Context: an optimization exercise on an open-source flow, tuned for small area. The choices shown serve that exercise and are no tape-out recipe. RTL that was checked went through simulation tests only; none was proved equivalent to the original. The series may have gaps, and a smaller design here may also do less where the tests do not look. Only the layout flow was run in run 2; the RTL was not checked for function there. No activity file was given, so power comes from the tool's default toggle rates.

### design/flow/design.v
module pipeline(
    clock,
    reset,
    imem_addr,
    imem_rdata,
    dmem_addr,
    dmem_wdata,
    dmem_we,
    dmem_re,
    dmem_rdata,
    program_done
);
    input wire clock;
    input wire reset;
    output wire[31:0] imem_addr;
    input wire[31:0]  imem_rdata;
    output wire[31:0] dmem_addr;
    output wire[31:0] dmem_wdata;
    output wire       dmem_we;
    output wire       dmem_re;
    input wire[31:0]  dmem_rdata;
    output reg program_done;
    reg [31:0] fa;           
    reg        first;        
    reg        insn_valid;   
    reg [31:0] si;           
    reg        zap;          
    reg        stall;
    reg [31:0] pc_d;         
    reg        c_we, c_rtype, c_itype, c_jtype, c_memwe, c_memrd, c_link;
    reg [4:0]  rd_d;
    reg [31:0] regs [0:31];
    reg [31:0] rvalid;       
    reg [31:0] rs_q, rt_q;
    reg [31:0] out;
    reg        taken;
    reg [5:0]  funct_x;
    reg [31:0] rtd_x;
    reg        x_we, x_memwe, x_memrd, x_link;
    reg [4:0]  rd_x;
    reg [31:0] wb_data;
    reg        wb_we;
    reg [4:0]  wb_rd;
    assign imem_addr  = fa;
    assign dmem_addr  = out;
    assign dmem_wdata = rtd_x;
    assign dmem_we    = x_memwe;
    assign dmem_re    = x_memrd;
    wire [31:0] insn = stall ? si : imem_rdata;
    wire [5:0]  op = insn[31:26];
    wire [4:0]  rs = insn[25:21];
    wire [4:0]  rt = insn[20:16];
    wire [4:0]  rd = insn[15:11];
    wire [5:0]  fn = insn[5:0];
    wire rs_wb = wb_we && rs == wb_rd;
    wire rt_wb = wb_we && rt == wb_rd;
    wire [31:0] a = rs_wb ? wb_data : rs_q;
    wire [31:0] b = rt_wb ? wb_data : rt_q;
    wire hz_rs = (c_we && !stall && rs == rd_d) || (x_we && rs == rd_x) || rs_wb;
    wire hz_rt = (c_we && !stall && rt == rd_d) || (x_we && rt == rd_x) || rt_wb;
    wire op_r     = op == 6'b000000;
    wire op_addiu = op == 6'b001001;
    wire op_slti  = op == 6'b001010;
    wire op_lw    = op == 6'b100011;
    wire op_sw    = op == 6'b101011;
    wire op_lui   = op == 6'b001111;
    wire op_ori   = op == 6'b001101;
    wire op_j     = op == 6'b000010;
    wire op_jal   = op == 6'b000011;
    wire op_beq   = op == 6'b000100;
    wire op_bne   = op == 6'b000101;
    wire op_bgtz  = op == 6'b000111;
    wire op_blez  = op == 6'b000110;
    wire op_rimm  = op == 6'b000001;
    wire dv = insn_valid && insn != 32'h0000_0000;
    wire d_itype = op_addiu | op_slti | op_lw | op_sw | op_lui | op_ori;
    wire d_jtype = op_j | op_jal | op_beq | op_bne | op_bgtz | op_blez | op_rimm;
    wire d_we = (op_r & fn != 6'b001000) | op_addiu | op_slti | op_lw | op_lui | op_ori | op_jal;
    wire stall_next = ((op_r | op_beq | op_bne | op_sw) & (hz_rs | hz_rt)) |
                      ((op_addiu | op_slti | op_lui | op_ori) & hz_rt) |
                      ((op_lw | op_bgtz | op_blez | op_rimm) & hz_rs);
    wire kill_d = taken | stall_next;
    wire [4:0] rd_next = (dv & d_itype) ? rt : (dv & op_jal) ? 5'd31 : rd;
    always @(posedge clock) begin
        si    <= insn;
        pc_d  <= fa;
        rd_d  <= rd_next;
        if (reset) begin
            zap <= 1'b1;
            stall <= 1'b0;
            c_we <= 1'b0;
            c_rtype <= 1'b0;
            c_itype <= 1'b0;
            c_jtype <= 1'b0;
            c_memwe <= 1'b0;
            c_memrd <= 1'b0;
            c_link <= 1'b0;
        end else begin
            zap <= kill_d;
            stall <= stall_next;
            c_we <= dv & d_we & ~kill_d;
            c_rtype <= dv & op_r;
            c_itype <= dv & d_itype;
            c_jtype <= dv & d_jtype;
            c_memwe <= dv & op_sw;
            c_memrd <= dv & op_lw;
            c_link <= dv & (op_ori | op_jal);
        end
    end
    genvar gi;
    generate
        for (gi = 0; gi < 32; gi = gi + 1) begin : rf
            always @(posedge clock) begin
                if (wb_we && wb_rd == gi)
                    regs[gi] <= wb_data;
            end
        end
    endgenerate
    always @(posedge clock) begin
        if (reset)
            rvalid <= 32'h0;
        else if (wb_we)
            rvalid[wb_rd] <= 1'b1;
    end
    function [31:0] init_val;
        input [4:0] r;
        init_val = (r == 5'd29) ? 32'h8002_2000 : {27'b0, r};
    endfunction
    always @(posedge clock) begin
        rs_q <= rvalid[rs] ? regs[rs] : init_val(rs);
        rt_q <= rvalid[rt] ? regs[rt] : init_val(rt);
    end
    wire kill_x = taken | zap;               
    wire [5:0]  xop = kill_x ? 6'b0 : si[31:26];
    wire [5:0]  xfn = kill_x ? 6'b0 : si[5:0];
    wire [4:0]  xsa = kill_x ? 5'b0 : si[10:6];
    wire [4:0]  xrt = si[20:16];
    wire [15:0] imm = si[15:0];
    wire x_addiu = xop == 6'b001001;
    wire x_slti  = xop == 6'b001010;
    wire x_lwsw  = xop == 6'b100011 || xop == 6'b101011;
    wire x_lui   = xop == 6'b001111;
    wire x_ori   = xop == 6'b001101;
    wire x_j     = xop == 6'b000010 || xop == 6'b000011;
    wire x_jal   = xop == 6'b000011;
    wire x_beq   = xop == 6'b000100;
    wire x_bne   = xop == 6'b000101;
    wire x_bgtz  = xop == 6'b000111;
    wire x_blez  = xop == 6'b000110;
    wire x_bgez  = xop == 6'b000001 && xrt == 5'b00001;
    wire f_add  = xfn == 6'b100000 || xfn == 6'b100001;
    wire f_sub  = xfn == 6'b100010 || xfn == 6'b100011;
    wire f_slt  = xfn == 6'b101010;
    wire f_sltu = xfn == 6'b101011;
    wire f_sll  = xfn == 6'b000000;
    wire f_srl  = xfn == 6'b000010 || xfn == 6'b000011;
    wire f_and  = xfn == 6'b100100;
    wire f_or   = xfn == 6'b100101;
    wire f_xor  = xfn == 6'b100110;
    wire f_nor  = xfn == 6'b100111;
    wire f_jr   = xfn == 6'b001000;
    wire [31:0] simm = {{16{imm[15]}}, imm};
    wire use_pc = c_jtype | x_jal;
    wire sub = c_rtype ? (f_sub | f_slt | f_sltu) : (c_itype & x_slti);
    reg [31:0] yop;
    always @(*) begin
        if (c_rtype)
            yop = b;
        else if (c_itype)
            yop = x_lwsw ? {16'b0, imm} : simm;
        else if (x_jal)
            yop = 32'd8;
        else
            yop = {simm[29:0], 2'b00};
    end
    wire [31:0] xop_a = use_pc ? pc_d : a;
    wire [32:0] sum = {1'b0, xop_a} + {1'b0, sub ? ~yop : yop} + {32'b0, sub};
    wire lt_s = (a[31] ^ yop[31]) ? a[31] : sum[31];
    wire lt_u = ~sum[32];
    function [31:0] rev32;
        input [31:0] v;
        integer k;
        for (k = 0; k < 32; k = k + 1) rev32[k] = v[31-k];
    endfunction
    wire [31:0] sh_in  = f_sll ? rev32(b) : b;
    wire [31:0] sh_r   = sh_in >> xsa;
    wire [31:0] sh_out = f_sll ? rev32(sh_r) : sh_r;
    wire [31:0] axb = a ^ b;
    wire a_eq_b = axb == 32'h0;
    wire a_zero = a == 32'h0;
    wire [5:0]  jtop = pc_d[31:26] + {5'b0, &pc_d[25:2]};
    wire [31:0] jtarget = {jtop, 26'b0} | {si[25:0], 2'b00};
    reg [31:0] out_next;
    reg        taken_next;
    always @(*) begin
        out_next = out;
        taken_next = 1'b0;
        if (c_rtype) begin
            if (f_add | f_sub)       out_next = sum[31:0];
            else if (f_slt)          out_next = {31'b0, lt_s};
            else if (f_sltu)         out_next = {31'b0, lt_u};
            else if (f_sll | f_srl)  out_next = sh_out;
            else if (f_and)          out_next = a & b;
            else if (f_or)           out_next = a | b;
            else if (f_xor)          out_next = axb;
            else if (f_nor)          out_next = ~(a | b);
            else if (f_jr) begin
                out_next = a;
                taken_next = 1'b1;
            end
        end else if (c_itype) begin
            if (x_addiu | x_lwsw)    out_next = sum[31:0];
            else if (x_slti)         out_next = {31'b0, lt_s};
            else if (x_lui)          out_next = {imm, 16'b0};
            else if (x_ori)          out_next = a | {16'b0, imm};
        end else if (c_jtype) begin
            if (x_j) begin
                out_next = jtarget;
                taken_next = 1'b1;
            end else if ((x_beq & a_eq_b) | (x_bne & ~a_eq_b) | (x_bgtz & ~a_zero) | x_bgez) begin
                out_next = sum[31:0];
                taken_next = 1'b1;
            end else if (x_blez & a_zero) begin
                out_next = sum[31:0];
            end
        end else begin
            out_next = 32'h0;
        end
    end
    always @(posedge clock) begin
        out <= out_next;
        rtd_x <= x_jal ? sum[31:0] : b;
        rd_x <= rd_d;
        if (reset) begin
            taken <= 1'b0;
            funct_x <= 6'b0;
            x_we <= 1'b0;
            x_memwe <= 1'b0;
            x_memrd <= 1'b0;
            x_link <= 1'b0;
        end else begin
            taken <= taken_next;
            funct_x <= xfn;
            x_we <= c_we & ~kill_x;
            x_memwe <= c_memwe & ~kill_x;
            x_memrd <= c_memrd & ~kill_x;
            x_link <= c_link & ~kill_x;
        end
    end
    always @(posedge clock) begin
        wb_data <= x_memrd ? dmem_rdata : (x_link ? rtd_x : out);
        wb_rd <= rd_x;
        if (reset)
            wb_we <= 1'b0;
        else
            wb_we <= x_we;
    end
    always @(posedge clock) begin
        first <= reset;
        if (reset) begin
            fa <= 32'h0;
            insn_valid <= 1'b0;
            program_done <= 1'b0;
        end else begin
            if (!stall)
                fa <= taken ? out : first ? 32'h8002_0000 : fa + 32'd4;
            insn_valid <= fa >= 32'h8002_0000;
            if (funct_x == 6'b001000 && out == 32'd31)
                program_done <= 1'b1;
        end
    end
endmodule
### design/flow/run.sh
#!/bin/bash
# synth_recipe.tcl (not shown) runs the flow's synth.tcl, then flattens the netlist and writes it again
# the make line also repeats each setting of config.mk as NAME=value (left out here)
make -C /OpenROAD-flow-scripts/flow DESIGN_CONFIG=/design/flow/config.mk WORK_HOME=/design/flow/orfs CLKGATE_MAP_FILE= SYNTH_SCRIPT=/design/flow/synth_recipe.tcl finish
### design/flow/config.mk
export PLATFORM = sky130hd
export DESIGN_NAME = pipeline
export DESIGN_NICKNAME = pipeline
export VERILOG_FILES = /design/flow/design.v
export SDC_FILE = /design/flow/constraint.sdc
export NUM_CORES = 4
export LEC_CHECK = 0
export CAP_MARGIN = 20
export CORE_MARGIN = 2
export CORE_UTILIZATION = 40
export PLACE_DENSITY = 0.6
export SLEW_MARGIN = 20
### design/flow/constraint.sdc
create_clock -name core_clock -period 10.0 [get_ports {clock}]
set_input_delay 2.0000 -clock core_clock [delete_from_list [all_inputs] [get_ports {clock}]]
set_output_delay 2.0000 -clock core_clock [all_outputs]
set_load 0.01 [all_outputs]
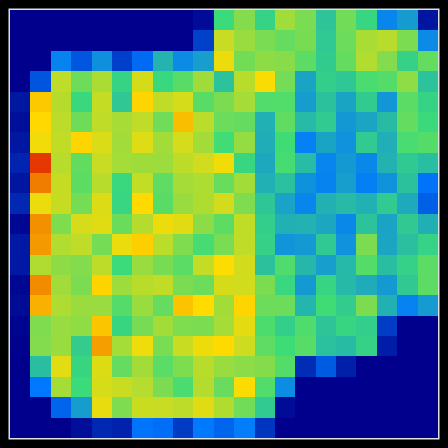
(run_1/density.png)
21 x 21 tiles, from dark blue (low) to red (high), 0 to 100% covered.
- fullest tile: 94%
- emptiest ninth of the die: south-east
- mean over tiles: 44%
effective utilization at floorplan: 40.1%
Util after Layout: 46.5%

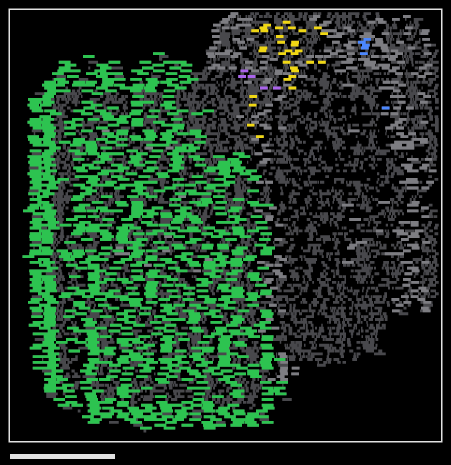
(run_1/registers.png)
Bar = 100 um. Other sequential cells in the stronger grey, the rest of the logic in the fainter grey.
- regs: green (sequential cells 1,024)
- si: yellow (sequential cells 32)
- wb_rd: purple (sequential cells 5; where north)
- funct_x: blue (sequential cells 6; where north-east)

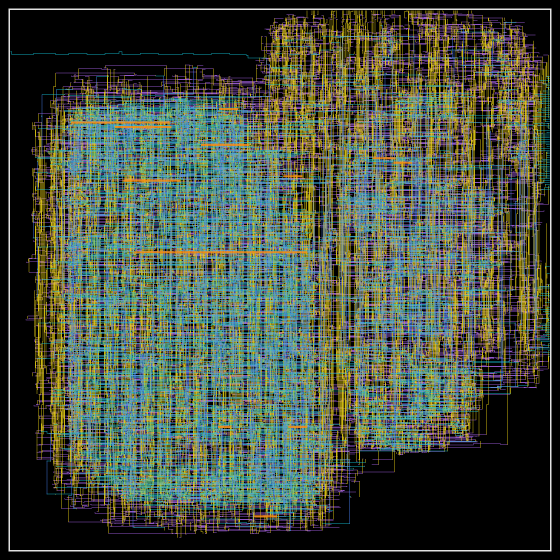
(run_1/metal_stack.png)
- met4: blue (wire length 36.7 mm)
- met3: cyan (wire length 60.5 mm)
- met1: purple (wire length 116 mm)
- met5: orange (wire length 410 um)
- met2: yellow (wire length 141 mm)
average wire length per cell after detail routing: 43.7 um
vias: 61,600
total detailed-routing wirelength: 355,000 um
global-route usage over all layers: 40.7%

==> reports/metrics.json, run 1 <==
{
  "outcome": {"value": "no timing/DRC/antenna violations"},
  "startpoint": {"value": "imem_rdata[23]"},
  "setup.worst_path.start_class": {"value": "input port"},
  "postSynthRegisterBits": {"value": 1351},
  "netlist_area": {"value": 66000, "unit": "um2"},
  "clock_sink_count": {"value": 1351},
  "dp_hpwl": {"value": 213000, "unit": "um"},
  "synth_top_area_share": {"value": 48.1, "unit": "%"},
  "power.combinational.fraction": {"value": 9.5, "unit": "%"},
  "finalNetCount": {"value": 5978},
  "portBuffers": {"value": 164},
  "seqAreaFraction": {"value": 49.2, "unit": "%"},
  "layout_commonest_cell": {"value": "edfxtp_1"},
  "largest-register": {"value": "regs"},
  "power_frac_seq": {"value": 47.4, "unit": "%"},
  "grt_setup_unrepaired": {"value": "false"},
  "timing.final.hold_violations": {"value": 0},
  "final.setup.worst_slack": {"value": 1.77, "unit": "ns"},
  "post_cts_resized": {"value": 0},
  "clock.fmax": {"value": 122, "unit": "MHz"},
  "netlist_instances": {"value": 5668},
  "uppermost_layer_routed": {"value": "met5"},
  "most-common-layout-cells": {"value": "1,056 x edfxtp_1, 387 x a221oi_1, 351 x nor2_1"},
  "yosys.area_share.simple": {"value": 9.60, "unit": "%"},
  "use_met1": {"value": 48.2, "unit": "%"},
  "ctsHoldBuffers": {"value": 0},
  "insertedDiodeCount": {"value": 8},
  "top_pwr_grp": {"value": "registers"},
  "antenna_violating_nets_post_route": {"value": 0},
  "placed_cell_area": {"value": 71600, "unit": "um2"},
  "core-area": {"value": 164000, "unit": "um2"},
  "drt_first_pass_iters": {"value": 11},
  "clock_tree_area_fraction": {"value": 6.43, "unit": "%"},
  "met2_usage": {"value": 57.1, "unit": "%"},
  "routabilityCongestion": {"value": 1.08},
  "area_delta_synth_final": {"value": 16.0, "unit": "%"},
  "worstSkewPairLatency": {"value": 0.83, "unit": "ns"},
  "p_switching": {"value": 3410, "unit": "uW"},
  "r2r-end": {"value": "out[30]"},
  "postLayoutCellArea": {"value": 76500, "unit": "um2"},
  "holdPathStages": {"value": 0},
  "cellLeakagePower": {"value": 0.0273, "unit": "uW"},
  "yosys-top-cells-area": {"value": "edfxtp_1 48%, dfxtp_1 9.0%, a221oi_1 5.1%, a22o_1 4.6%, a22oi_1 3.2%"},
  "synth.largest_area_cell": {"value": "edfxtp_1"},
  "ctsHtreeMaxLevel": {"value": 4},
  "critical_path.endpoint_type": {"value": "flop"},
  "power.density": {"value": 170, "unit": "nW/um2"},
  "grt_pass1_wl": {"value": 475000, "unit": "um"},
  "worst_path_largest_cell_delay": {"value": 1.00, "unit": "ns"},
  "std_cell_rows": {"value": 149},
  "worst_ep_arrival_time": {"value": 8.75, "unit": "ns"},
  "cts_tree": {"value": "yes"},
  "routing_layer_with_the_top_usage_in_global_route": {"value": "met2"},
  "slew_violations": {"value": 0},
  "sequentialPower": {"value": 6150, "unit": "uW"},
  "synth_top_family_by_area": {"value": "compound AO/OA/AOI/OAI gates"},
  "route.met3.wl": {"value": 60500, "unit": "um"}
}
==> inputs of run 2 (changes only) <==
--- a/design/flow/design.v
+++ b/design/flow/design.v
@@ -30,7 +30,6 @@
     reg        c_we, c_rtype, c_itype, c_jtype, c_memwe, c_memrd, c_link;
     reg [4:0]  rd_d;
     reg [31:0] regs [0:31];
-    reg [31:0] rvalid;       
     reg [31:0] rs_q, rt_q;
     reg [31:0] out;
     reg        taken;
@@ -107,28 +106,23 @@
             c_link <= dv & (op_ori | op_jal);
         end
     end
-    genvar gi;
-    generate
-        for (gi = 0; gi < 32; gi = gi + 1) begin : rf
-            always @(posedge clock) begin
-                if (wb_we && wb_rd == gi)
-                    regs[gi] <= wb_data;
-            end
-        end
-    endgenerate
-    always @(posedge clock) begin
-        if (reset)
-            rvalid <= 32'h0;
-        else if (wb_we)
-            rvalid[wb_rd] <= 1'b1;
-    end
     function [31:0] init_val;
         input [4:0] r;
         init_val = (r == 5'd29) ? 32'h8002_2000 : {27'b0, r};
     endfunction
-    always @(posedge clock) begin
-        rs_q <= rvalid[rs] ? regs[rs] : init_val(rs);
-        rt_q <= rvalid[rt] ? regs[rt] : init_val(rt);
+    genvar gi;
+    generate
+        for (gi = 0; gi < 32; gi = gi + 1) begin : rf
+            wire [31:0] wd = reset ? init_val(gi) : wb_data;
+            always @(posedge clock) begin
+                if (reset || (wb_we && wb_rd == gi))
+                    regs[gi] <= wd;
+            end
+        end
+    endgenerate
+    always @(posedge clock) begin
+        rs_q <= regs[rs];
+        rt_q <= regs[rt];
     end
     wire kill_x = taken | zap;               
     wire [5:0]  xop = kill_x ? 6'b0 : si[31:26];
--- a/design/flow/config.mk
+++ b/design/flow/config.mk
@@ -7,6 +7,7 @@
 export LEC_CHECK = 0
 export CAP_MARGIN = 20
 export CORE_MARGIN = 2
-export CORE_UTILIZATION = 40
-export PLACE_DENSITY = 0.6
+export CORE_UTILIZATION = 55
+export CTS_BUF_LIST = sky130_fd_sc_hd__clkbuf_4 sky130_fd_sc_hd__clkbuf_8
+export PLACE_DENSITY = 0.7
 export SLEW_MARGIN = 20
==> run 2 against run 1 <==
  * Still clean on timing, DRC and antenna
  * Clock skew shrank 0.015 ns
  * Final cell count down 9.5%
  * Worst hold slack got worse by 0.037 ns
  * Sequential cell count is 32 lower
  * Global-route usage grew 13 points
  * Cell area decreased by 3.8%
  * Non-clock buffer count down 73
  * Critical path depth increased by 2
  * Largest cell class unchanged
  * Largest power group unchanged
==> reports/metrics.json, run 2 <==
{
  "ctsHtreeMaxLevel": {"value": 4, "change": "unchanged"},
  "cts_tree": {"value": "yes"},
  "netlist_instances": {"value": 5500, "change": "-3.0%"},
  "use_met1": {"value": 61.2, "unit": "%", "change": "+13 points"},
  "dp_hpwl": {"value": 195000, "unit": "um", "change": "-8.7%"},
  "wl_per_cell": {"value": 45.7, "unit": "um", "change": "+4.6%"},
  "startpoint": {"value": "imem_rdata[17]"},
  "critical_path.endpoint_type": {"value": "flop"},
  "r2r-end": {"value": "out[28]"},
  "setup.worst_path.start_class": {"value": "input port"},
  "slew_violations": {"value": 0, "change": "unchanged"},
  "timing.final.hold_violations": {"value": 0, "change": "unchanged"},
  "route.met3.wl": {"value": 58600, "unit": "um", "change": "-3.2%"},
  "grt_pass1_wl": {"value": 451000, "unit": "um", "change": "-5.0%"},
  "synth.largest_area_cell": {"value": "edfxtp_1"},
  "p_switching": {"value": 3930, "unit": "uW", "change": "+15%"},
  "final.setup.worst_slack": {"value": 1.85, "unit": "ns", "change": "+0.0803 ns"},
  "yosys.area_share.simple": {"value": 9.38, "unit": "%", "change": "-0.22 points"},
  "outcome": {"value": "no timing/DRC/antenna violations"},
  "yosys-top-cells-area": {"value": "edfxtp_1 49%, dfxtp_1 8.1%, a221oi_1 4.9%, a22o_1 4.1%, a22oi_1 4.1%"},
  "routabilityCongestion": {"value": 1.11, "change": "+3.3%"},
  "core-area": {"value": 117000, "unit": "um2", "change": "-29%"},
  "postLayoutCellArea": {"value": 73600, "unit": "um2", "change": "-3.8%"},
  "worst_path_largest_cell_delay": {"value": 0.61, "unit": "ns", "change": "-0.39 ns"},
  "finalWirelength": {"value": 336000, "unit": "um", "change": "-5.3%"},
  "met2_usage": {"value": 74.4, "unit": "%", "change": "+17 points"},
  "clock.fmax": {"value": 123, "unit": "MHz", "change": "+0.99%"},
  "netlist_area": {"value": 64800, "unit": "um2", "change": "-1.8%"},
  "seqAreaFraction": {"value": 50.3, "unit": "%", "change": "+1.1 points"},
  "finalNetCount": {"value": 5788, "change": "-3.2%"},
  "synth_top_area_share": {"value": 49.0, "unit": "%", "change": "+0.89 points"},
  "top_pwr_grp": {"value": "registers"},
  "post_cts_resized": {"value": 0, "change": "unchanged"},
  "power.density": {"value": 183, "unit": "nW/um2", "change": "+8.1%"},
  "clock_tree_area_fraction": {"value": 6.28, "unit": "%", "change": "-0.15 points"},
  "utilization": {"value": 63.2, "unit": "%", "change": "+17 points"},
  "largest-register": {"value": "regs"},
  "route.vias.total": {"value": 61200, "change": "-0.68%"},
  "placed_cell_area": {"value": 68800, "unit": "um2", "change": "-3.9%"},
  "postSynthRegisterBits": {"value": 1319, "change": "-2.4%"},
  "power_frac_seq": {"value": 48.2, "unit": "%", "change": "+0.8 points"},
  "antenna_violating_nets_post_route": {"value": 0, "change": "unchanged"},
  "rrSetupSlack": {"value": 2.62, "unit": "ns"},
  "holdPathStages": {"value": 0, "change": "unchanged"},
  "uppermost_layer_routed": {"value": "met5"}
}
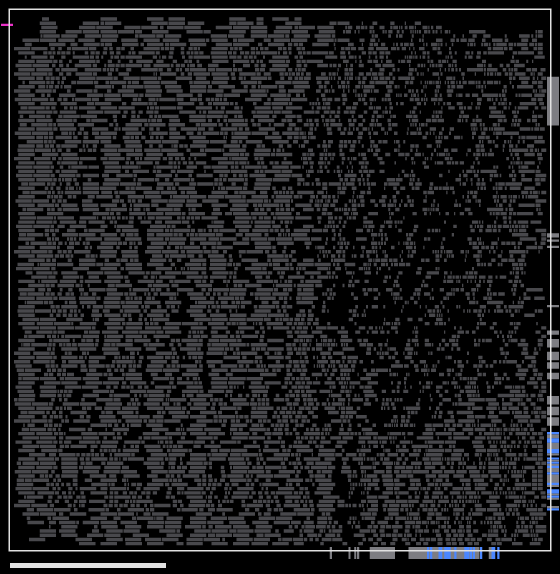
(run_2/pins.png)
Bar = 100 um. Pins as bars across the die edge, other pins in grey.
- clock: magenta (pins 1; direction input; edge west)
- imem_addr: blue (pins 32; direction output; edge 18 south, 14 east)
- all pins by edge: 88 east, 76 south, 1 west
floorplan die width: 347 um
PortBufs: 164
die height: 347 um

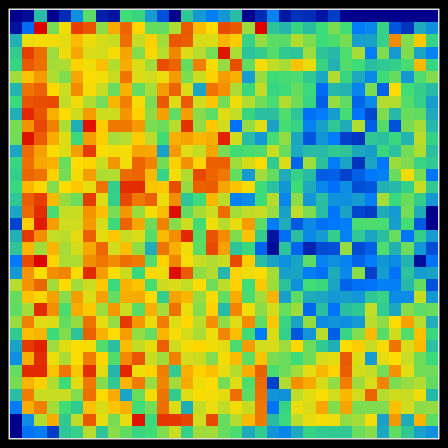
(run_2/density.png)
35 x 35 tiles, from dark blue (low) to red (high), 0 to 100% covered.
- nearly empty tiles: 1.3%
- emptiest ninth of the die: east
- tiles over 75% full: 27%
- mean over tiles: 59%

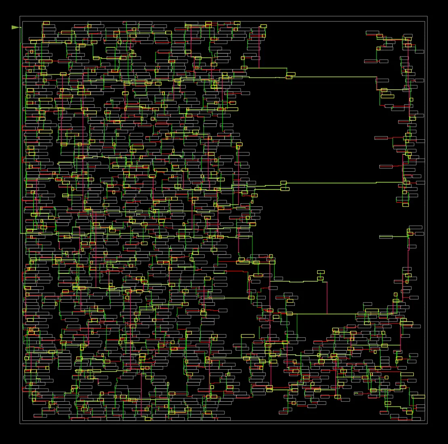
(run_2/final_clocks.png)
final setup skew: 0.0500 ns
FF+latch count: 1,319
count of clock tree sinks: 1,319
CTS buffer count: 205
Clock Latency Late Sink: 1.02 ns

## Run 3: files that changed since run 2, shown whole
==> design/flow/design.v <==
module pipeline(
    clock,
    reset,
    imem_addr,
    imem_rdata,
    dmem_addr,
    dmem_wdata,
    dmem_we,
    dmem_re,
    dmem_rdata,
    program_done
);
    input wire clock;
    input wire reset;
    output wire[31:0] imem_addr;
    input wire[31:0]  imem_rdata;
    output wire[31:0] dmem_addr;
    output wire[31:0] dmem_wdata;
    output wire       dmem_we;
    output wire       dmem_re;
    input wire[31:0]  dmem_rdata;
    output reg program_done;
    reg [31:0] fa;           
    reg        first;        
    reg        insn_valid;   
    reg [31:0] si;           
    reg        zap;          
    reg        stall;
    reg        sp;           
    reg        c_we, c_rtype, c_itype, c_jtype, c_memwe, c_memrd, c_link;
    reg [4:0]  rd_d;
    reg [31:0] regs [0:31];
    reg [31:0] rs_q, rt_q;
    reg [31:0] out;
    reg        taken;
    reg        jr_x;
    reg [31:0] rtd_x;
    reg        x_we, x_memwe, x_memrd, x_link;
    reg [4:0]  rd_x;
    reg [31:0] wb_data;
    reg        wb_we;
    reg [4:0]  wb_rd;
    assign imem_addr  = fa;
    assign dmem_addr  = out;
    assign dmem_wdata = rtd_x;
    assign dmem_we    = x_memwe;
    assign dmem_re    = x_memrd;
    wire [31:0] insn = stall ? si : imem_rdata;
    wire [5:0]  op = insn[31:26];
    wire [4:0]  rs = insn[25:21];
    wire [4:0]  rt = insn[20:16];
    wire [4:0]  rd = insn[15:11];
    wire [5:0]  fn = insn[5:0];
    wire rs_wb = wb_we && rs == wb_rd;
    wire rt_wb = wb_we && rt == wb_rd;
    wire [31:0] a = rs_wb ? wb_data : rs_q;
    wire [31:0] b = rt_wb ? wb_data : rt_q;
    wire hz_rs = (c_we && !stall && rs == rd_d) || (x_we && rs == rd_x) || rs_wb;
    wire hz_rt = (c_we && !stall && rt == rd_d) || (x_we && rt == rd_x) || rt_wb;
    wire op_r     = op == 6'b000000;
    wire op_addiu = op == 6'b001001;
    wire op_slti  = op == 6'b001010;
    wire op_lw    = op == 6'b100011;
    wire op_sw    = op == 6'b101011;
    wire op_lui   = op == 6'b001111;
    wire op_ori   = op == 6'b001101;
    wire op_j     = op == 6'b000010;
    wire op_jal   = op == 6'b000011;
    wire op_beq   = op == 6'b000100;
    wire op_bne   = op == 6'b000101;
    wire op_bgtz  = op == 6'b000111;
    wire op_blez  = op == 6'b000110;
    wire op_rimm  = op == 6'b000001;
    wire dv = insn_valid && insn != 32'h0000_0000;
    wire d_itype = op_addiu | op_slti | op_lw | op_sw | op_lui | op_ori;
    wire d_jtype = op_j | op_jal | op_beq | op_bne | op_bgtz | op_blez | op_rimm;
    wire d_we = (op_r & fn != 6'b001000) | op_addiu | op_slti | op_lw | op_lui | op_ori | op_jal;
    wire stall_next = ((op_r | op_beq | op_bne | op_sw) & (hz_rs | hz_rt)) |
                      ((op_addiu | op_slti | op_lui | op_ori) & hz_rt) |
                      ((op_lw | op_bgtz | op_blez | op_rimm) & hz_rs);
    wire kill_d = taken | stall_next;
    wire [4:0] rd_next = (dv & d_itype) ? rt : (dv & op_jal) ? 5'd31 : rd;
    always @(posedge clock) begin
        si    <= insn;
        sp    <= stall;
        rd_d  <= rd_next;
        if (reset) begin
            zap <= 1'b1;
            stall <= 1'b0;
            c_we <= 1'b0;
            c_rtype <= 1'b0;
            c_itype <= 1'b0;
            c_jtype <= 1'b0;
            c_memwe <= 1'b0;
            c_memrd <= 1'b0;
            c_link <= 1'b0;
        end else begin
            zap <= kill_d;
            stall <= stall_next;
            c_we <= dv & d_we & ~kill_d;
            c_rtype <= dv & op_r;
            c_itype <= dv & d_itype;
            c_jtype <= dv & d_jtype;
            c_memwe <= dv & op_sw;
            c_memrd <= dv & op_lw;
            c_link <= dv & (op_ori | op_jal);
        end
    end
    function [31:0] init_val;
        input [4:0] r;
        init_val = (r == 5'd29) ? 32'h8002_2000 : {27'b0, r};
    endfunction
    genvar gi;
    generate
        for (gi = 0; gi < 32; gi = gi + 1) begin : rf
            wire [31:0] wd = reset ? init_val(gi) : wb_data;
            always @(posedge clock) begin
                if (reset || (wb_we && wb_rd == gi))
                    regs[gi] <= wd;
            end
        end
    endgenerate
    always @(posedge clock) begin
        rs_q <= regs[rs];
        rt_q <= regs[rt];
    end
    wire kill_x = taken | zap;               
    wire [5:0]  xop = kill_x ? 6'b0 : si[31:26];
    wire [5:0]  xfn = kill_x ? 6'b0 : si[5:0];
    wire [4:0]  xsa = kill_x ? 5'b0 : si[10:6];
    wire [4:0]  xrt = si[20:16];
    wire [15:0] imm = si[15:0];
    wire x_addiu = xop == 6'b001001;
    wire x_slti  = xop == 6'b001010;
    wire x_lwsw  = xop == 6'b100011 || xop == 6'b101011;
    wire x_lui   = xop == 6'b001111;
    wire x_ori   = xop == 6'b001101;
    wire x_j     = xop == 6'b000010 || xop == 6'b000011;
    wire x_jal   = xop == 6'b000011;
    wire x_beq   = xop == 6'b000100;
    wire x_bne   = xop == 6'b000101;
    wire x_bgtz  = xop == 6'b000111;
    wire x_blez  = xop == 6'b000110;
    wire x_bgez  = xop == 6'b000001 && xrt == 5'b00001;
    wire f_add  = xfn == 6'b100000 || xfn == 6'b100001;
    wire f_sub  = xfn == 6'b100010 || xfn == 6'b100011;
    wire f_slt  = xfn == 6'b101010;
    wire f_sltu = xfn == 6'b101011;
    wire f_sll  = xfn == 6'b000000;
    wire f_srl  = xfn == 6'b000010 || xfn == 6'b000011;
    wire f_and  = xfn == 6'b100100;
    wire f_or   = xfn == 6'b100101;
    wire f_xor  = xfn == 6'b100110;
    wire f_nor  = xfn == 6'b100111;
    wire f_jr   = xfn == 6'b001000;
    wire [31:0] simm = {{16{imm[15]}}, imm};
    wire use_pc = c_jtype | x_jal;
    wire [16:0] boff = {imm[15], imm} - {16'b0, ~sp};
    wire sub = c_rtype ? (f_sub | f_slt | f_sltu) : (c_itype & x_slti);
    reg [31:0] yop;
    always @(*) begin
        if (c_rtype)
            yop = b;
        else if (c_itype)
            yop = x_lwsw ? {16'b0, imm} : simm;
        else if (x_jal)
            yop = sp ? 32'd8 : 32'd4;
        else
            yop = {{13{boff[16]}}, boff, 2'b00};
    end
    wire [31:0] xop_a = use_pc ? fa : a;
    wire [32:0] sum = {1'b0, xop_a} + {1'b0, sub ? ~yop : yop} + {32'b0, sub};
    wire lt_s = (a[31] ^ yop[31]) ? a[31] : sum[31];
    wire lt_u = ~sum[32];
    function [31:0] rev32;
        input [31:0] v;
        integer k;
        for (k = 0; k < 32; k = k + 1) rev32[k] = v[31-k];
    endfunction
    wire [31:0] sh_in  = f_sll ? rev32(b) : b;
    wire [31:0] sh_4 = xsa[4] ? {16'b0, sh_in[31:16]} : sh_in;
    wire [31:0] sh_3 = xsa[3] ? {8'b0, sh_4[31:8]} : sh_4;
    wire [31:0] sh_2 = xsa[2] ? {4'b0, sh_3[31:4]} : sh_3;
    wire [31:0] sh_1 = xsa[1] ? {2'b0, sh_2[31:2]} : sh_2;
    wire [31:0] sh_r = xsa[0] ? {1'b0, sh_1[31:1]} : sh_1;
    wire [31:0] axb = a ^ b;
    wire a_eq_b = axb == 32'h0;
    wire a_zero = a == 32'h0;
    wire [5:0]  jtop = fa[31:26] + {5'b0, sp & (&fa[25:2])};
    wire [31:0] jtarget = {jtop, 26'b0} | {si[25:0], 2'b00};
    wire br_go  = (x_beq & a_eq_b) | (x_bne & ~a_eq_b) | (x_bgtz & ~a_zero) | x_bgez;
    wire s_sum  = (c_rtype & (f_add | f_sub)) | (c_itype & (x_addiu | x_lwsw)) |
                  (c_jtype & (br_go | (x_blez & a_zero)));
    wire s_lts  = (c_rtype & f_slt) | (c_itype & x_slti);
    wire s_ltu  = c_rtype & f_sltu;
    wire s_sll  = c_rtype & f_sll;
    wire s_srl  = c_rtype & f_srl;
    wire s_and  = c_rtype & f_and;
    wire s_or   = c_rtype & f_or;
    wire s_xor  = c_rtype & f_xor;
    wire s_nor  = c_rtype & f_nor;
    wire s_a    = c_rtype & f_jr;
    wire s_lui  = c_itype & x_lui;
    wire s_ori  = c_itype & x_ori;
    wire s_jt   = c_jtype & x_j;
    wire s_zero = ~c_rtype & ~c_itype & ~c_jtype;
    wire s_hold = ~(s_sum | s_lts | s_ltu | s_sll | s_srl | s_and | s_or | s_xor | s_nor |
                    s_a | s_lui | s_ori | s_jt | s_zero);
    wire [31:0] a_or_b = a | b;
    wire [31:0] out_next =
        ({32{s_sum}} & sum[31:0]) |
        {31'b0, (s_lts & lt_s) | (s_ltu & lt_u)} |
        ({32{s_sll}} & rev32(sh_r)) |
        ({32{s_srl}} & sh_r) |
        ({32{s_and}} & (a & b)) |
        ({32{s_or}}  & a_or_b) |
        ({32{s_xor}} & axb) |
        ({32{s_nor}} & ~a_or_b) |
        ({32{s_a}}   & a) |
        ({32{s_lui}} & {imm, 16'b0}) |
        ({32{s_ori}} & (a | {16'b0, imm})) |
        ({32{s_jt}}  & jtarget) |
        ({32{s_hold}} & out);
    wire taken_next = (c_rtype & f_jr) | (c_jtype & (x_j | br_go));
    always @(posedge clock) begin
        out <= out_next;
        rtd_x <= x_jal ? sum[31:0] : b;
        rd_x <= rd_d;
        if (reset) begin
            taken <= 1'b0;
            jr_x <= 1'b0;
            x_we <= 1'b0;
            x_memwe <= 1'b0;
            x_memrd <= 1'b0;
            x_link <= 1'b0;
        end else begin
            taken <= taken_next;
            jr_x <= f_jr;
            x_we <= c_we & ~kill_x;
            x_memwe <= c_memwe & ~kill_x;
            x_memrd <= c_memrd & ~kill_x;
            x_link <= c_link & ~kill_x;
        end
    end
    always @(posedge clock) begin
        wb_data <= x_memrd ? dmem_rdata : (x_link ? rtd_x : out);
        wb_rd <= rd_x;
        if (reset)
            wb_we <= 1'b0;
        else
            wb_we <= x_we;
    end
    always @(posedge clock) begin
        first <= reset;
        if (reset) begin
            fa <= 32'h0;
            insn_valid <= 1'b0;
            program_done <= 1'b0;
        end else begin
            if (!stall)
                fa <= taken ? out : first ? 32'h8002_0000 : fa + 32'd4;
            insn_valid <= fa >= 32'h8002_0000;
            if (jr_x && out == 32'd31)
                program_done <= 1'b1;
        end
    end
endmodule
==> design/flow/config.mk <==
export PLATFORM = sky130hd
export DESIGN_NAME = pipeline
export DESIGN_NICKNAME = pipeline
export VERILOG_FILES = /design/flow/design.v
export SDC_FILE = /design/flow/constraint.sdc
export NUM_CORES = 4
export LEC_CHECK = 0
export CAP_MARGIN = 20
export CORE_MARGIN = 2
export CORE_UTILIZATION = 45
export CTS_BUF_LIST = sky130_fd_sc_hd__clkbuf_16
export CTS_CLUSTER_DIAMETER = 60
export CTS_CLUSTER_SIZE = 30
export PLACE_DENSITY = 0.6
export SLEW_MARGIN = 20
==> run 3 against run 2 <==
  * Combinational power is 5% lower
  * Die area is 18% higher
  * Worst hold slack better by 0.043 ns
  * Global-route usage is 5.9 points lower
  * Area after synthesis is 3.5% lower
  * Power is 6.8% lower
  * Core utilization is 11 points lower
  * Routed wire length is 5.1% higher
==> reports/metrics.json, run 3 <==
{
  "pin_count_of_the_biggest_net_entering_global_routing": {"value": 69},
  "dp_hpwl": {"value": 207000, "unit": "um", "change": "+6.1%"},
  "n_fill_cell": {"value": 11900},
  "fin_hold_ws": {"value": 0.401, "unit": "ns"},
  "route.vias.total": {"value": 57900, "change": "-5.4%"},
  "dieHeight": {"value": 377, "unit": "um", "change": "+8.5%"},
  "uppermost_layer_routed": {"value": "met5"},
  "io_pins": {"value": 165},
  "timing.clock.skew": {"value": 0.0834, "unit": "ns", "change": "+0.0334 ns"},
  "grt_remaining_overflow": {"value": 0},
  "holdPathStages": {"value": 0, "change": "unchanged"},
  "area_delta_synth_final": {"value": 13.9, "unit": "%"},
  "postLayoutCellArea": {"value": 71200, "unit": "um2", "change": "-3.3%"},
  "drive_gt1_share": {"value": 11.9, "unit": "%"},
  "drt_first_pass_iters": {"value": 13},
  "synth_area_per_cell": {"value": 11.9, "unit": "um2"},
  "use_met1": {"value": 57.1, "unit": "%", "change": "-4.1 points"},
  "setup.worst_path.end": {"value": "out[0]"},
  "multi_input_comb_area": {"value": 25500, "unit": "um2"},
  "timing.setup.tns": {"value": 0, "unit": "ns"},
  "slew_violations": {"value": 0, "change": "unchanged"},
  "yosys-top-cells-area": {"value": "edfxtp_1 49%, dfxtp_1 8.3%, a221oi_1 5.3%, a22o_1 4.4%, a22oi_1 4.2%"},
  "timing.final.hold_violations": {"value": 0, "change": "unchanged"},
  "hold_start": {"value": "rd_x[3]"},
  "antenna_violating_nets_post_route": {"value": 0, "change": "unchanged"},
  "placed_cell_area": {"value": 67300, "unit": "um2", "change": "-2.1%"},
  "routabilityCongestion": {"value": 1.05, "change": "-5.6%"},
  "finalWirelength": {"value": 353000, "unit": "um", "change": "+5.1%"},
  "sequentialPower": {"value": 6300, "unit": "uW"},
  "route.met3.wl": {"value": 54300, "unit": "um", "change": "-7.4%"},
  "cellLeakagePower": {"value": 0.0255, "unit": "uW"},
  "netlist_instances": {"value": 5255, "change": "-4.5%"},
  "r2r_start": {"value": "stall"},
  "routedLengthMet1": {"value": 115000, "unit": "um"},
  "critical_path.endpoint_type": {"value": "flop"},
  "grt_pass1_wl": {"value": 467000, "unit": "um", "change": "+3.5%"},
  "post-route-min-period": {"value": 8.16, "unit": "ns"},
  "synth-adder-area-share": {"value": 2.05, "unit": "%"},
  "initial_drc_count": {"value": 12700},
  "outcome": {"value": "no timing/DRC/antenna violations"},
  "floorplan_die_width": {"value": 377, "unit": "um", "change": "+8.5%"},
  "clock_sink_count": {"value": 1283, "change": "-2.7%"},
  "n_tap_cell": {"value": 1794},
  "synth.yosys.warnings": {"value": 2},
  "cts_root_buffer": {"value": "clkbuf_16"},
  "clock_tree_area_fraction": {"value": 5.20, "unit": "%", "change": "-1.1 points"},
  "ctsHtreeMaxLevel": {"value": 3, "change": "-1"},
  "postSynthRegisterBits": {"value": 1283, "change": "-2.7%"},
  "final.setup.worst_slack": {"value": 1.84, "unit": "ns", "change": "-0.0104 ns"},
  "layout.non_clock_inverters": {"value": 112},
  "seqAreaFraction": {"value": 50.5, "unit": "%", "change": "+0.24 points"},
  "critPathBufInv": {"value": 5},
  "clock.fmax": {"value": 123, "unit": "MHz", "change": "-0.13%"},
  "crit_fanout": {"value": 23},
  "insertedDiodeCount": {"value": 12},
  "met2_usage": {"value": 70.1, "unit": "%", "change": "-4.3 points"},
  "post_cts_resized": {"value": 0, "change": "unchanged"},
  "power_frac_seq": {"value": 50.1, "unit": "%", "change": "+1.9 points"},
  "setup.worst_path.start_class": {"value": "input port"},
  "grt_antenna_before_repair": {"value": 19},
  "synth.largest_area_cell": {"value": "edfxtp_1"},
  "pre_cts_ws": {"value": 1.31, "unit": "ns"},
  "worst_path_largest_cell_delay": {"value": 0.88, "unit": "ns", "change": "+0.27 ns"},
  "sequential_cell_area_in_the_final_layout": {"value": 35900, "unit": "um2"},
  "r2r_cells": {"value": 20},
  "startpoint": {"value": "imem_rdata[25]"},
  "synth_edf_count": {"value": 1024},
  "power.share.clock": {"value": 36.0, "unit": "%"},
  "synth_cell_type_count": {"value": 87},
  "yosysSeqAreaShare": {"value": 57.5, "unit": "%"},
  "synth_top_area_share": {"value": 49.2, "unit": "%", "change": "+0.23 points"},
  "dominant_cells": {"value": "registers"},
  "p_switching": {"value": 3950, "unit": "uW", "change": "+0.48%"},
  "worst_pin_slew": {"value": 1.23, "unit": "ns"},
  "finalNetCount": {"value": 5505, "change": "-4.9%"},
  "rrSetupSlack": {"value": 2.60, "unit": "ns", "change": "-0.02 ns"},
  "synthMuxAreaShare": {"value": 4.14, "unit": "%"},
  "largest-register": {"value": "regs"},
  "post_synth_xor_area_fraction": {"value": 1.65, "unit": "%"},
  "internal-power": {"value": 8620, "unit": "uW"},
  "power.density": {"value": 177, "unit": "nW/um2", "change": "-3.7%"},
  "portBuffers": {"value": 164, "change": "unchanged"},
  "finalCritPeriodShare": {"value": 81.6, "unit": "%"},
  "top_pwr_grp": {"value": "registers"},
  "worstSkewPairLatency": {"value": 0.83, "unit": "ns", "change": "-0.19 ns"},
  "layout_commonest_cell": {"value": "edfxtp_1"},
  "utilization": {"value": 51.7, "unit": "%", "change": "-11 points"},
  "wl_per_cell": {"value": 48.8, "unit": "um", "change": "+6.9%"},
  "worst_setup_hold_path_clk_slew": {"value": 0.08, "unit": "ns"},
  "met2RoutedLength": {"value": 145000, "unit": "um"},
  "detail_route.drc_violations": {"value": 0},
  "clockBufferCount": {"value": 103},
  "vias_per_cell": {"value": 8.00},
  "cts_buffer_depth": {"value": 3},
  "cts_buffers": {"value": 102, "change": "-50%"},
  "power.combinational.fraction": {"value": 13.9, "unit": "%"},
  "pwr.group.combinational": {"value": 1740, "unit": "uW"},
  "worst_path_cell_chain": {"value": "clkdlybuf4s50_1 -> mux2i_2 -> buf_4 -> inv_1 -> buf_4 -> xnor2_1 -> and4_1 -> nand2_2 -> buf_12 -> mux2i_1 -> a21oi_1 -> ha_1 -> o21a_1 -> o21a_1 -> a21oi_1 -> a21bo_2 -> a2111oi_0 -> nand2b_1 -> o21bai_1 -> a21oi_1 -> o31ai_1 -> a211oi_1 -> a211o_1"},
  "netlist_area": {"value": 62500, "unit": "um2", "change": "-3.5%"},
  "gr-usage-met3": {"value": 18.1, "unit": "%"},
  "design.seq.count": {"value": 1283, "change": "-2.7%"},
  "r2r-end": {"value": "out[0]"},
  "cp_slowest_cell": {"value": "mux2i_1"},
  "yosys.area_share.simple": {"value": 9.25, "unit": "%", "change": "-0.13 points"},
  "timing.setup.critical_path_class": {"value": "in2reg"},
  "core-area": {"value": 138000, "unit": "um2", "change": "+18%"},
  "postSynth.asyncResetShare": {"value": 0, "unit": "%"},
  "synth_compound_area_share": {"value": 22.2, "unit": "%"},
  "cts_tree": {"value": "yes"}
}
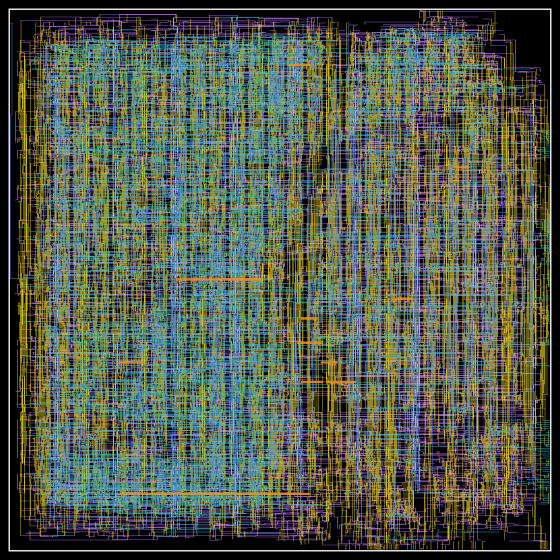
(run_3/metal_stack.png)
- met3: cyan (wire length 54.3 mm)
- met2: yellow (wire length 145 mm)
- met5: orange (wire length 307 um)
- met4: blue (wire length 37.5 mm)
- met1: purple (wire length 115 mm)

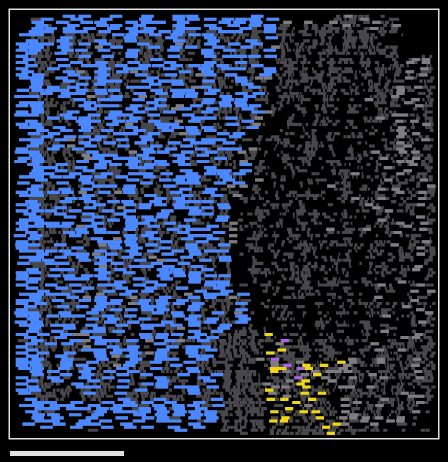
(run_3/registers.png)
Bar = 100 um. Other sequential cells in the stronger grey, the rest of the logic in the fainter grey.
- wb_rd: purple (sequential cells 5)
- si: yellow (sequential cells 32)
- regs: blue (sequential cells 1,024)
- not coloured: 222

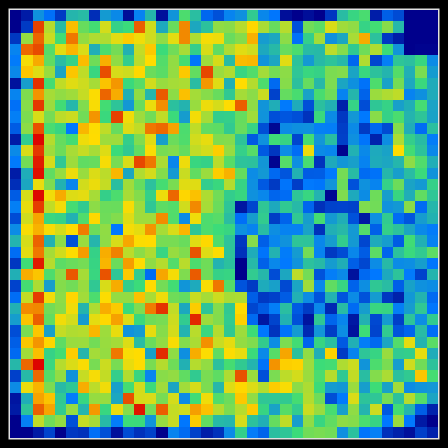
(run_3/density.png)
38 x 38 tiles, from dark blue (low) to red (high), 0 to 100% covered.
- tiles over 75% full: 10%
- fullest tile: 100%
- mean over tiles: 49%
- nearly empty tiles: 1.9%

==> inputs of run 4 (changes only) <==
--- a/design/flow/design.v
+++ b/design/flow/design.v
@@ -169,20 +169,60 @@
             yop = {{13{boff[16]}}, boff, 2'b00};
     end
     wire [31:0] xop_a = use_pc ? fa : a;
-    wire [32:0] sum = {1'b0, xop_a} + {1'b0, sub ? ~yop : yop} + {32'b0, sub};
+    wire [32:0] sum = add33(xop_a, sub ? ~yop : yop, sub);
     wire lt_s = (a[31] ^ yop[31]) ? a[31] : sum[31];
     wire lt_u = ~sum[32];
+    function [32:0] add33;
+        input [31:0] x;
+        input [31:0] y;
+        input        ci;
+        reg [31:0] p, g, pp, gg;
+        reg [32:0] c;
+        integer i, l;
+        begin
+            p = x ^ y;
+            g = x & y;
+            gg = g;
+            pp = p;
+            gg[0] = g[0] | (p[0] & ci);
+            for (l = 0; l < 5; l = l + 1)
+                for (i = (2 << l) - 1; i < 32; i = i + (2 << l)) begin
+                    gg[i] = gg[i] | (pp[i] & gg[i - (1 << l)]);
+                    pp[i] = pp[i] & pp[i - (1 << l)];
+                end
+            for (l = 3; l >= 0; l = l - 1)
+                for (i = (3 << l) - 1; i < 32; i = i + (2 << l)) begin
+                    gg[i] = gg[i] | (pp[i] & gg[i - (1 << l)]);
+                    pp[i] = pp[i] & pp[i - (1 << l)];
+                end
+            c[0] = ci;
+            for (i = 0; i < 32; i = i + 1)
+                c[i + 1] = gg[i];
+            add33 = {c[32], p ^ c[31:0]};
+        end
+    endfunction
     function [31:0] rev32;
         input [31:0] v;
         integer k;
         for (k = 0; k < 32; k = k + 1) rev32[k] = v[31-k];
     endfunction
     wire [31:0] sh_in  = f_sll ? rev32(b) : b;
-    wire [31:0] sh_4 = xsa[4] ? {16'b0, sh_in[31:16]} : sh_in;
-    wire [31:0] sh_3 = xsa[3] ? {8'b0, sh_4[31:8]} : sh_4;
-    wire [31:0] sh_2 = xsa[2] ? {4'b0, sh_3[31:4]} : sh_3;
-    wire [31:0] sh_1 = xsa[1] ? {2'b0, sh_2[31:2]} : sh_2;
-    wire [31:0] sh_r = xsa[0] ? {1'b0, sh_1[31:1]} : sh_1;
+    wire [3:0] sd0 = 4'b1 << xsa[1:0];
+    wire [3:0] sd1 = 4'b1 << xsa[3:2];
+    wire [63:0] sh_x = {32'b0, sh_in};
+    reg  [31:0] sh_1, sh_2;
+    reg  [63:0] sh_y;
+    integer si_k;
+    always @(*) begin
+        for (si_k = 0; si_k < 32; si_k = si_k + 1)
+            sh_1[si_k] = (sd0[0] & sh_x[si_k]) | (sd0[1] & sh_x[si_k + 1]) |
+                         (sd0[2] & sh_x[si_k + 2]) | (sd0[3] & sh_x[si_k + 3]);
+        sh_y = {32'b0, sh_1};
+        for (si_k = 0; si_k < 32; si_k = si_k + 1)
+            sh_2[si_k] = (sd1[0] & sh_y[si_k]) | (sd1[1] & sh_y[si_k + 4]) |
+                         (sd1[2] & sh_y[si_k + 8]) | (sd1[3] & sh_y[si_k + 12]);
+    end
+    wire [31:0] sh_r = xsa[4] ? {16'b0, sh_2[31:16]} : sh_2;
     wire [31:0] axb = a ^ b;
     wire a_eq_b = axb == 32'h0;
     wire a_zero = a == 32'h0;
==> design/flow/flow/run.sh (new file) <==
#!/bin/bash
# Own layout flow: the standard synthesis and layout (standard.sh), with
# clock tree synthesis told not to add dummy loads and to cluster sinks in
# larger groups, and the port buffers made with buf_1. Each call's full
# output goes to its own log file in the work folder; ORFS keeps its
# per-step logs under orfs/logs.
set -euo pipefail
bash standard.sh synth > log_1_synth.txt 2>&1
bash standard.sh \
  "CTS_ARGS=-sink_clustering_enable -repair_clock_nets -dont_use_dummy_load -buf_list sky130_fd_sc_hd__clkbuf_8 -sink_clustering_size 18 -sink_clustering_max_diameter 50" \
  "BUFFER_PORTS_ARGS=-buffer_cell sky130_fd_sc_hd__buf_1" \
  finish > log_2_layout.txt 2>&1
==> design/flow/standard.sh (new file) <==
#!/bin/bash
# synth_recipe.tcl (not shown) runs the flow's synth.tcl, then flattens the netlist and writes it again
# the make line also repeats each setting of config.mk as NAME=value (left out here)
make -C /OpenROAD-flow-scripts/flow DESIGN_CONFIG=/design/flow/config.mk WORK_HOME=/design/flow/orfs CLKGATE_MAP_FILE= SYNTH_SCRIPT=/design/flow/synth_recipe.tcl "${@:-finish}"
--- a/design/flow/config.mk
+++ b/design/flow/config.mk
@@ -8,8 +8,5 @@
 export CAP_MARGIN = 20
 export CORE_MARGIN = 2
 export CORE_UTILIZATION = 45
-export CTS_BUF_LIST = sky130_fd_sc_hd__clkbuf_16
-export CTS_CLUSTER_DIAMETER = 60
-export CTS_CLUSTER_SIZE = 30
 export PLACE_DENSITY = 0.6
 export SLEW_MARGIN = 20
removed: design/flow/run.sh
==> run 4 against run 3 <==
  * Global-route usage down 3.1 points
  * Cell area down 5.9%
  * First-iteration DRC count down 3.1%
  * Core utilization down 2.3 points
  * Final cell count down 2.8%
  * Synthesized cell count down 1.7%
  * Clock power down 34%
  * Critical path type is now reg2reg
  * Largest cell class unchanged
  * Highest routed layer unchanged
==> reports/metrics.json, run 4 <==
{
  "timing.setup.critical_path_class": {"value": "reg2reg"},
  "synth.largest_area_cell": {"value": "edfxtp_1"},
  "cts_buffers": {"value": 133, "change": "+30%"},
  "n_tap_cell": {"value": 1781, "change": "-0.72%"},
  "worst_setup_hold_path_clk_slew": {"value": 0.09, "unit": "ns", "change": "about the same"},
  "pre_cts_ws": {"value": 1.49, "unit": "ns", "change": "+0.180 ns"},
  "wl_per_cell": {"value": 46.5, "unit": "um", "change": "-4.6%"},
  "final.setup.worst_slack": {"value": 2.16, "unit": "ns", "change": "+0.314 ns"},
  "power_frac_seq": {"value": 58.3, "unit": "%", "change": "+8.2 points"},
  "cp_slowest_cell": {"value": "a221oi_1"},
  "r2r_cells": {"value": 22, "change": "+10%"},
  "drt_first_pass_iters": {"value": 9, "change": "-4"},
  "design.seq.count": {"value": 1283, "change": "unchanged"},
  "hold_start": {"value": "rd_d[4]"},
  "power.combinational.fraction": {"value": 13.9, "unit": "%", "change": "about the same"},
  "met2RoutedLength": {"value": 133000, "unit": "um", "change": "-8.5%"},
  "postLayoutCellArea": {"value": 67000, "unit": "um2", "change": "-5.9%"},
  "holdPathStages": {"value": 0, "change": "unchanged"},
  "netlist_instances": {"value": 5164, "change": "-1.7%"},
  "pin_count_of_the_biggest_net_entering_global_routing": {"value": 71, "change": "+2.9%"},
  "synth_area_per_cell": {"value": 11.9, "unit": "um2", "change": "+0.28%"},
  "synth_top_area_share": {"value": 49.9, "unit": "%", "change": "+0.73 points"},
  "outcome": {"value": "no timing/DRC/antenna violations"},
  "area_delta_synth_final": {"value": 8.71, "unit": "%"},
  "r2r_start": {"value": "taken"},
  "dp_hpwl": {"value": 188000, "unit": "um", "change": "-9.1%"},
  "finalWirelength": {"value": 327000, "unit": "um", "change": "-7.3%"},
  "antenna_violating_nets_post_route": {"value": 0, "change": "unchanged"},
  "power.share.clock": {"value": 27.9, "unit": "%", "change": "-8.1 points"},
  "critPathBufInv": {"value": 0, "change": "-5"},
  "n_fill_cell": {"value": 12100, "change": "+1.8%"},
  "gr-usage-met3": {"value": 18.5, "unit": "%", "change": "+0.39 points"},
  "yosys.area_share.simple": {"value": 9.54, "unit": "%", "change": "+0.29 points"},
  "synth_edf_count": {"value": 1024, "change": "unchanged"},
  "ctsHtreeMaxLevel": {"value": 4, "change": "+1"},
  "cts_root_buffer": {"value": "clkbuf_8"},
  "io_pins": {"value": 165, "change": "unchanged"},
  "clock_tree_area_fraction": {"value": 2.73, "unit": "%", "change": "-2.5 points"},
  "postSynthRegisterBits": {"value": 1283, "change": "unchanged"},
  "p_switching": {"value": 3160, "unit": "uW", "change": "-20%"},
  "timing.clock.skew": {"value": 0.144, "unit": "ns", "change": "+0.0610 ns"},
  "clockBufferCount": {"value": 133, "change": "+29%"},
  "yosys-top-cells-area": {"value": "edfxtp_1 50%, dfxtp_1 8.4%, a221oi_1 7.7%, a22o_1 6.4%, nand2_1 2.2%"},
  "insertedDiodeCount": {"value": 9, "change": "-3"},
  "largest-register": {"value": "regs"},
  "worst_path_largest_cell_delay": {"value": 0.93, "unit": "ns", "change": "+0.05 ns"},
  "post_cts_resized": {"value": 0, "change": "unchanged"}
}
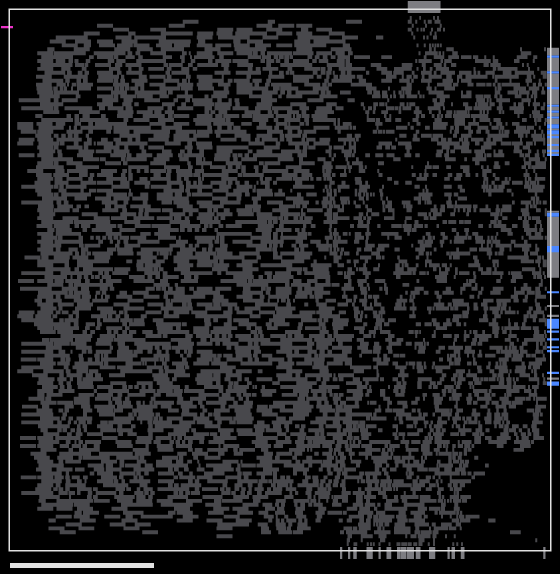
(run_4/pins.png)
Bar = 100 um. Pins as bars across the die edge, other pins in grey.
die height: 374 um
floorplan die width: 374 um

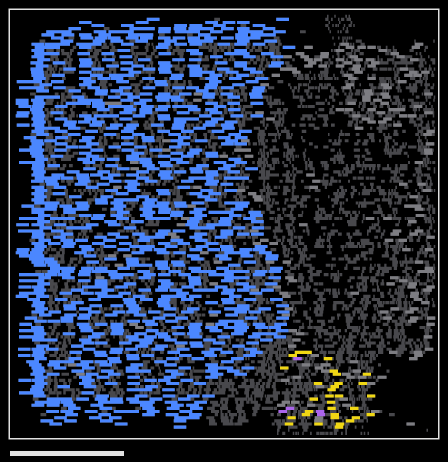
(run_4/registers.png)
Bar = 100 um. Other sequential cells in the stronger grey, the rest of the logic in the fainter grey.
Util after Layout: 49.4%
sequential cell area in the final layout: 35,900 um2

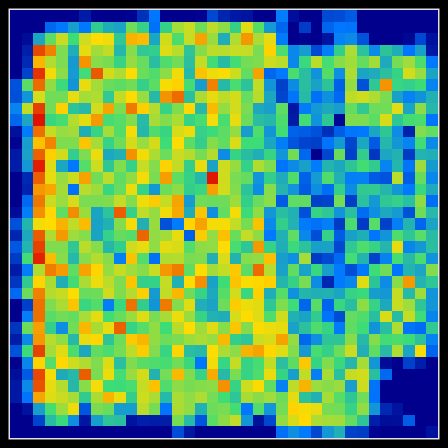
(run_4/density.png)
37 x 37 tiles, from dark blue (low) to red (high), 0 to 100% covered.
- fullest tile: 98%
- emptiest ninth of the die: north-east
- nearly empty tiles: 7.8%
- mean over tiles: 46%

==> inputs of run 5 (changes only) <==
--- a/design/flow/flow/run.sh
+++ b/design/flow/flow/run.sh
@@ -7,6 +7,6 @@
 set -euo pipefail
 bash standard.sh synth > log_1_synth.txt 2>&1
 bash standard.sh \
-  "CTS_ARGS=-sink_clustering_enable -repair_clock_nets -dont_use_dummy_load -buf_list sky130_fd_sc_hd__clkbuf_8 -sink_clustering_size 18 -sink_clustering_max_diameter 50" \
+  "CTS_ARGS=-sink_clustering_enable -repair_clock_nets -dont_use_dummy_load -buf_list sky130_fd_sc_hd__clkbuf_16 -sink_clustering_size 30 -sink_clustering_max_diameter 60" \
   "BUFFER_PORTS_ARGS=-buffer_cell sky130_fd_sc_hd__buf_1" \
   finish > log_2_layout.txt 2>&1
--- a/design/flow/config.mk
+++ b/design/flow/config.mk
@@ -5,8 +5,8 @@
 export SDC_FILE = /design/flow/constraint.sdc
 export NUM_CORES = 4
 export LEC_CHECK = 0
-export CAP_MARGIN = 20
+export CAP_MARGIN = 10
 export CORE_MARGIN = 2
 export CORE_UTILIZATION = 45
 export PLACE_DENSITY = 0.6
-export SLEW_MARGIN = 20
+export SLEW_MARGIN = 10
==> run 5 against run 4 <==
  * Final cell count shrank 0.41%
  * Area after synthesis is the same
  * Power increased by 6.4%
  * Largest power group unchanged
  * Still clean on timing, DRC and antenna
  * Fmax up 0.15%
  * Routed wire length shrank 0.33%
  * Clock power up 23%
  * Sequential cell count did not move
  * Sequential power about the same
==> reports/metrics.json, run 5 <==
{
  "power.combinational.fraction": {"value": 13.0, "unit": "%", "change": "-0.9 points"},
  "dieHeight": {"value": 374, "unit": "um", "change": "unchanged"},
  "r2r_start": {"value": "taken"},
  "setup.worst_path.end": {"value": "out[0]"},
  "postLayoutCellArea": {"value": 67600, "unit": "um2", "change": "+0.93%"},
  "antenna_violating_nets_post_route": {"value": 0, "change": "unchanged"},
  "yosys-top-cells-area": {"value": "edfxtp_1 50%, dfxtp_1 8.4%, a221oi_1 7.7%, a22o_1 6.4%, nand2_1 2.2%"},
  "clock_tree_area_fraction": {"value": 3.81, "unit": "%", "change": "+1.1 points"},
  "final.setup.worst_slack": {"value": 2.17, "unit": "ns", "change": "+0.0120 ns"},
  "synth-adder-area-share": {"value": 2.55, "unit": "%"},
  "gr-usage-met3": {"value": 18.1, "unit": "%", "change": "-0.44 points"},
  "dp_hpwl": {"value": 188000, "unit": "um", "change": "unchanged"},
  "timing.setup.critical_path_class": {"value": "reg2reg"},
  "use_met1": {"value": 53.8, "unit": "%"},
  "synth_top_area_share": {"value": 49.9, "unit": "%", "change": "unchanged"},
  "synth_edf_count": {"value": 1024, "change": "unchanged"},
  "n_tap_cell": {"value": 1781, "change": "unchanged"},
  "area_delta_synth_final": {"value": 9.73, "unit": "%"},
  "netlist_instances": {"value": 5164, "change": "unchanged"},
  "yosys.area_share.simple": {"value": 9.54, "unit": "%", "change": "unchanged"},
  "finalWirelength": {"value": 326000, "unit": "um", "change": "-0.33%"},
  "slew_violations": {"value": 0},
  "rrSetupSlack": {"value": 2.17, "unit": "ns"},
  "insertedDiodeCount": {"value": 13, "change": "+4"},
  "synth_compound_area_share": {"value": 22.6, "unit": "%"},
  "outcome": {"value": "no timing/DRC/antenna violations"},
  "synth_top_family_by_area": {"value": "compound AO/OA/AOI/OAI gates"},
  "power_switching_share": {"value": 28.3, "unit": "%"},
  "n_fill_cell": {"value": 12000, "change": "-0.82%"},
  "met2_usage": {"value": 64.5, "unit": "%"},
  "timing.clock.skew": {"value": 0.120, "unit": "ns", "change": "-0.0249 ns"},
  "floorplan_die_width": {"value": 374, "unit": "um", "change": "unchanged"},
  "power.share.clock": {"value": 32.2, "unit": "%", "change": "+4.3 points"},
  "post_cts_resized": {"value": 0, "change": "unchanged"},
  "vias_in_the_first_global_route": {"value": 51100},
  "power.density": {"value": 169, "unit": "nW/um2"},
  "std_cell_rows": {"value": 135},
  "wl_per_cell": {"value": 46.6, "unit": "um", "change": "about the same"},
  "synth.largest_area_cell": {"value": "edfxtp_1"},
  "met2RoutedLength": {"value": 132000, "unit": "um", "change": "-0.42%"},
  "power_frac_seq": {"value": 54.8, "unit": "%", "change": "-3.5 points"},
  "p_switching": {"value": 3230, "unit": "uW", "change": "+2.2%"},
  "cts_root_buffer": {"value": "clkbuf_16"},
  "holdPathStages": {"value": 0, "change": "unchanged"},
  "pin_count_of_the_biggest_net_entering_global_routing": {"value": 71, "change": "unchanged"},
  "grt_remaining_overflow": {"value": 0},
  "drt_first_pass_iters": {"value": 9, "change": "unchanged"},
  "critPathBufInv": {"value": 0, "change": "unchanged"},
  "most-common-layout-cells": {"value": "1,024 x edfxtp_1, 544 x a221oi_1, 449 x a22o_1"},
  "initial_drc_count": {"value": 12000},
  "sequential_cell_area_in_the_final_layout": {"value": 35900, "unit": "um2", "change": "unchanged"},
  "cp_slowest_cell": {"value": "a221oi_1"},
  "largest-register": {"value": "regs"},
  "timing.setup.tns": {"value": 0, "unit": "ns"},
  "worst_path_largest_cell_delay": {"value": 1.01, "unit": "ns", "change": "+0.08 ns"},
  "cts_buffers": {"value": 103, "change": "-23%"},
  "hold_start": {"value": "rd_d[4]"},
  "worst_setup_hold_path_clk_slew": {"value": 0.08, "unit": "ns", "change": "about the same"},
  "synth_area_per_cell": {"value": 11.9, "unit": "um2", "change": "unchanged"},
  "r2r_cells": {"value": 22, "change": "unchanged"},
  "ctsHtreeMaxLevel": {"value": 3, "change": "-1"},
  "pre_cts_ws": {"value": 1.49, "unit": "ns", "change": "unchanged"},
  "clockBufferCount": {"value": 103, "change": "-23%"},
  "io_pins": {"value": 165, "change": "unchanged"},
  "postSynthRegisterBits": {"value": 1283, "change": "unchanged"},
  "design.seq.count": {"value": 1283, "change": "unchanged"},
  "postSynth.asyncResetShare": {"value": 0, "unit": "%"}
}
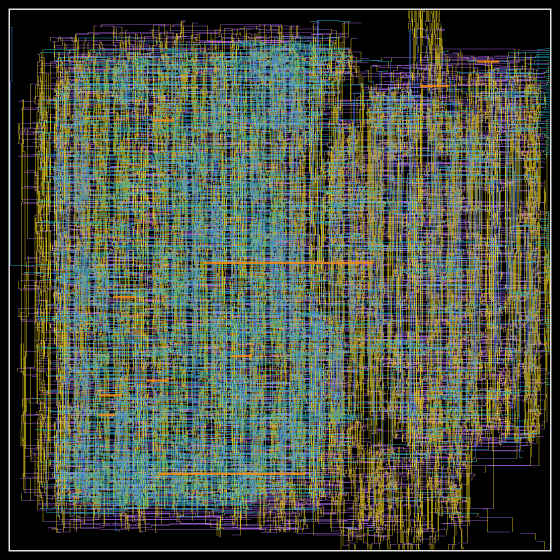
(run_5/metal_stack.png)
- met3: cyan (wire length 52.0 mm)
- met5: orange (wire length 326 um)
- met2: yellow (wire length 132 mm)
- met1: purple (wire length 107 mm)
- met4: blue (wire length 33.9 mm)

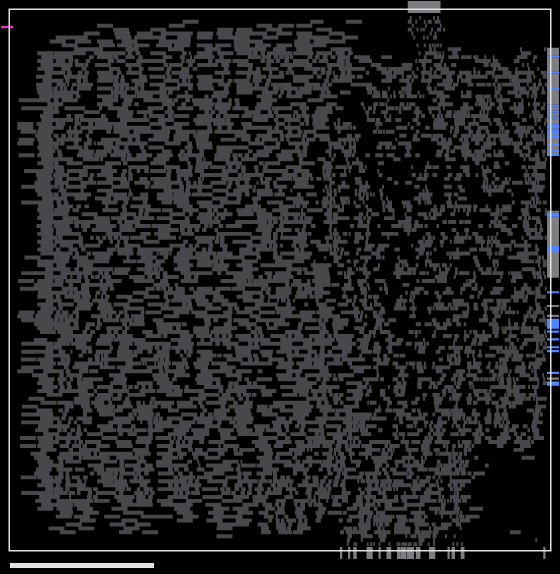
(run_5/pins.png)
Bar = 100 um. Pins as bars across the die edge, other pins in grey.
- imem_addr: blue (pins 32; direction output; edge east)
- clock: magenta (pins 1; direction input; edge west)
- all pins by edge: 105 east, 35 south, 24 north, 1 west

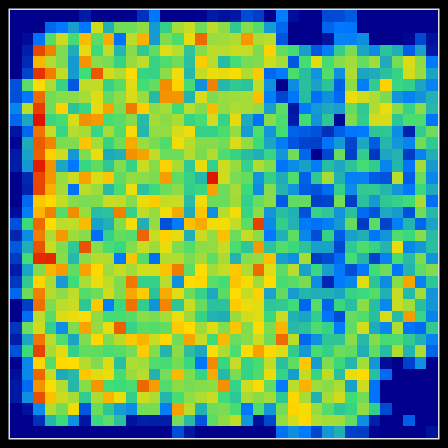
(run_5/density.png)
37 x 37 tiles, from dark blue (low) to red (high), 0 to 100% covered.
- nearly empty tiles: 8.1%
- fullest tile: 98%
- mean over tiles: 47%
total core area: 136,000 um2
Util after Layout: 49.8%
effective utilization at floorplan: 45.4%

==> inputs of run 6 (changes only) <==
--- a/design/flow/design.v
+++ b/design/flow/design.v
@@ -120,9 +120,23 @@
             end
         end
     endgenerate
+    wire [31:0] dec_rs = 32'b1 << rs;
+    wire [31:0] dec_rt = 32'b1 << rt;
+    wire [31:0] rd_rs, rd_rt;
+    genvar bk, rk;
+    generate
+        for (bk = 0; bk < 32; bk = bk + 1) begin : rdm
+            wire [31:0] col;
+            for (rk = 0; rk < 32; rk = rk + 1) begin : c
+                assign col[rk] = regs[rk][bk];
+            end
+            rf_mux32 mrs (.sel(dec_rs), .d(col), .q(rd_rs[bk]));
+            rf_mux32 mrt (.sel(dec_rt), .d(col), .q(rd_rt[bk]));
+        end
+    endgenerate
     always @(posedge clock) begin
-        rs_q <= regs[rs];
-        rt_q <= regs[rt];
+        rs_q <= rd_rs;
+        rt_q <= rd_rt;
     end
     wire kill_x = taken | zap;               
     wire [5:0]  xop = kill_x ? 6'b0 : si[31:26];
@@ -206,23 +220,8 @@
         integer k;
         for (k = 0; k < 32; k = k + 1) rev32[k] = v[31-k];
     endfunction
-    wire [31:0] sh_in  = f_sll ? rev32(b) : b;
-    wire [3:0] sd0 = 4'b1 << xsa[1:0];
-    wire [3:0] sd1 = 4'b1 << xsa[3:2];
-    wire [63:0] sh_x = {32'b0, sh_in};
-    reg  [31:0] sh_1, sh_2;
-    reg  [63:0] sh_y;
-    integer si_k;
-    always @(*) begin
-        for (si_k = 0; si_k < 32; si_k = si_k + 1)
-            sh_1[si_k] = (sd0[0] & sh_x[si_k]) | (sd0[1] & sh_x[si_k + 1]) |
-                         (sd0[2] & sh_x[si_k + 2]) | (sd0[3] & sh_x[si_k + 3]);
-        sh_y = {32'b0, sh_1};
-        for (si_k = 0; si_k < 32; si_k = si_k + 1)
-            sh_2[si_k] = (sd1[0] & sh_y[si_k]) | (sd1[1] & sh_y[si_k + 4]) |
-                         (sd1[2] & sh_y[si_k + 8]) | (sd1[3] & sh_y[si_k + 12]);
-    end
-    wire [31:0] sh_r = xsa[4] ? {16'b0, sh_2[31:16]} : sh_2;
+    wire [31:0] sh_r;
+    shift_right SHIFTER (.left (f_sll), .sa (xsa), .d (b), .q (sh_r));
     wire [31:0] axb = a ^ b;
     wire a_eq_b = axb == 32'h0;
     wire a_zero = a == 32'h0;
@@ -305,3 +304,38 @@
         end
     end
 endmodule
+module rf_mux32 (
+    input  wire [31:0] sel,
+    input  wire [31:0] d,
+    output wire        q
+);
+    assign q = |(sel & d);
+endmodule
+module shift_right (
+    input  wire        left,
+    input  wire [4:0]  sa,
+    input  wire [31:0] d,
+    output wire [31:0] q
+);
+    integer k;
+    reg [31:0] din;
+    always @(*)
+        for (k = 0; k < 32; k = k + 1)
+            din[k] = left ? d[31 - k] : d[k];
+    wire [3:0] sd0 = 4'b1 << sa[1:0];
+    wire [3:0] sd1 = 4'b1 << sa[3:2];
+    wire [63:0] sh_x = {32'b0, din};
+    reg  [31:0] sh_1, sh_2;
+    reg  [63:0] sh_y;
+    integer si_k;
+    always @(*) begin
+        for (si_k = 0; si_k < 32; si_k = si_k + 1)
+            sh_1[si_k] = (sd0[0] & sh_x[si_k]) | (sd0[1] & sh_x[si_k + 1]) |
+                         (sd0[2] & sh_x[si_k + 2]) | (sd0[3] & sh_x[si_k + 3]);
+        sh_y = {32'b0, sh_1};
+        for (si_k = 0; si_k < 32; si_k = si_k + 1)
+            sh_2[si_k] = (sd1[0] & sh_y[si_k]) | (sd1[1] & sh_y[si_k + 4]) |
+                         (sd1[2] & sh_y[si_k + 8]) | (sd1[3] & sh_y[si_k + 12]);
+    end
+    assign q = sa[4] ? {16'b0, sh_2[31:16]} : sh_2;
+endmodule
--- a/design/flow/config.mk
+++ b/design/flow/config.mk
@@ -10,3 +10,4 @@
 export CORE_UTILIZATION = 45
 export PLACE_DENSITY = 0.6
 export SLEW_MARGIN = 10
+export SYNTH_HIERARCHICAL = 1
==> run 6 against run 5 <==
  * Sequential share of layout area grew 0.19 points
  * Critical endpoint unchanged
  * Synthesized cell count shrank 8.9%
  * Global-route usage shrank 7.3 points
  * Routed wire length down 18%
==> reports/metrics.json, run 6 <==
{
  "postSynthRegisterBits": {"value": 1283, "change": "unchanged"},
  "timing.clock.skew": {"value": 0.105, "unit": "ns", "change": "-0.0144 ns"},
  "insertedDiodeCount": {"value": 11, "change": "-2"},
  "hold_start": {"value": "rd_x[4]"},
  "synth.largest_area_cell": {"value": "edfxtp_1"},
  "critical_path.endpoint_type": {"value": "flop"},
  "r2r_start": {"value": "taken"},
  "worst_setup_hold_path_clk_slew": {"value": 0.07, "unit": "ns", "change": "about the same"},
  "drt_first_pass_iters": {"value": 10, "change": "+1"},
  "power.density": {"value": 167, "unit": "nW/um2", "change": "-0.98%"},
  "multi_input_comb_area": {"value": 24100, "unit": "um2"},
  "holdPathStages": {"value": 0, "change": "unchanged"},
  "most-common-layout-cells": {"value": "1,024 x edfxtp_1, 980 x a22oi_1, 280 x nand4_1"},
  "synth-adder-area-share": {"value": 2.63, "unit": "%", "change": "+0.082 points"},
  "setup.worst_path.end": {"value": "out[0]"},
  "power.combinational.fraction": {"value": 12.3, "unit": "%", "change": "-0.7 points"},
  "gr-usage-met3": {"value": 8.41, "unit": "%", "change": "-9.7 points"},
  "setup.worst_path.start_class": {"value": "input port"},
  "post_cts_resized": {"value": 0, "change": "unchanged"},
  "vdd_ir_drop_max": {"value": 0.000149, "unit": "V"},
  "worst_path_largest_cell_delay": {"value": 0.72, "unit": "ns", "change": "-0.29 ns"},
  "n_tap_cell": {"value": 1768, "change": "-0.73%"},
  "grt_remaining_overflow": {"value": 0, "change": "unchanged"},
  "cts_root_buffer": {"value": "clkbuf_16"},
  "worst_slew_margin": {"value": 9.64, "unit": "%"},
  "area_delta_synth_final": {"value": 11.4, "unit": "%"},
  "yosys_most_used_dff": {"value": "edfxtp_1"},
  "clk-power": {"value": 3670, "unit": "uW"},
  "met2_usage": {"value": 57.9, "unit": "%", "change": "-6.6 points"},
  "design.seq.count": {"value": 1283, "change": "unchanged"},
  "outcome": {"value": "no timing/DRC/antenna violations"},
  "uppermost_layer_routed": {"value": "met5"},
  "std_cell_rows": {"value": 134, "change": "-0.74%"},
  "buffer_area_share": {"value": 2.88, "unit": "%"},
  "power.share.clock": {"value": 32.6, "unit": "%", "change": "+0.4 points"},
  "netlist_instances": {"value": 4702, "change": "-8.9%"},
  "cp_slowest_cell": {"value": "nor4_1"},
  "critPathBufInv": {"value": 1, "change": "+1"},
  "yosys.cell_count.top_type": {"value": "edfxtp_1"},
  "synth_area_per_cell": {"value": 12.9, "unit": "um2", "change": "+7.7%"},
  "largest-register": {"value": "regs"},
  "dp_hpwl": {"value": 173000, "unit": "um", "change": "-7.8%"},
  "clock_tree_area_fraction": {"value": 3.94, "unit": "%", "change": "+0.13 points"},
  "synth_top_family_by_area": {"value": "compound AO/OA/AOI/OAI gates"},
  "worst_path_cell_chain": {"value": "buf_1 -> mux2i_1 -> xnor2_1 -> nor4_4 -> nand3_2 -> mux2i_1 -> mux2i_1 -> xnor2_1 -> fa_1 -> a211oi_1 -> nor3_1 -> nor4_1 -> o31ai_1 -> nand4_1 -> a31oi_1 -> a21boi_0 -> o21ai_0 -> fa_1 -> xor2_1 -> maj3_1 -> nand2_1 -> nand3_1"},
  "seqAreaFraction": {"value": 53.4, "unit": "%"},
  "n_fill_cell": {"value": 11600, "change": "-3.9%"},
  "dieHeight": {"value": 370, "unit": "um", "change": "-0.94%"},
  "met2RoutedLength": {"value": 119000, "unit": "um", "change": "-10%"},
  "clock_sink_count": {"value": 1283},
  "portBuffers": {"value": 164},
  "io_pins": {"value": 165, "change": "unchanged"},
  "cp.depth": {"value": 22},
  "p_switching": {"value": 3000, "unit": "uW", "change": "-6.9%"},
  "synth_edf_count": {"value": 1024, "change": "unchanged"},
  "power_switching_share": {"value": 26.7, "unit": "%", "change": "-1.6 points"},
  "antenna_violating_nets_post_route": {"value": 0, "change": "unchanged"},
  "drive_gt1_share": {"value": 12.0, "unit": "%"},
  "clock.fmax": {"value": 122, "unit": "MHz"},
  "rrSetupSlack": {"value": 2.21, "unit": "ns", "change": "+0.04 ns"},
  "ctsHtreeMaxLevel": {"value": 3, "change": "unchanged"},
  "use_met1": {"value": 47.0, "unit": "%", "change": "-6.9 points"},
  "r2r_cells": {"value": 20, "change": "-9.1%"},
  "timing.setup.critical_path_class": {"value": "in2reg"},
  "routing_layer_with_the_top_usage_in_global_route": {"value": "met2"},
  "synth_compound_area_share": {"value": 19.0, "unit": "%", "change": "-3.6 points"},
  "postSynth.asyncResetShare": {"value": 0, "unit": "%", "change": "unchanged"},
  "route.met3.wl": {"value": 29700, "unit": "um"},
  "initial_drc_count": {"value": 8598, "change": "-29%"},
  "pin_count_of_the_biggest_net_entering_global_routing": {"value": 66, "change": "-7.0%"},
  "yosys-top-cells-area": {"value": "edfxtp_1 51%, a22oi_1 12%, dfxtp_1 8.6%, nand4_1 2.9%, mux2i_1 2.8%"},
  "synth_top_area_share": {"value": 50.9, "unit": "%", "change": "+0.96 points"},
  "timing.setup.tns": {"value": 0, "unit": "ns", "change": "unchanged"},
  "floorplan_die_width": {"value": 370, "unit": "um", "change": "-0.94%"},
  "routabilityCongestion": {"value": 1.01},
  "vias_in_the_first_global_route": {"value": 45700, "change": "-10%"},
  "crit_fanout": {"value": 11},
  "sequential_cell_area_in_the_final_layout": {"value": 35900, "unit": "um2", "change": "unchanged"},
  "post-route-min-period": {"value": 8.16, "unit": "ns"},
  "clockBufferCount": {"value": 106, "change": "+2.9%"},
  "power_frac_seq": {"value": 55.0, "unit": "%", "change": "+0.2 points"},
  "cts_buffers": {"value": 106, "change": "+2.9%"},
  "worst_ep_arrival_time": {"value": 8.73, "unit": "ns"},
  "pre_cts_ws": {"value": 1.32, "unit": "ns", "change": "-0.164 ns"},
  "yosys.area_share.simple": {"value": 9.78, "unit": "%", "change": "+0.24 points"},
  "postLayoutCellArea": {"value": 67400, "unit": "um2", "change": "-0.36%"},
  "final.setup.worst_slack": {"value": 1.84, "unit": "ns", "change": "-0.334 ns"},
  "slew_violations": {"value": 0, "change": "unchanged"}
}
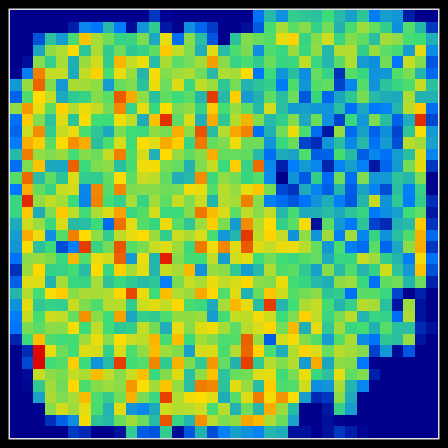
(run_6/density.png)
37 x 37 tiles, from dark blue (low) to red (high), 0 to 100% covered.
Util after Layout: 50.5%
effective utilization at floorplan: 45.3%
total core area: 133,000 um2

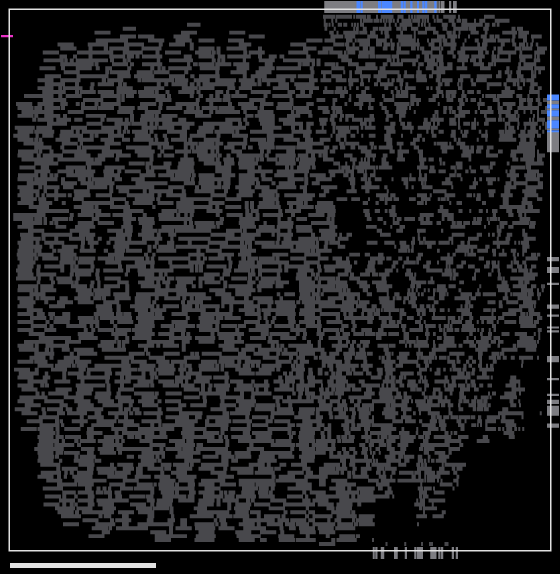
(run_6/pins.png)
Bar = 100 um. Pins as bars across the die edge, other pins in grey.
- imem_addr: blue (pins 32; direction output; edge 19 north, 13 east)
- clock: magenta (pins 1; direction input; edge west)
- all pins by edge: 90 north, 54 east, 20 south, 1 west

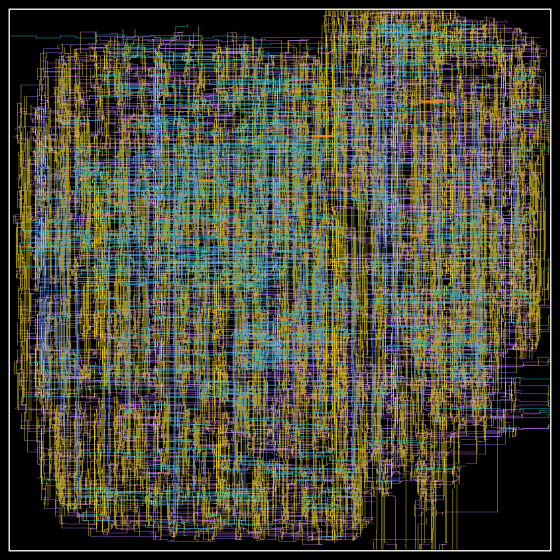
(run_6/metal_stack.png)
- met5: orange (wire length 46.0 um)
- met4: blue (wire length 23.6 mm)
- met2: yellow (wire length 119 mm)
- met1: purple (wire length 93.8 mm)
- met3: cyan (wire length 29.7 mm)
total detailed-routing wirelength: 266,000 um
global-route usage over all layers: 37.8%
average wire length per cell after detail routing: 39.4 um
vias: 48,900

==> inputs of run 7 (changes only) <==
--- a/design/flow/flow/run.sh
+++ b/design/flow/flow/run.sh
@@ -7,6 +7,6 @@
 set -euo pipefail
 bash standard.sh synth > log_1_synth.txt 2>&1
 bash standard.sh \
-  "CTS_ARGS=-sink_clustering_enable -repair_clock_nets -dont_use_dummy_load -buf_list sky130_fd_sc_hd__clkbuf_16 -sink_clustering_size 30 -sink_clustering_max_diameter 60" \
+  "CTS_ARGS=-sink_clustering_enable -repair_clock_nets -dont_use_dummy_load -buf_list sky130_fd_sc_hd__clkbuf_8 -sink_clustering_size 16 -sink_clustering_max_diameter 50" \
   "BUFFER_PORTS_ARGS=-buffer_cell sky130_fd_sc_hd__buf_1" \
   finish > log_2_layout.txt 2>&1
==> run 7 against run 6 <==
  * Die area is the same
  * Still clean
  * Combinational power is essentially flat
  * First-iteration DRC count shrank 1.4%
  * Via count is essentially flat
  * Routed wire length grew 0.46%
  * Core utilization shrank 0.59 points
  * Largest cell class unchanged
  * Sequential share of layout area grew 0.63 points
==> reports/metrics.json, run 7 <==
{
  "pin_count_of_the_biggest_net_entering_global_routing": {"value": 66, "change": "unchanged"},
  "hold_start": {"value": "rd_x[4]"},
  "outcome": {"value": "no timing/DRC/antenna violations"},
  "worst_slew_margin": {"value": 12.3, "unit": "%", "change": "+2.6 points"},
  "timing.setup.critical_path_class": {"value": "in2reg"},
  "cp.depth": {"value": 22, "change": "unchanged"},
  "grt_remaining_overflow": {"value": 0, "change": "unchanged"},
  "vias_in_the_first_global_route": {"value": 46100, "change": "+0.69%"},
  "drt_first_pass_iters": {"value": 8, "change": "-2"},
  "design.seq.count": {"value": 1283, "change": "unchanged"},
  "postSynth.asyncResetShare": {"value": 0, "unit": "%", "change": "unchanged"},
  "multi_input_comb_area": {"value": 24100, "unit": "um2", "change": "unchanged"},
  "worst_path_largest_cell_delay": {"value": 0.70, "unit": "ns", "change": "-0.02 ns"},
  "final.setup.worst_slack": {"value": 2.05, "unit": "ns", "change": "+0.216 ns"},
  "post_cts_resized": {"value": 0, "change": "unchanged"},
  "antenna_violating_nets_post_route": {"value": 0, "change": "unchanged"},
  "clk-power": {"value": 2960, "unit": "uW", "change": "-19%"},
  "met2_usage": {"value": 58.1, "unit": "%", "change": "+0.20 points"},
  "worst_setup_hold_path_clk_slew": {"value": 0.08, "unit": "ns", "change": "about the same"},
  "clock_tree_area_fraction": {"value": 2.77, "unit": "%", "change": "-1.2 points"},
  "ctsHtreeMaxLevel": {"value": 4, "change": "+1"},
  "uppermost_layer_routed": {"value": "met5"},
  "most-common-layout-cells": {"value": "1,024 x edfxtp_1, 980 x a22oi_1, 280 x nand4_1"},
  "power.combinational.fraction": {"value": 13.2, "unit": "%", "change": "+0.9 points"},
  "power.share.clock": {"value": 28.1, "unit": "%", "change": "-4.5 points"},
  "yosys.cell_count.top_type": {"value": "edfxtp_1"},
  "slew_violations": {"value": 0, "change": "unchanged"},
  "std_cell_rows": {"value": 134, "change": "unchanged"},
  "area_delta_synth_final": {"value": 10.1, "unit": "%"},
  "yosys_most_used_dff": {"value": "edfxtp_1"},
  "cts_buffers": {"value": 134, "change": "+26%"},
  "synth-adder-area-share": {"value": 2.63, "unit": "%", "change": "unchanged"},
  "cp_slowest_cell": {"value": "nor4_1"},
  "critPathBufInv": {"value": 1, "change": "unchanged"},
  "core-area": {"value": 133000, "unit": "um2", "change": "unchanged"},
  "route.vias.total": {"value": 48900, "change": "-0.039%"},
  "met2RoutedLength": {"value": 119000, "unit": "um", "change": "about the same"},
  "largest-register": {"value": "regs"},
  "n_fill_cell": {"value": 11700, "change": "+1.2%"},
  "buffer_area_share": {"value": 2.90, "unit": "%", "change": "+0.027 points"},
  "n_tap_cell": {"value": 1768, "change": "unchanged"},
  "postLayoutCellArea": {"value": 66600, "unit": "um2", "change": "-1.2%"},
  "holdPathStages": {"value": 0, "change": "unchanged"},
  "io_pins": {"value": 165, "change": "unchanged"},
  "sequential_cell_area_in_the_final_layout": {"value": 35900, "unit": "um2", "change": "unchanged"},
  "power_frac_seq": {"value": 58.7, "unit": "%", "change": "+3.7 points"},
  "gr-usage-met3": {"value": 9.30, "unit": "%", "change": "+0.89 points"},
  "yosys-top-cells-area": {"value": "edfxtp_1 51%, a22oi_1 12%, dfxtp_1 8.6%, nand4_1 2.9%, mux2i_1 2.8%"},
  "yosys.area_share.simple": {"value": 9.78, "unit": "%", "change": "unchanged"},
  "worst_path_cell_chain": {"value": "buf_1 -> mux2i_1 -> xnor2_1 -> nor4_4 -> nand3_2 -> mux2i_1 -> mux2i_1 -> xnor2_1 -> fa_1 -> a211oi_1 -> nor3_1 -> nor4_1 -> o31ai_1 -> nand4_1 -> a31oi_1 -> a21boi_0 -> o21ai_0 -> fa_1 -> xor2_1 -> maj3_1 -> nand2_1 -> nand3_1"},
  "drive_gt1_share": {"value": 12.4, "unit": "%", "change": "+0.47 points"},
  "postSynthRegisterBits": {"value": 1283, "change": "unchanged"},
  "pre_cts_ws": {"value": 1.32, "unit": "ns", "change": "unchanged"},
  "critical_path.endpoint_type": {"value": "flop"},
  "power_switching_share": {"value": 28.0, "unit": "%", "change": "+1.3 points"},
  "dp_hpwl": {"value": 173000, "unit": "um", "change": "unchanged"},
  "timing.clock.skew": {"value": 0.117, "unit": "ns", "change": "+0.0115 ns"},
  "initial_drc_count": {"value": 8474, "change": "-1.4%"},
  "vdd_ir_drop_max": {"value": 0.000135, "unit": "V", "change": "-9.2%"},
  "floorplan.initialDensity": {"value": 45.3, "unit": "%", "change": "unchanged"},
  "routing_layer_with_the_top_usage_in_global_route": {"value": "met2"},
  "wl_per_cell": {"value": 39.4, "unit": "um", "change": "about the same"},
  "setup.worst_path.start_class": {"value": "input port"},
  "netlist_instances": {"value": 4702, "change": "unchanged"},
  "timing.setup.tns": {"value": 0, "unit": "ns", "change": "unchanged"},
  "r2r_cells": {"value": 20, "change": "unchanged"},
  "synth_area_per_cell": {"value": 12.9, "unit": "um2", "change": "unchanged"},
  "synth_edf_count": {"value": 1024, "change": "unchanged"},
  "rrSetupSlack": {"value": 2.24, "unit": "ns", "change": "+0.03 ns"}
}
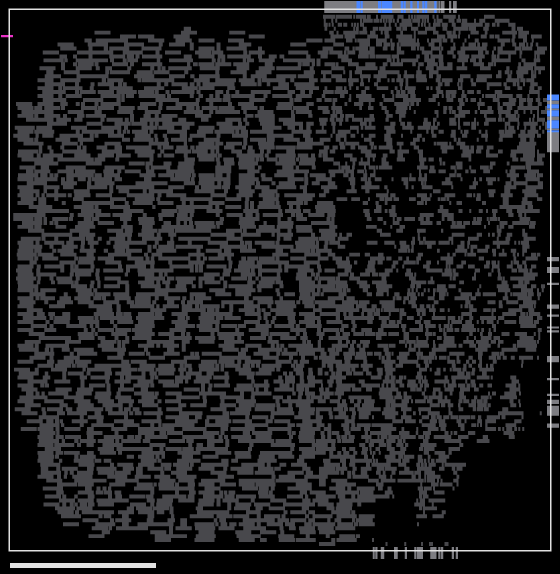
(run_7/pins.png)
Bar = 100 um. Pins as bars across the die edge, other pins in grey.
- clock: magenta (pins 1; direction input; edge west)
- imem_addr: blue (pins 32; direction output; edge 19 north, 13 east)
floorplan die width: 370 um
die height: 370 um

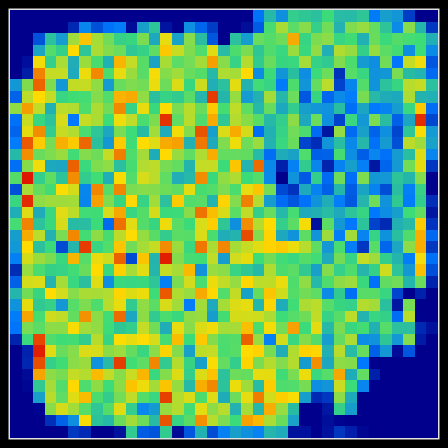
(run_7/density.png)
37 x 37 tiles, from dark blue (low) to red (high), 0 to 100% covered.
- fullest tile: 97%
- mean over tiles: 47%
- nearly empty tiles: 8.9%
Util after Layout: 49.9%

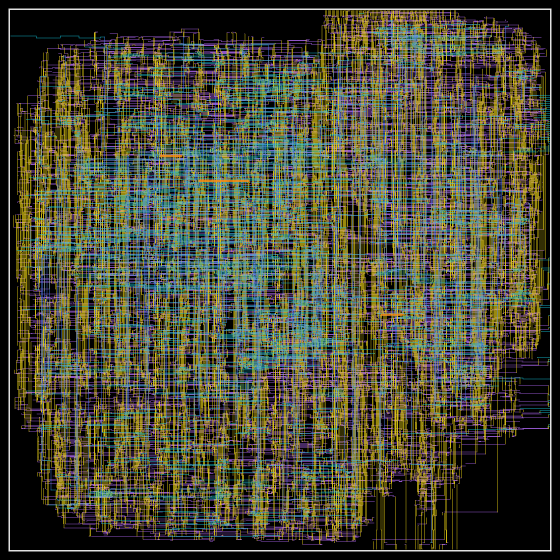
(run_7/metal_stack.png)
- met4: blue (wire length 23.7 mm)
- met3: cyan (wire length 31.2 mm)
- met1: purple (wire length 93.3 mm)
- met5: orange (wire length 60.7 um)
- met2: yellow (wire length 119 mm)

==> inputs of run 8 (changes only) <==
--- a/design/flow/design.v
+++ b/design/flow/design.v
@@ -130,8 +130,18 @@
             for (rk = 0; rk < 32; rk = rk + 1) begin : c
                 assign col[rk] = regs[rk][bk];
             end
-            rf_mux32 mrs (.sel(dec_rs), .d(col), .q(rd_rs[bk]));
-            rf_mux32 mrt (.sel(dec_rt), .d(col), .q(rd_rt[bk]));
+            wire [10:0] ts_n, tt_n;
+            wire [32:0] colx = {1'b0, col};
+            wire [32:0] dsx = {1'b0, dec_rs};
+            wire [32:0] dtx = {1'b0, dec_rt};
+            for (rk = 0; rk < 11; rk = rk + 1) begin : g
+                rf_aoi3 ms (.s0(dsx[3*rk]), .d0(colx[3*rk]), .s1(dsx[3*rk+1]), .d1(colx[3*rk+1]),
+                            .s2(dsx[3*rk+2]), .d2(colx[3*rk+2]), .q_n(ts_n[rk]));
+                rf_aoi3 mt (.s0(dtx[3*rk]), .d0(colx[3*rk]), .s1(dtx[3*rk+1]), .d1(colx[3*rk+1]),
+                            .s2(dtx[3*rk+2]), .d2(colx[3*rk+2]), .q_n(tt_n[rk]));
+            end
+            assign rd_rs[bk] = ~&ts_n;
+            assign rd_rt[bk] = ~&tt_n;
         end
     endgenerate
     always @(posedge clock) begin
@@ -304,12 +314,11 @@
         end
     end
 endmodule
-module rf_mux32 (
-    input  wire [31:0] sel,
-    input  wire [31:0] d,
-    output wire        q
+module rf_aoi3 (
+    input  wire s0, d0, s1, d1, s2, d2,
+    output wire q_n
 );
-    assign q = |(sel & d);
+    assign q_n = ~((s0 & d0) | (s1 & d1) | (s2 & d2));
 endmodule
 module shift_right (
     input  wire        left,
@@ -317,25 +326,39 @@
     input  wire [31:0] d,
     output wire [31:0] q
 );
-    integer k;
-    reg [31:0] din;
-    always @(*)
-        for (k = 0; k < 32; k = k + 1)
-            din[k] = left ? d[31 - k] : d[k];
+    wire [31:0] din;
     wire [3:0] sd0 = 4'b1 << sa[1:0];
     wire [3:0] sd1 = 4'b1 << sa[3:2];
-    wire [63:0] sh_x = {32'b0, din};
-    reg  [31:0] sh_1, sh_2;
-    reg  [63:0] sh_y;
-    integer si_k;
-    always @(*) begin
-        for (si_k = 0; si_k < 32; si_k = si_k + 1)
-            sh_1[si_k] = (sd0[0] & sh_x[si_k]) | (sd0[1] & sh_x[si_k + 1]) |
-                         (sd0[2] & sh_x[si_k + 2]) | (sd0[3] & sh_x[si_k + 3]);
-        sh_y = {32'b0, sh_1};
-        for (si_k = 0; si_k < 32; si_k = si_k + 1)
-            sh_2[si_k] = (sd1[0] & sh_y[si_k]) | (sd1[1] & sh_y[si_k + 4]) |
-                         (sd1[2] & sh_y[si_k + 8]) | (sd1[3] & sh_y[si_k + 12]);
-    end
+    wire [31:0] sh_1, sh_2;
+    genvar k;
+    generate
+        for (k = 0; k < 32; k = k + 1) begin : st
+            assign din[k] = left ? d[31 - k] : d[k];
+            if (k + 3 < 32) begin : f1
+                wire t_n;
+                rf_aoi3 u0 (.s0(sd0[0]), .d0(din[k]), .s1(sd0[1]), .d1(din[k + 1]),
+                            .s2(sd0[2]), .d2(din[k + 2]), .q_n(t_n));
+                assign sh_1[k] = ~(t_n & ~(sd0[3] & din[k + 3]));
+            end else if (k + 2 < 32) begin : p1a
+                assign sh_1[k] = (sd0[0] & din[k]) | (sd0[1] & din[k + 1]) | (sd0[2] & din[k + 2]);
+            end else if (k + 1 < 32) begin : p1b
+                assign sh_1[k] = (sd0[0] & din[k]) | (sd0[1] & din[k + 1]);
+            end else begin : p1c
+                assign sh_1[k] = sd0[0] & din[k];
+            end
+            if (k + 12 < 32) begin : f2
+                wire t_n;
+                rf_aoi3 u0 (.s0(sd1[0]), .d0(sh_1[k]), .s1(sd1[1]), .d1(sh_1[k + 4]),
+                            .s2(sd1[2]), .d2(sh_1[k + 8]), .q_n(t_n));
+                assign sh_2[k] = ~(t_n & ~(sd1[3] & sh_1[k + 12]));
+            end else if (k + 8 < 32) begin : p2a
+                assign sh_2[k] = (sd1[0] & sh_1[k]) | (sd1[1] & sh_1[k + 4]) | (sd1[2] & sh_1[k + 8]);
+            end else if (k + 4 < 32) begin : p2b
+                assign sh_2[k] = (sd1[0] & sh_1[k]) | (sd1[1] & sh_1[k + 4]);
+            end else begin : p2c
+                assign sh_2[k] = sd1[0] & sh_1[k];
+            end
+        end
+    endgenerate
     assign q = sa[4] ? {16'b0, sh_2[31:16]} : sh_2;
 endmodule
==> run 8 against run 7 <==
  * Still clean
  * Power decreased by 1.2%
  * Worst hold slack lost 0.038 ns
  * Critical path depth increased by 2
  * Sequential cell count stayed put
  * Global-route usage decreased by 1.0 points
  * Via count shrank 2.5%
  * Non-clock buffer count is 6 higher
  * Die area down 3.7%
  * Combinational power barely moved
  * Sequential power is 0.8% lower
  * Cell area decreased by 2.9%
  * Area after synthesis is 3.7% lower
  * Critical path type unchanged
==> reports/metrics.json, run 8 <==
{
  "uppermost_layer_routed": {"value": "met5"},
  "met2_usage": {"value": 56.9, "unit": "%", "change": "-1.2 points"},
  "grt_remaining_overflow": {"value": 0, "change": "unchanged"},
  "postSynthRegisterBits": {"value": 1283, "change": "unchanged"},
  "pin_count_of_the_biggest_net_entering_global_routing": {"value": 67, "change": "+1.5%"},
  "slew_violations": {"value": 0, "change": "unchanged"},
  "yosys.area_share.simple": {"value": 9.17, "unit": "%", "change": "-0.61 points"},
  "vias_in_the_first_global_route": {"value": 45000, "change": "-2.4%"},
  "final.setup.worst_slack": {"value": 2.16, "unit": "ns", "change": "+0.107 ns"},
  "yosys-top-cells-area": {"value": "edfxtp_1 53%, a222oi_1 13%, dfxtp_1 8.9%, nand4_1 2.3%, nor2_1 2.3%"},
  "finalCritPeriodShare": {"value": 78.4, "unit": "%"},
  "layout_commonest_cell": {"value": "edfxtp_1"},
  "cp.depth": {"value": 24, "change": "+9.1%"},
  "n_fill_cell": {"value": 11100, "change": "-5.1%"},
  "worst_path_largest_cell_delay": {"value": 0.49, "unit": "ns", "change": "-0.21 ns"},
  "pre_cts_ws": {"value": 1.47, "unit": "ns", "change": "+0.142 ns"},
  "detail_route.drc_violations": {"value": 0},
  "worst_hold_path_class": {"value": "reg2reg"},
  "postLayoutCellArea": {"value": 64600, "unit": "um2", "change": "-2.9%"},
  "ctsHoldBuffers": {"value": 0},
  "drive_gt1_share": {"value": 11.7, "unit": "%", "change": "-0.72 points"},
  "rrSetupSlack": {"value": 2.42, "unit": "ns", "change": "+0.18 ns"},
  "hold_start": {"value": "rd_d[1]"},
  "timing.setup.tns": {"value": 0, "unit": "ns", "change": "unchanged"},
  "critPathBufInv": {"value": 4, "change": "+3"},
  "die-area": {"value": 132000, "unit": "um2"},
  "worst_setup_hold_path_clk_slew": {"value": 0.09, "unit": "ns", "change": "about the same"},
  "synth_area_per_cell": {"value": 13.4, "unit": "um2", "change": "+4.1%"},
  "synth_top_area_share": {"value": 52.8, "unit": "%"},
  "gr-usage-met3": {"value": 7.09, "unit": "%", "change": "-2.2 points"},
  "critical_path.endpoint_type": {"value": "flop"},
  "comb.multi_input.count": {"value": 2897},
  "worst_slew_margin": {"value": 15.9, "unit": "%", "change": "+3.6 points"},
  "power_frac_seq": {"value": 59.0, "unit": "%", "change": "+0.3 points"},
  "synth.largest_area_cell": {"value": "edfxtp_1"},
  "largest-register": {"value": "regs"},
  "top_pwr_grp": {"value": "registers"},
  "setup.worst_path.start_class": {"value": "input port"},
  "yosys.cell_count.top_type": {"value": "edfxtp_1"},
  "grt_antenna_before_repair": {"value": 13},
  "cts_tree": {"value": "yes"},
  "std_cell_rows": {"value": 131, "change": "-2.2%"},
  "io_pins": {"value": 165, "change": "unchanged"},
  "vdd_ir_drop_max": {"value": 0.000127, "unit": "V", "change": "-6.2%"},
  "worst_ep_arrival_time": {"value": 8.50, "unit": "ns"},
  "initial_drc_count": {"value": 11000, "change": "+30%"},
  "drt_first_pass_iters": {"value": 13, "change": "+5"},
  "multi_input_comb_area": {"value": 22200, "unit": "um2", "change": "-7.8%"},
  "dieHeight": {"value": 364, "unit": "um", "change": "-1.9%"},
  "synth_edf_count": {"value": 1024, "change": "unchanged"},
  "cp_slowest_cell": {"value": "buf_4"},
  "area_delta_synth_final": {"value": 11.1, "unit": "%"},
  "clock_tree_area_fraction": {"value": 2.77, "unit": "%", "change": "-0.0032 points"},
  "met2RoutedLength": {"value": 113000, "unit": "um", "change": "-5.6%"},
  "grt_pass1_wl": {"value": 345000, "unit": "um"},
  "worst_path_cell_chain": {"value": "buf_1 -> mux2i_1 -> inv_1 -> xnor2_1 -> and2_1 -> nand2_1 -> buf_4 -> mux2_2 -> inv_1 -> a21oi_1 -> xor2_1 -> ha_1 -> a211o_1 -> a211oi_1 -> o21ai_0 -> a31o_2 -> nand2_1 -> a31oi_1 -> a211o_1 -> fa_1 -> xnor2_1 -> maj3_1 -> o21ai_0 -> or4_1"},
  "n_tap_cell": {"value": 1729, "change": "-2.2%"},
  "r2r_cells": {"value": 23, "change": "+15%"},
  "wl_per_cell": {"value": 38.5, "unit": "um", "change": "-2.1%"},
  "power.density": {"value": 161, "unit": "nW/um2"},
  "synth-adder-area-share": {"value": 2.72, "unit": "%", "change": "+0.084 points"},
  "postSynth.asyncResetShare": {"value": 0, "unit": "%", "change": "unchanged"},
  "holdPathStages": {"value": 0, "change": "unchanged"},
  "ctsHtreeMaxLevel": {"value": 4, "change": "unchanged"},
  "sequential_cell_area_in_the_final_layout": {"value": 35900, "unit": "um2", "change": "unchanged"},
  "timing.setup.critical_path_class": {"value": "in2reg"},
  "post_cts_resized": {"value": 0, "change": "unchanged"},
  "netlist_instances": {"value": 4351, "change": "-7.5%"},
  "clk-power": {"value": 2890, "unit": "uW", "change": "-2%"},
  "route.vias.total": {"value": 47700, "change": "-2.5%"},
  "timing.clock.skew": {"value": 0.140, "unit": "ns", "change": "+0.0232 ns"},
  "post-route-min-period": {"value": 7.84, "unit": "ns"},
  "floorplan.initialDensity": {"value": 45.5, "unit": "%", "change": "+0.17 points"},
  "core-area": {"value": 128000, "unit": "um2", "change": "-4.1%"},
  "routing_layer_with_the_top_usage_in_global_route": {"value": "met2"},
  "floorplan_die_width": {"value": 364, "unit": "um", "change": "-1.9%"},
  "power.share.clock": {"value": 27.7, "unit": "%", "change": "-0.4 points"},
  "power.combinational.fraction": {"value": 13.3, "unit": "%", "change": "about the same"},
  "dp_hpwl": {"value": 161000, "unit": "um", "change": "-6.9%"},
  "outcome": {"value": "no timing/DRC/antenna violations"},
  "power_switching_share": {"value": 27.7, "unit": "%", "change": "-0.31 points"},
  "timing.critical_path.max_delay_family": {"value": "compound AO/OA/AOI/OAI gates"},
  "antenna_violating_nets_post_route": {"value": 0, "change": "unchanged"},
  "buffer_area_share": {"value": 3.06, "unit": "%", "change": "+0.16 points"},
  "cts_buffers": {"value": 130, "change": "-3.0%"},
  "most-common-layout-cells": {"value": "1,024 x edfxtp_1, 763 x a222oi_1, 286 x nor2_1"},
  "yosys_most_used_dff": {"value": "edfxtp_1"}
}
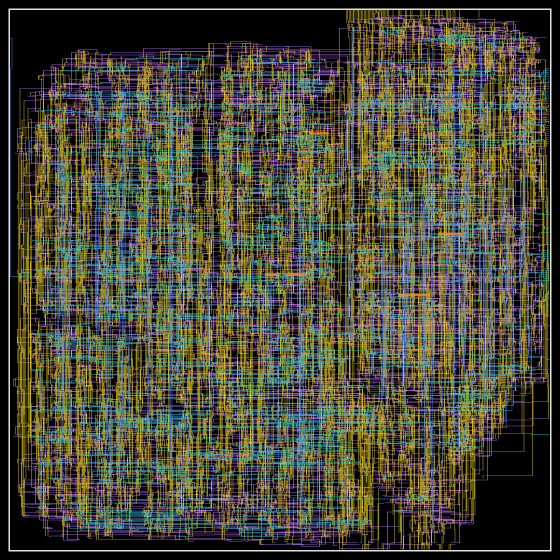
(run_8/metal_stack.png)
- met1: purple (wire length 89.7 mm)
- met5: orange (wire length 66.2 um)
- met3: cyan (wire length 29.6 mm)
- met2: yellow (wire length 113 mm)
- met4: blue (wire length 19,700 um)

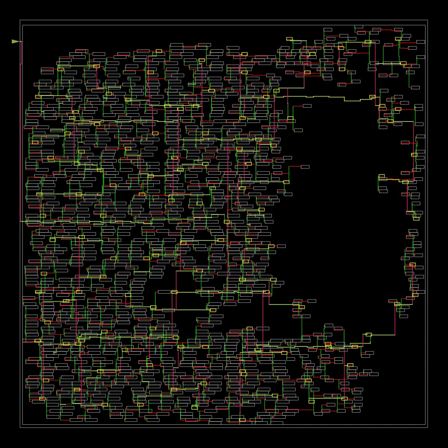
(run_8/final_clocks.png)
number of clock buffers in the layout: 130
FF+latch count: 1,283
count of clock tree sinks: 1,283

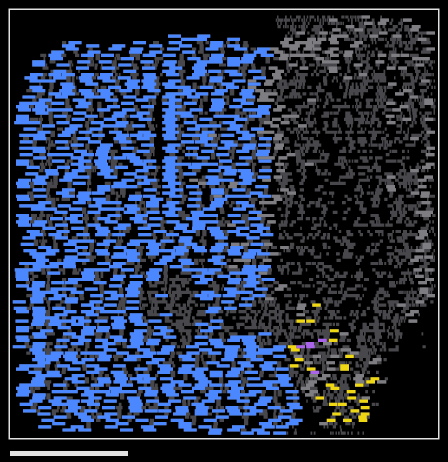
(run_8/registers.png)
Bar = 100 um. Other sequential cells in the stronger grey, the rest of the logic in the fainter grey.
Util after Layout: 50.5%
Flop+latch power: 6140 uW
flip-flop and latch share of the layout cell area: 55.6%

==> inputs of run 9 (changes only) <==
--- a/design/flow/config.mk
+++ b/design/flow/config.mk
@@ -5,9 +5,9 @@
 export SDC_FILE = /design/flow/constraint.sdc
 export NUM_CORES = 4
 export LEC_CHECK = 0
-export CAP_MARGIN = 10
+export CAP_MARGIN = 0
 export CORE_MARGIN = 2
 export CORE_UTILIZATION = 45
 export PLACE_DENSITY = 0.6
-export SLEW_MARGIN = 10
+export SLEW_MARGIN = 0
 export SYNTH_HIERARCHICAL = 1
==> run 9 against run 8 <==
  * Die area is the same
  * Core utilization barely moved
  * Power hardly changed
  * First-iteration DRC count up 0.22%
  * Clock skew is 0.0034 ns higher
  * Sequential share of layout area about the same
  * Global-route usage unchanged
  * Critical path type unchanged
==> reports/metrics.json, run 9 <==
{
  "post_cts_resized": {"value": 0, "change": "unchanged"},
  "n_tap_cell": {"value": 1729, "change": "unchanged"},
  "synth.cells.most_frequent": {"value": "1,024 x edfxtp_1, 763 x a222oi_1, 354 x nor2_1, 259 x dfxtp_1, 217 x nand4_1"},
  "placed_cell_area": {"value": 62800, "unit": "um2"},
  "antenna_violating_nets_post_route": {"value": 0, "change": "unchanged"},
  "grt_remaining_overflow": {"value": 0, "change": "unchanged"},
  "synth_area_per_cell": {"value": 13.4, "unit": "um2", "change": "unchanged"},
  "r2r_cells": {"value": 23, "change": "unchanged"},
  "n_fill_cell": {"value": 11100, "change": "+0.0090%"},
  "largest-register": {"value": "regs"},
  "critPathBufInv": {"value": 4, "change": "unchanged"},
  "worst_setup_hold_path_clk_slew": {"value": 0.09, "unit": "ns", "change": "about the same"},
  "cts_tree": {"value": "yes"},
  "buffer_area_share": {"value": 3.06, "unit": "%", "change": "about the same"},
  "insertedDiodeCount": {"value": 6},
  "grt_antenna_before_repair": {"value": 13, "change": "unchanged"},
  "postcts_setup_bufs": {"value": 0},
  "synth_cell_type_count": {"value": 86},
  "final.setup.worst_slack": {"value": 2.15, "unit": "ns", "change": "-0.0106 ns"},
  "finalWirelength": {"value": 251000, "unit": "um"},
  "ctsHtreeMaxLevel": {"value": 4, "change": "unchanged"},
  "area_delta_synth_final": {"value": 11.1, "unit": "%", "change": "about the same"},
  "multi_input_area_share": {"value": 34.4, "unit": "%"},
  "ctsHoldBuffers": {"value": 0, "change": "unchanged"},
  "report.power.total": {"value": 10400, "unit": "uW"},
  "grt_pass1_wl": {"value": 345000, "unit": "um", "change": "unchanged"},
  "holdPathStages": {"value": 0, "change": "unchanged"},
  "yosys_most_used_dff": {"value": "edfxtp_1"},
  "cellLeakagePower": {"value": 0.0225, "unit": "uW"},
  "synth_top_area_share": {"value": 52.8, "unit": "%", "change": "unchanged"},
  "met2_usage": {"value": 56.9, "unit": "%", "change": "unchanged"},
  "pin_count_of_the_biggest_net_entering_global_routing": {"value": 67, "change": "unchanged"},
  "worst_path_cell_chain": {"value": "buf_1 -> mux2i_1 -> inv_1 -> xnor2_1 -> and2_1 -> nand2_1 -> buf_4 -> mux2_2 -> inv_1 -> a21oi_1 -> xor2_1 -> ha_1 -> a211o_1 -> a211oi_1 -> o21ai_0 -> a31o_2 -> nand2_1 -> a31oi_1 -> a211o_1 -> fa_1 -> xnor2_1 -> maj3_1 -> o21ai_0 -> or4_1"},
  "wl_per_cell": {"value": 38.5, "unit": "um", "change": "about the same"},
  "postSynth.asyncResetShare": {"value": 0, "unit": "%", "change": "unchanged"},
  "floorplan.initialDensity": {"value": 45.5, "unit": "%", "change": "unchanged"},
  "vias_per_cell": {"value": 7.31},
  "worst_ep_arrival_time": {"value": 8.51, "unit": "ns", "change": "about the same"},
  "gr-usage-met3": {"value": 7.09, "unit": "%", "change": "unchanged"},
  "power_switching_share": {"value": 27.7, "unit": "%", "change": "about the same"},
  "drive_gt1_share": {"value": 11.7, "unit": "%", "change": "-0.042 points"},
  "worst_hold_path_class": {"value": "reg2reg"},
  "multi_input_comb_area": {"value": 22200, "unit": "um2", "change": "about the same"},
  "routabilityCongestion": {"value": 1.05},
  "synth.largest_area_cell": {"value": "edfxtp_1"},
  "route.vias.total": {"value": 47700, "change": "+0.082%"},
  "gr-usage-all-layers": {"value": 37.0, "unit": "%"},
  "portBuffers": {"value": 164},
  "io_pins": {"value": 165, "change": "unchanged"},
  "worst_slew_margin": {"value": 11.4, "unit": "%", "change": "-4.5 points"},
  "routedLengthMet1": {"value": 89100, "unit": "um"},
  "postSynthRegisterBits": {"value": 1283, "change": "unchanged"},
  "synth_top_family_by_area": {"value": "compound AO/OA/AOI/OAI gates"},
  "dp_hpwl": {"value": 161000, "unit": "um", "change": "unchanged"},
  "std_cell_rows": {"value": 131, "change": "unchanged"},
  "synth_compound_area_share": {"value": 19.6, "unit": "%"},
  "postLayoutCellArea": {"value": 64600, "unit": "um2", "change": "about the same"},
  "comb.multi_input.count": {"value": 2897, "change": "unchanged"},
  "setup.worst_path.start_class": {"value": "input port"},
  "yosys-top-cells-area": {"value": "edfxtp_1 53%, a222oi_1 13%, dfxtp_1 8.9%, nand4_1 2.3%, nor2_1 2.3%"},
  "synth_edf_count": {"value": 1024, "change": "unchanged"},
  "detail_route.drc_violations": {"value": 0, "change": "unchanged"},
  "cp.depth": {"value": 24, "change": "unchanged"},
  "rrSetupSlack": {"value": 2.41, "unit": "ns", "change": "about the same"},
  "initial_drc_count": {"value": 11000, "change": "+0.22%"},
  "clock_tree_area_fraction": {"value": 2.77, "unit": "%", "change": "about the same"},
  "top_pwr_grp": {"value": "registers"},
  "cts_buffer_depth": {"value": 3},
  "timing.final.hold_violations": {"value": 0},
  "timing.setup.critical_path_class": {"value": "in2reg"},
  "pre_cts_ws": {"value": 1.47, "unit": "ns", "change": "unchanged"},
  "power.share.clock": {"value": 27.8, "unit": "%", "change": "about the same"},
  "sequential_cell_area_in_the_final_layout": {"value": 35900, "unit": "um2", "change": "unchanged"},
  "yosys.cell_count.top_type": {"value": "edfxtp_1"},
  "routing_layer_with_the_top_usage_in_global_route": {"value": "met2"},
  "power.combinational.fraction": {"value": 13.3, "unit": "%", "change": "about the same"},
  "met2RoutedLength": {"value": 112000, "unit": "um", "change": "-0.30%"},
  "power.density": {"value": 161, "unit": "nW/um2", "change": "about the same"},
  "clock_sink_count": {"value": 1283, "change": "unchanged"},
  "vdd_ir_drop_max": {"value": 0.000126, "unit": "V", "change": "-0.53%"},
  "uppermost_layer_routed": {"value": "met5"},
  "design.seq.count": {"value": 1283, "change": "unchanged"},
  "vias_in_the_first_global_route": {"value": 45000, "change": "unchanged"},
  "drt_first_pass_iters": {"value": 15, "change": "+2"},
  "most-common-layout-cells": {"value": "1,024 x edfxtp_1, 763 x a222oi_1, 286 x nor2_1"},
  "layout_commonest_cell": {"value": "edfxtp_1"},
  "clockBufferCount": {"value": 130, "change": "unchanged"},
  "sequentialPower": {"value": 6140, "unit": "uW", "change": "about the same"},
  "cap_violations": {"value": 0},
  "core-area": {"value": 128000, "unit": "um2", "change": "unchanged"},
  "slew_violations": {"value": 0, "change": "unchanged"},
  "power_frac_seq": {"value": 58.9, "unit": "%", "change": "about the same"},
  "outcome": {"value": "no timing/DRC/antenna violations"},
  "critical_path.endpoint_type": {"value": "flop"},
  "cp_slowest_cell": {"value": "buf_4"},
  "hold_start": {"value": "rd_d[1]"},
  "synth-adder-area-share": {"value": 2.72, "unit": "%", "change": "unchanged"},
  "netlist_instances": {"value": 4351, "change": "unchanged"},
  "timing.critical_path.max_delay_family": {"value": "compound AO/OA/AOI/OAI gates"},
  "die-area": {"value": 132000, "unit": "um2", "change": "unchanged"},
  "yosys.area_share.simple": {"value": 9.17, "unit": "%", "change": "unchanged"},
  "dominant_cells": {"value": "registers"},
  "worst_path_largest_cell_delay": {"value": 0.49, "unit": "ns", "change": "about the same"},
  "finalCritPeriodShare": {"value": 78.5, "unit": "%", "change": "+0.11 points"},
  "timing.setup.tns": {"value": 0, "unit": "ns", "change": "unchanged"},
  "post-route-min-period": {"value": 7.85, "unit": "ns", "change": "+0.0106 ns"}
}
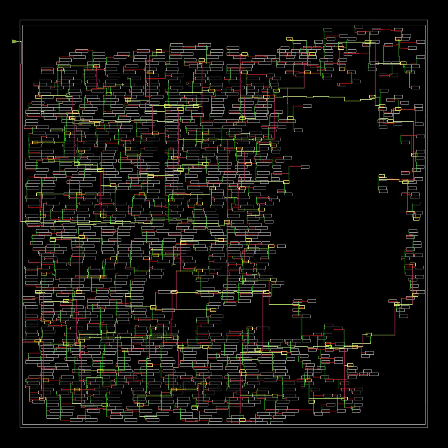
(run_9/final_clocks.png)
CTS buffer count: 130
Clock Latency Late Sink: 0.93 ns
clock network power consumption: 2890 uW
final setup skew: 0.143 ns

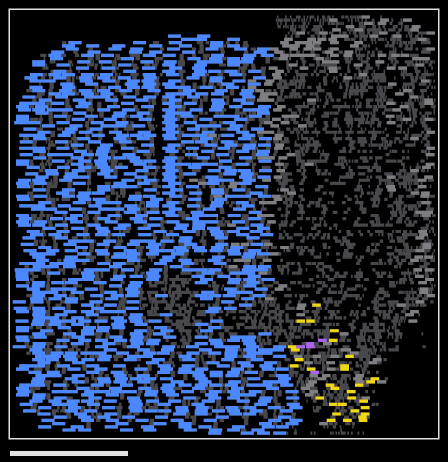
(run_9/registers.png)
Bar = 100 um. Other sequential cells in the stronger grey, the rest of the logic in the fainter grey.
- regs: blue (sequential cells 1,024)
- si: yellow (sequential cells 32; where south-east)
- wb_rd: purple (sequential cells 5)
- not coloured: 222
Util after Layout: 50.5%
flip-flop and latch share of the layout cell area: 55.6%

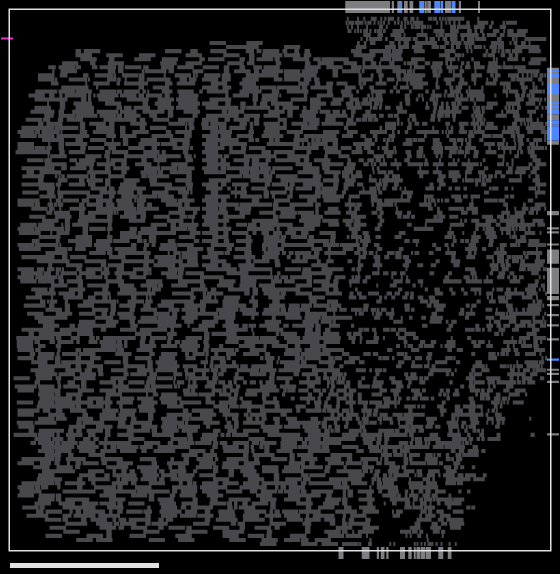
(run_9/pins.png)
Bar = 100 um. Pins as bars across the die edge, other pins in grey.
- clock: magenta (pins 1; direction input; edge west)
- imem_addr: blue (pins 32; direction output; edge 22 east, 10 north)
- all pins by edge: 74 east, 59 north, 31 south, 1 west
die height: 364 um
floorplan die width: 364 um

==> inputs of run 10 (changes only) <==
--- a/design/flow/config.mk
+++ b/design/flow/config.mk
@@ -7,7 +7,7 @@
 export LEC_CHECK = 0
 export CAP_MARGIN = 0
 export CORE_MARGIN = 2
-export CORE_UTILIZATION = 45
-export PLACE_DENSITY = 0.6
+export CORE_UTILIZATION = 55
+export PLACE_DENSITY = 0.65
 export SLEW_MARGIN = 0
 export SYNTH_HIERARCHICAL = 1
==> run 10 against run 9 <==
  * Via count up 1.6%
  * Final cell count down 5.7%
  * Clock power down 6%
  * Cell area down 1.1%
  * First-iteration DRC count up 13%
  * Worst setup slack worse by 0.32 ns
  * Non-clock buffer count down 20
  * Routed wire length down 0.84%
  * Core utilization up 10 points
  * Sequential share of layout area up 0.60 points
  * Combinational power about the same
  * Die area down 18%
  * Largest power group unchanged
==> reports/metrics.json, run 10 <==
{
  "grt_antenna_before_repair": {"value": 6, "change": "-7"},
  "grt_pass1_wl": {"value": 343000, "unit": "um", "change": "-0.63%"},
  "outcome": {"value": "no timing/DRC/antenna violations"},
  "holdPathStages": {"value": 0, "change": "unchanged"},
  "postSynth.asyncResetShare": {"value": 0, "unit": "%", "change": "unchanged"},
  "clock_sink_count": {"value": 1283, "change": "unchanged"},
  "clock_tree_area_fraction": {"value": 2.54, "unit": "%", "change": "-0.23 points"},
  "post_cts_resized": {"value": 0, "change": "unchanged"},
  "synth_area_per_cell": {"value": 13.4, "unit": "um2", "change": "unchanged"},
  "routabilityCongestion": {"value": 1.05, "change": "+0.54%"},
  "cts_tree": {"value": "yes"},
  "worst_path_cell_chain": {"value": "buf_1 -> mux2i_1 -> xnor2_1 -> nor4_1 -> nand2_1 -> mux2_2 -> a22oi_1 -> xnor2_1 -> fa_1 -> a21o_1 -> a21oi_1 -> o21ai_0 -> a31o_2 -> nand2_1 -> a31oi_1 -> a211o_1 -> fa_1 -> xnor2_1 -> maj3_1 -> o21ai_0 -> or4_1"},
  "post-route-min-period": {"value": 8.17, "unit": "ns", "change": "+0.323 ns"},
  "drt_first_pass_iters": {"value": 13, "change": "-2"},
  "insertedDiodeCount": {"value": 7, "change": "+1"},
  "most-common-layout-cells": {"value": "1,024 x edfxtp_1, 763 x a222oi_1, 287 x nor2_1"},
  "yosys.area_share.simple": {"value": 9.17, "unit": "%", "change": "unchanged"},
  "worst_path_largest_cell_delay": {"value": 0.66, "unit": "ns", "change": "+0.17 ns"},
  "yosys_most_used_dff": {"value": "edfxtp_1"},
  "postcts_setup_bufs": {"value": 0, "change": "unchanged"},
  "timing.critical_path.max_delay_family": {"value": "compound AO/OA/AOI/OAI gates"},
  "n_tap_cell": {"value": 1391, "change": "-20%"},
  "critical_path.endpoint_type": {"value": "flop"},
  "worst_hold_path_class": {"value": "reg2reg"},
  "top_pwr_grp": {"value": "registers"},
  "timing.setup.critical_path_class": {"value": "in2reg"},
  "synth.cells.most_frequent": {"value": "1,024 x edfxtp_1, 763 x a222oi_1, 354 x nor2_1, 259 x dfxtp_1, 217 x nand4_1"},
  "gr-usage-met3": {"value": 9.62, "unit": "%", "change": "+2.5 points"},
  "routing_layer_with_the_top_usage_in_global_route": {"value": "met2"},
  "yosys.cell_count.top_type": {"value": "edfxtp_1"},
  "sequentialPower": {"value": 6150, "unit": "uW", "change": "about the same"},
  "drive_gt1_share": {"value": 11.1, "unit": "%", "change": "-0.57 points"},
  "netlist_instances": {"value": 4351, "change": "unchanged"},
  "timing.setup.tns": {"value": 0, "unit": "ns", "change": "unchanged"},
  "cp_slowest_cell": {"value": "nor4_1"},
  "synth_top_family_by_area": {"value": "compound AO/OA/AOI/OAI gates"},
  "std_cell_rows": {"value": 119, "change": "-9.2%"},
  "ctsHtreeMaxLevel": {"value": 3, "change": "-1"},
  "route.vias.total": {"value": 48500, "change": "+1.6%"},
  "multi_input_area_share": {"value": 34.8, "unit": "%", "change": "+0.44 points"},
  "pre_cts_ws": {"value": 1.14, "unit": "ns", "change": "-0.329 ns"},
  "largest-register": {"value": "regs"},
  "final.setup.worst_slack": {"value": 1.83, "unit": "ns", "change": "-0.323 ns"},
  "n_fill_cell": {"value": 8418, "change": "-24%"}
}
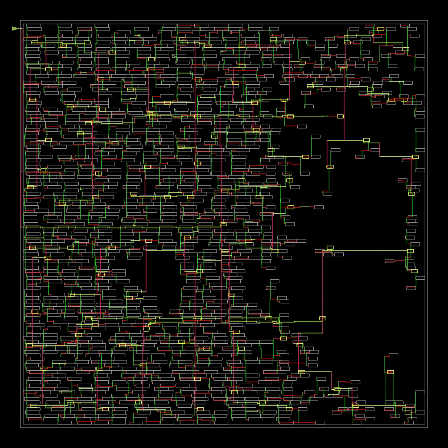
(run_10/final_clocks.png)
CTS buffer count: 118
Clock Latency Late Sink: 0.87 ns
clock network power consumption: 2720 uW
number of clock buffers in the layout: 118
final setup skew: 0.134 ns

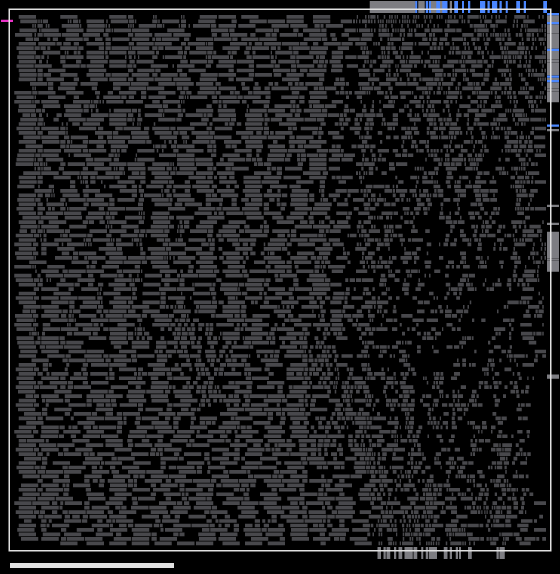
(run_10/pins.png)
Bar = 100 um. Pins as bars across the die edge, other pins in grey.
die height: 329 um
floorplan die width: 329 um

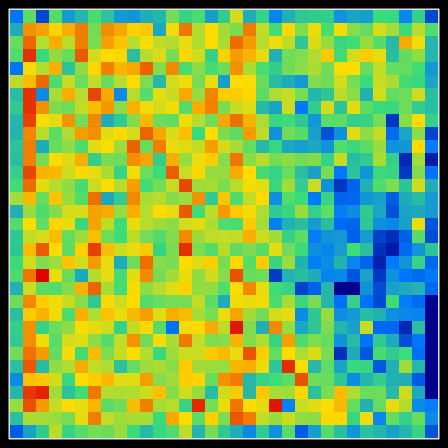
(run_10/density.png)
33 x 33 tiles, from dark blue (low) to red (high), 0 to 100% covered.
effective utilization at floorplan: 55.4%
total core area: 105,000 um2
Util after Layout: 60.8%

==> inputs of run 11 (changes only) <==
--- a/design/flow/design.v
+++ b/design/flow/design.v
@@ -131,15 +131,14 @@
                 assign col[rk] = regs[rk][bk];
             end
             wire [10:0] ts_n, tt_n;
-            wire [32:0] colx = {1'b0, col};
-            wire [32:0] dsx = {1'b0, dec_rs};
-            wire [32:0] dtx = {1'b0, dec_rt};
-            for (rk = 0; rk < 11; rk = rk + 1) begin : g
-                rf_aoi3 ms (.s0(dsx[3*rk]), .d0(colx[3*rk]), .s1(dsx[3*rk+1]), .d1(colx[3*rk+1]),
-                            .s2(dsx[3*rk+2]), .d2(colx[3*rk+2]), .q_n(ts_n[rk]));
-                rf_aoi3 mt (.s0(dtx[3*rk]), .d0(colx[3*rk]), .s1(dtx[3*rk+1]), .d1(colx[3*rk+1]),
-                            .s2(dtx[3*rk+2]), .d2(colx[3*rk+2]), .q_n(tt_n[rk]));
+            for (rk = 0; rk < 10; rk = rk + 1) begin : g
+                rf_aoi3 ms (.s0(dec_rs[3*rk]), .d0(col[3*rk]), .s1(dec_rs[3*rk+1]), .d1(col[3*rk+1]),
+                            .s2(dec_rs[3*rk+2]), .d2(col[3*rk+2]), .q_n(ts_n[rk]));
+                rf_aoi3 mt (.s0(dec_rt[3*rk]), .d0(col[3*rk]), .s1(dec_rt[3*rk+1]), .d1(col[3*rk+1]),
+                            .s2(dec_rt[3*rk+2]), .d2(col[3*rk+2]), .q_n(tt_n[rk]));
             end
+            assign ts_n[10] = ~((dec_rs[30] & col[30]) | (dec_rs[31] & col[31]));
+            assign tt_n[10] = ~((dec_rt[30] & col[30]) | (dec_rt[31] & col[31]));
             assign rd_rs[bk] = ~&ts_n;
             assign rd_rt[bk] = ~&tt_n;
         end
==> design/flow/config.mk (replaced) <==
export PLATFORM = sky130hd
export DESIGN_NAME = pipeline
export DESIGN_NICKNAME = pipeline
export VERILOG_FILES = /design/flow/design.v
export SDC_FILE = /design/flow/constraint.sdc
export NUM_CORES = 4
export LEC_CHECK = 0
export CAP_MARGIN = 10
export CORE_MARGIN = 2
export CORE_UTILIZATION = 45
export PLACE_DENSITY = 0.6
export SLEW_MARGIN = 10
export SYNTH_HIERARCHICAL = 1
==> run 11 against run 10 <==
  * Still clean on timing, DRC and antenna
  * Core utilization shrank 11 points
  * Sequential share of layout area is 0.36 points lower
  * Sequential power grew 0.7%
  * Combinational power fell by 3%
  * Synthesized cell count grew 2.4%
  * Area after synthesis grew 0.49%
  * Sequential cell count is the same
  * Worst setup slack better by 0.34 ns
  * Via count down 0.27%
  * First-iteration DRC count shrank 7.9%
  * Die area is 23% higher
  * Critical path type unchanged
  * Critical endpoint unchanged
  * Largest power group unchanged
==> reports/metrics.json, run 11 <==
{
  "worst_path_largest_cell_delay": {"value": 0.49, "unit": "ns", "change": "-0.17 ns"},
  "met2_usage": {"value": 58.8, "unit": "%"},
  "power_frac_seq": {"value": 59.2, "unit": "%"},
  "postcts_setup_bufs": {"value": 0, "change": "unchanged"},
  "synth_cell_type_count": {"value": 87},
  "clock_sink_count": {"value": 1283, "change": "unchanged"},
  "holdPathStages": {"value": 0, "change": "unchanged"},
  "timing.critical_path.max_delay_family": {"value": "compound AO/OA/AOI/OAI gates"},
  "signal_buffers": {"value": 334},
  "critPathBufInv": {"value": 1},
  "core-area": {"value": 129000, "unit": "um2", "change": "+23%"},
  "postSynth.asyncResetShare": {"value": 0, "unit": "%", "change": "unchanged"},
  "n_fill_cell": {"value": 11400, "change": "+35%"},
  "sequentialPower": {"value": 6190, "unit": "uW", "change": "+0.7%"},
  "synth_top_area_share": {"value": 52.6, "unit": "%"},
  "met2RoutedLength": {"value": 116000, "unit": "um"},
  "largest-register": {"value": "regs"},
  "worst_slew_margin": {"value": 2.71, "unit": "%"},
  "synth-adder-area-share": {"value": 2.70, "unit": "%"},
  "power.share.clock": {"value": 27.8, "unit": "%"},
  "most-common-layout-cells": {"value": "1,024 x edfxtp_1, 721 x a222oi_1, 347 x nand2_1"},
  "grt_setup_unrepaired": {"value": "false"},
  "yosys.cell_count.top_type": {"value": "edfxtp_1"},
  "cts_root_buffer": {"value": "clkbuf_8"},
  "clock.fmax": {"value": 128, "unit": "MHz"},
  "top_pwr_grp": {"value": "registers"},
  "critical_path.endpoint_type": {"value": "flop"},
  "cp.depth": {"value": 22},
  "ctsHtreeMaxLevel": {"value": 4, "change": "+1"},
  "comb.multi_input.count": {"value": 2854},
  "post-route-min-period": {"value": 7.84, "unit": "ns", "change": "-0.336 ns"},
  "floorplan_die_width": {"value": 365, "unit": "um", "change": "+11%"},
  "clk-power": {"value": 2910, "unit": "uW", "change": "+7%"},
  "synth.cells.most_frequent": {"value": "1,024 x edfxtp_1, 721 x a222oi_1, 347 x nand2_1, 263 x nor2_1, 259 x dfxtp_1"},
  "pre_cts_ws": {"value": 1.36, "unit": "ns", "change": "+0.219 ns"},
  "power.combinational.fraction": {"value": 13.0, "unit": "%"},
  "insertedDiodeCount": {"value": 14, "change": "+7"},
  "synth_top_family_by_area": {"value": "compound AO/OA/AOI/OAI gates"},
  "vias_per_cell": {"value": 7.44},
  "portBuffers": {"value": 164},
  "die-area": {"value": 133000, "unit": "um2"},
  "drive_gt1_share": {"value": 12.1, "unit": "%", "change": "+0.98 points"},
  "report.power.total": {"value": 10500, "unit": "uW"},
  "synth.largest_area_cell": {"value": "edfxtp_1"},
  "detail_route.drc_violations": {"value": 0},
  "cellLeakagePower": {"value": 0.0227, "unit": "uW"},
  "yosys-top-cells-area": {"value": "edfxtp_1 53%, a222oi_1 12%, dfxtp_1 8.9%, nand2_1 2.2%, ha_1 2.1%"},
  "io_pins": {"value": 165},
  "finalCritPeriodShare": {"value": 78.4, "unit": "%"},
  "vdd_ir_drop_max": {"value": 0.000131, "unit": "V"},
  "cts_buffer_depth": {"value": 3},
  "dpl.cell_count": {"value": 6357},
  "clock_tree_area_fraction": {"value": 2.82, "unit": "%", "change": "+0.28 points"},
  "routabilityCongestion": {"value": 1.07, "change": "+1.3%"},
  "outcome": {"value": "no timing/DRC/antenna violations"},
  "route.met3.wl": {"value": 32900, "unit": "um"},
  "cts_tree": {"value": "yes"},
  "routing_layer_with_the_top_usage_in_global_route": {"value": "met2"},
  "grt_antenna_before_repair": {"value": 26, "change": "+20"},
  "cp_slowest_cell": {"value": "nand2_2"},
  "dp_hpwl": {"value": 164000, "unit": "um"},
  "design.seq.count": {"value": 1283},
  "netlist_instances": {"value": 4457, "change": "+2.4%"},
  "drt_first_pass_iters": {"value": 13, "change": "unchanged"},
  "utilization": {"value": 49.8, "unit": "%", "change": "-11 points"},
  "dieHeight": {"value": 365, "unit": "um", "change": "+11%"},
  "n_tap_cell": {"value": 1742, "change": "+25%"},
  "layout.non_clock_inverters": {"value": 145},
  "yosys_most_used_dff": {"value": "edfxtp_1"},
  "post_cts_resized": {"value": 0, "change": "unchanged"},
  "worst_hold_path_class": {"value": "reg2reg"},
  "worst_ep_arrival_time": {"value": 8.58, "unit": "ns"},
  "slew_violations": {"value": 0},
  "yosys.area_share.simple": {"value": 9.54, "unit": "%", "change": "+0.38 points"},
  "std_cell_rows": {"value": 132, "change": "+11%"},
  "netlist_area": {"value": 58500, "unit": "um2"},
  "worst_path_cell_chain": {"value": "buf_1 -> mux2i_2 -> xnor2_1 -> nor4_4 -> nand2_2 -> mux2i_2 -> mux2i_1 -> xor2_1 -> fa_1 -> a211oi_1 -> or3_1 -> nand3_1 -> a31o_2 -> a211oi_1 -> a21oi_1 -> a21boi_0 -> o21ai_0 -> fa_1 -> xnor2_1 -> maj3_1 -> o21ai_0 -> or3_1"},
  "vias_in_the_first_global_route": {"value": 44600},
  "multi_input_area_share": {"value": 34.1, "unit": "%", "change": "-0.74 points"},
  "timing.setup.tns": {"value": 0, "unit": "ns", "change": "unchanged"},
  "fin_cells": {"value": 6504},
  "gr-usage-met3": {"value": 9.80, "unit": "%", "change": "+0.18 points"},
  "floorplan.initialDensity": {"value": 45.2, "unit": "%", "change": "-10 points"},
  "grt_pass1_wl": {"value": 352000, "unit": "um", "change": "+2.7%"},
  "timing.setup.critical_path_class": {"value": "in2reg"},
  "final.setup.worst_slack": {"value": 2.16, "unit": "ns", "change": "+0.336 ns"},
  "r2r-end": {"value": "out[0]"},
  "power.density": {"value": 163, "unit": "nW/um2"},
  "fin_hold_ws": {"value": 0.332, "unit": "ns"},
  "critPathRequiredTime": {"value": 10.74, "unit": "ns"},
  "dominant_cells": {"value": "registers"},
  "synth_area_per_cell": {"value": 13.1, "unit": "um2", "change": "-1.9%"},
  "cap_violations": {"value": 0}
}
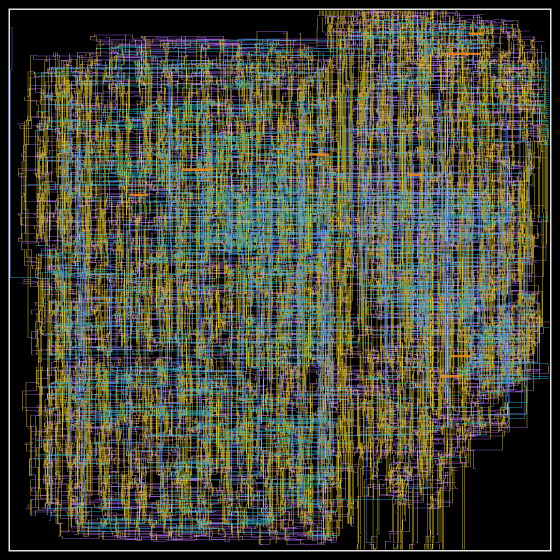
(run_11/metal_stack.png)
- met1: purple (wire length 86.4 mm)
- met2: yellow (wire length 116 mm)
- met4: blue (wire length 23.7 mm)
- met5: orange (wire length 103 um)
- met3: cyan (wire length 32.9 mm)
average wire length per cell after detail routing: 39.8 um
vias: 48,400
total detailed-routing wirelength: 259,000 um

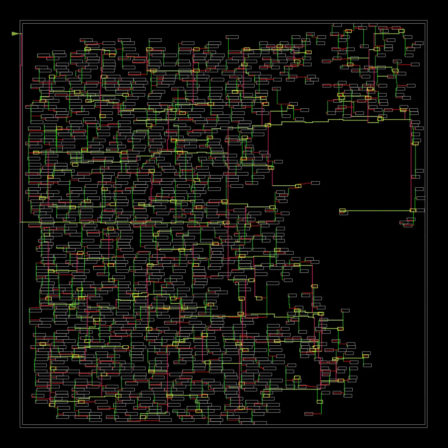
(run_11/final_clocks.png)
CTS buffer count: 132
final setup skew: 0.124 ns
number of clock buffers in the layout: 132
Clock Latency Late Sink: 0.94 ns

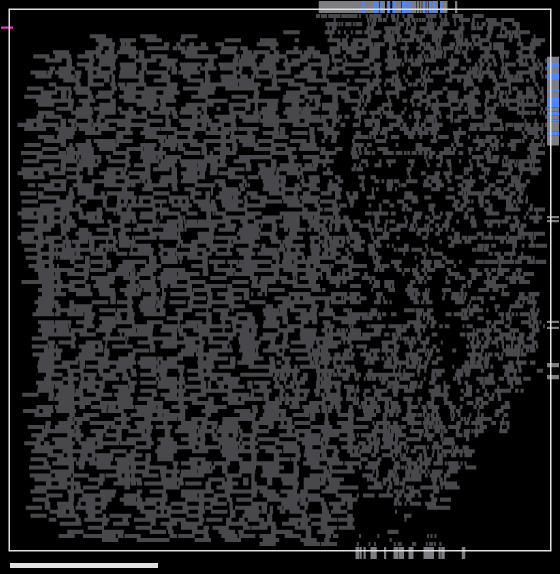
(run_11/pins.png)
Bar = 100 um. Pins as bars across the die edge, other pins in grey.
- clock: magenta (pins 1; direction input; edge west)
- imem_addr: blue (pins 32; direction output; edge 16 north, 16 east)
- all pins by edge: 82 north, 52 east, 30 south, 1 west

-- re-timing with driven ports --
No port has a modelled driver above. Below, the same layouts with a new extraction and two added sets of constraints. Step 1 (the two cells are an assumption about what drives the block):
set clk [get_ports {clock}]
set_driving_cell -lib_cell sky130_fd_sc_hd__clkbuf_16 $clk
set_driving_cell -lib_cell sky130_fd_sc_hd__buf_2 [delete_from_list [all_inputs] $clk]
Step 2, shift: input delay + t, output delay - t, t = (earliest + latest rising clock arrival at the registers) / 2. This alone moves slack from input paths to output paths. a / b / c = ideal ports / drivers / drivers and shift; a / b = the first two.
run	shift t [ns]	slack for setup (ns)	worst setup path after step 2	cell pins on the clock port's net
run 1	0.884	1.774 / 1.831 / 0.947	input to register	1
run 2	1.067	1.854 / 1.899 / 0.832	input to register	1
run 3	0.865	1.844 / 1.873 / 1.008	input to register	1
run 4	0.949	2.158 / 2.158 / 1.445	input to register	1
run 5	0.820	2.170 / 2.170 / 1.417	input to register	1
run 6	0.791	1.836 / 1.885 / 1.094	input to register	1
run 7	0.962	2.052 / 2.103 / 1.142	input to register	1
run 8	0.921	2.159 / 2.189 / 1.268	input to register	1
run 9	0.920	2.149 / 2.178 / 1.258	input to register	1
run 10	0.876	1.825 / 1.874 / 0.998	input to register	1
run 11	0.945	2.162 / 2.169 / 1.224	input to register	1
After both steps setup and hold are still met in every run listed. The setup slack of run 2, which loses most, moves by +0.045 ns with the drivers and by -1.022 ns with both steps.
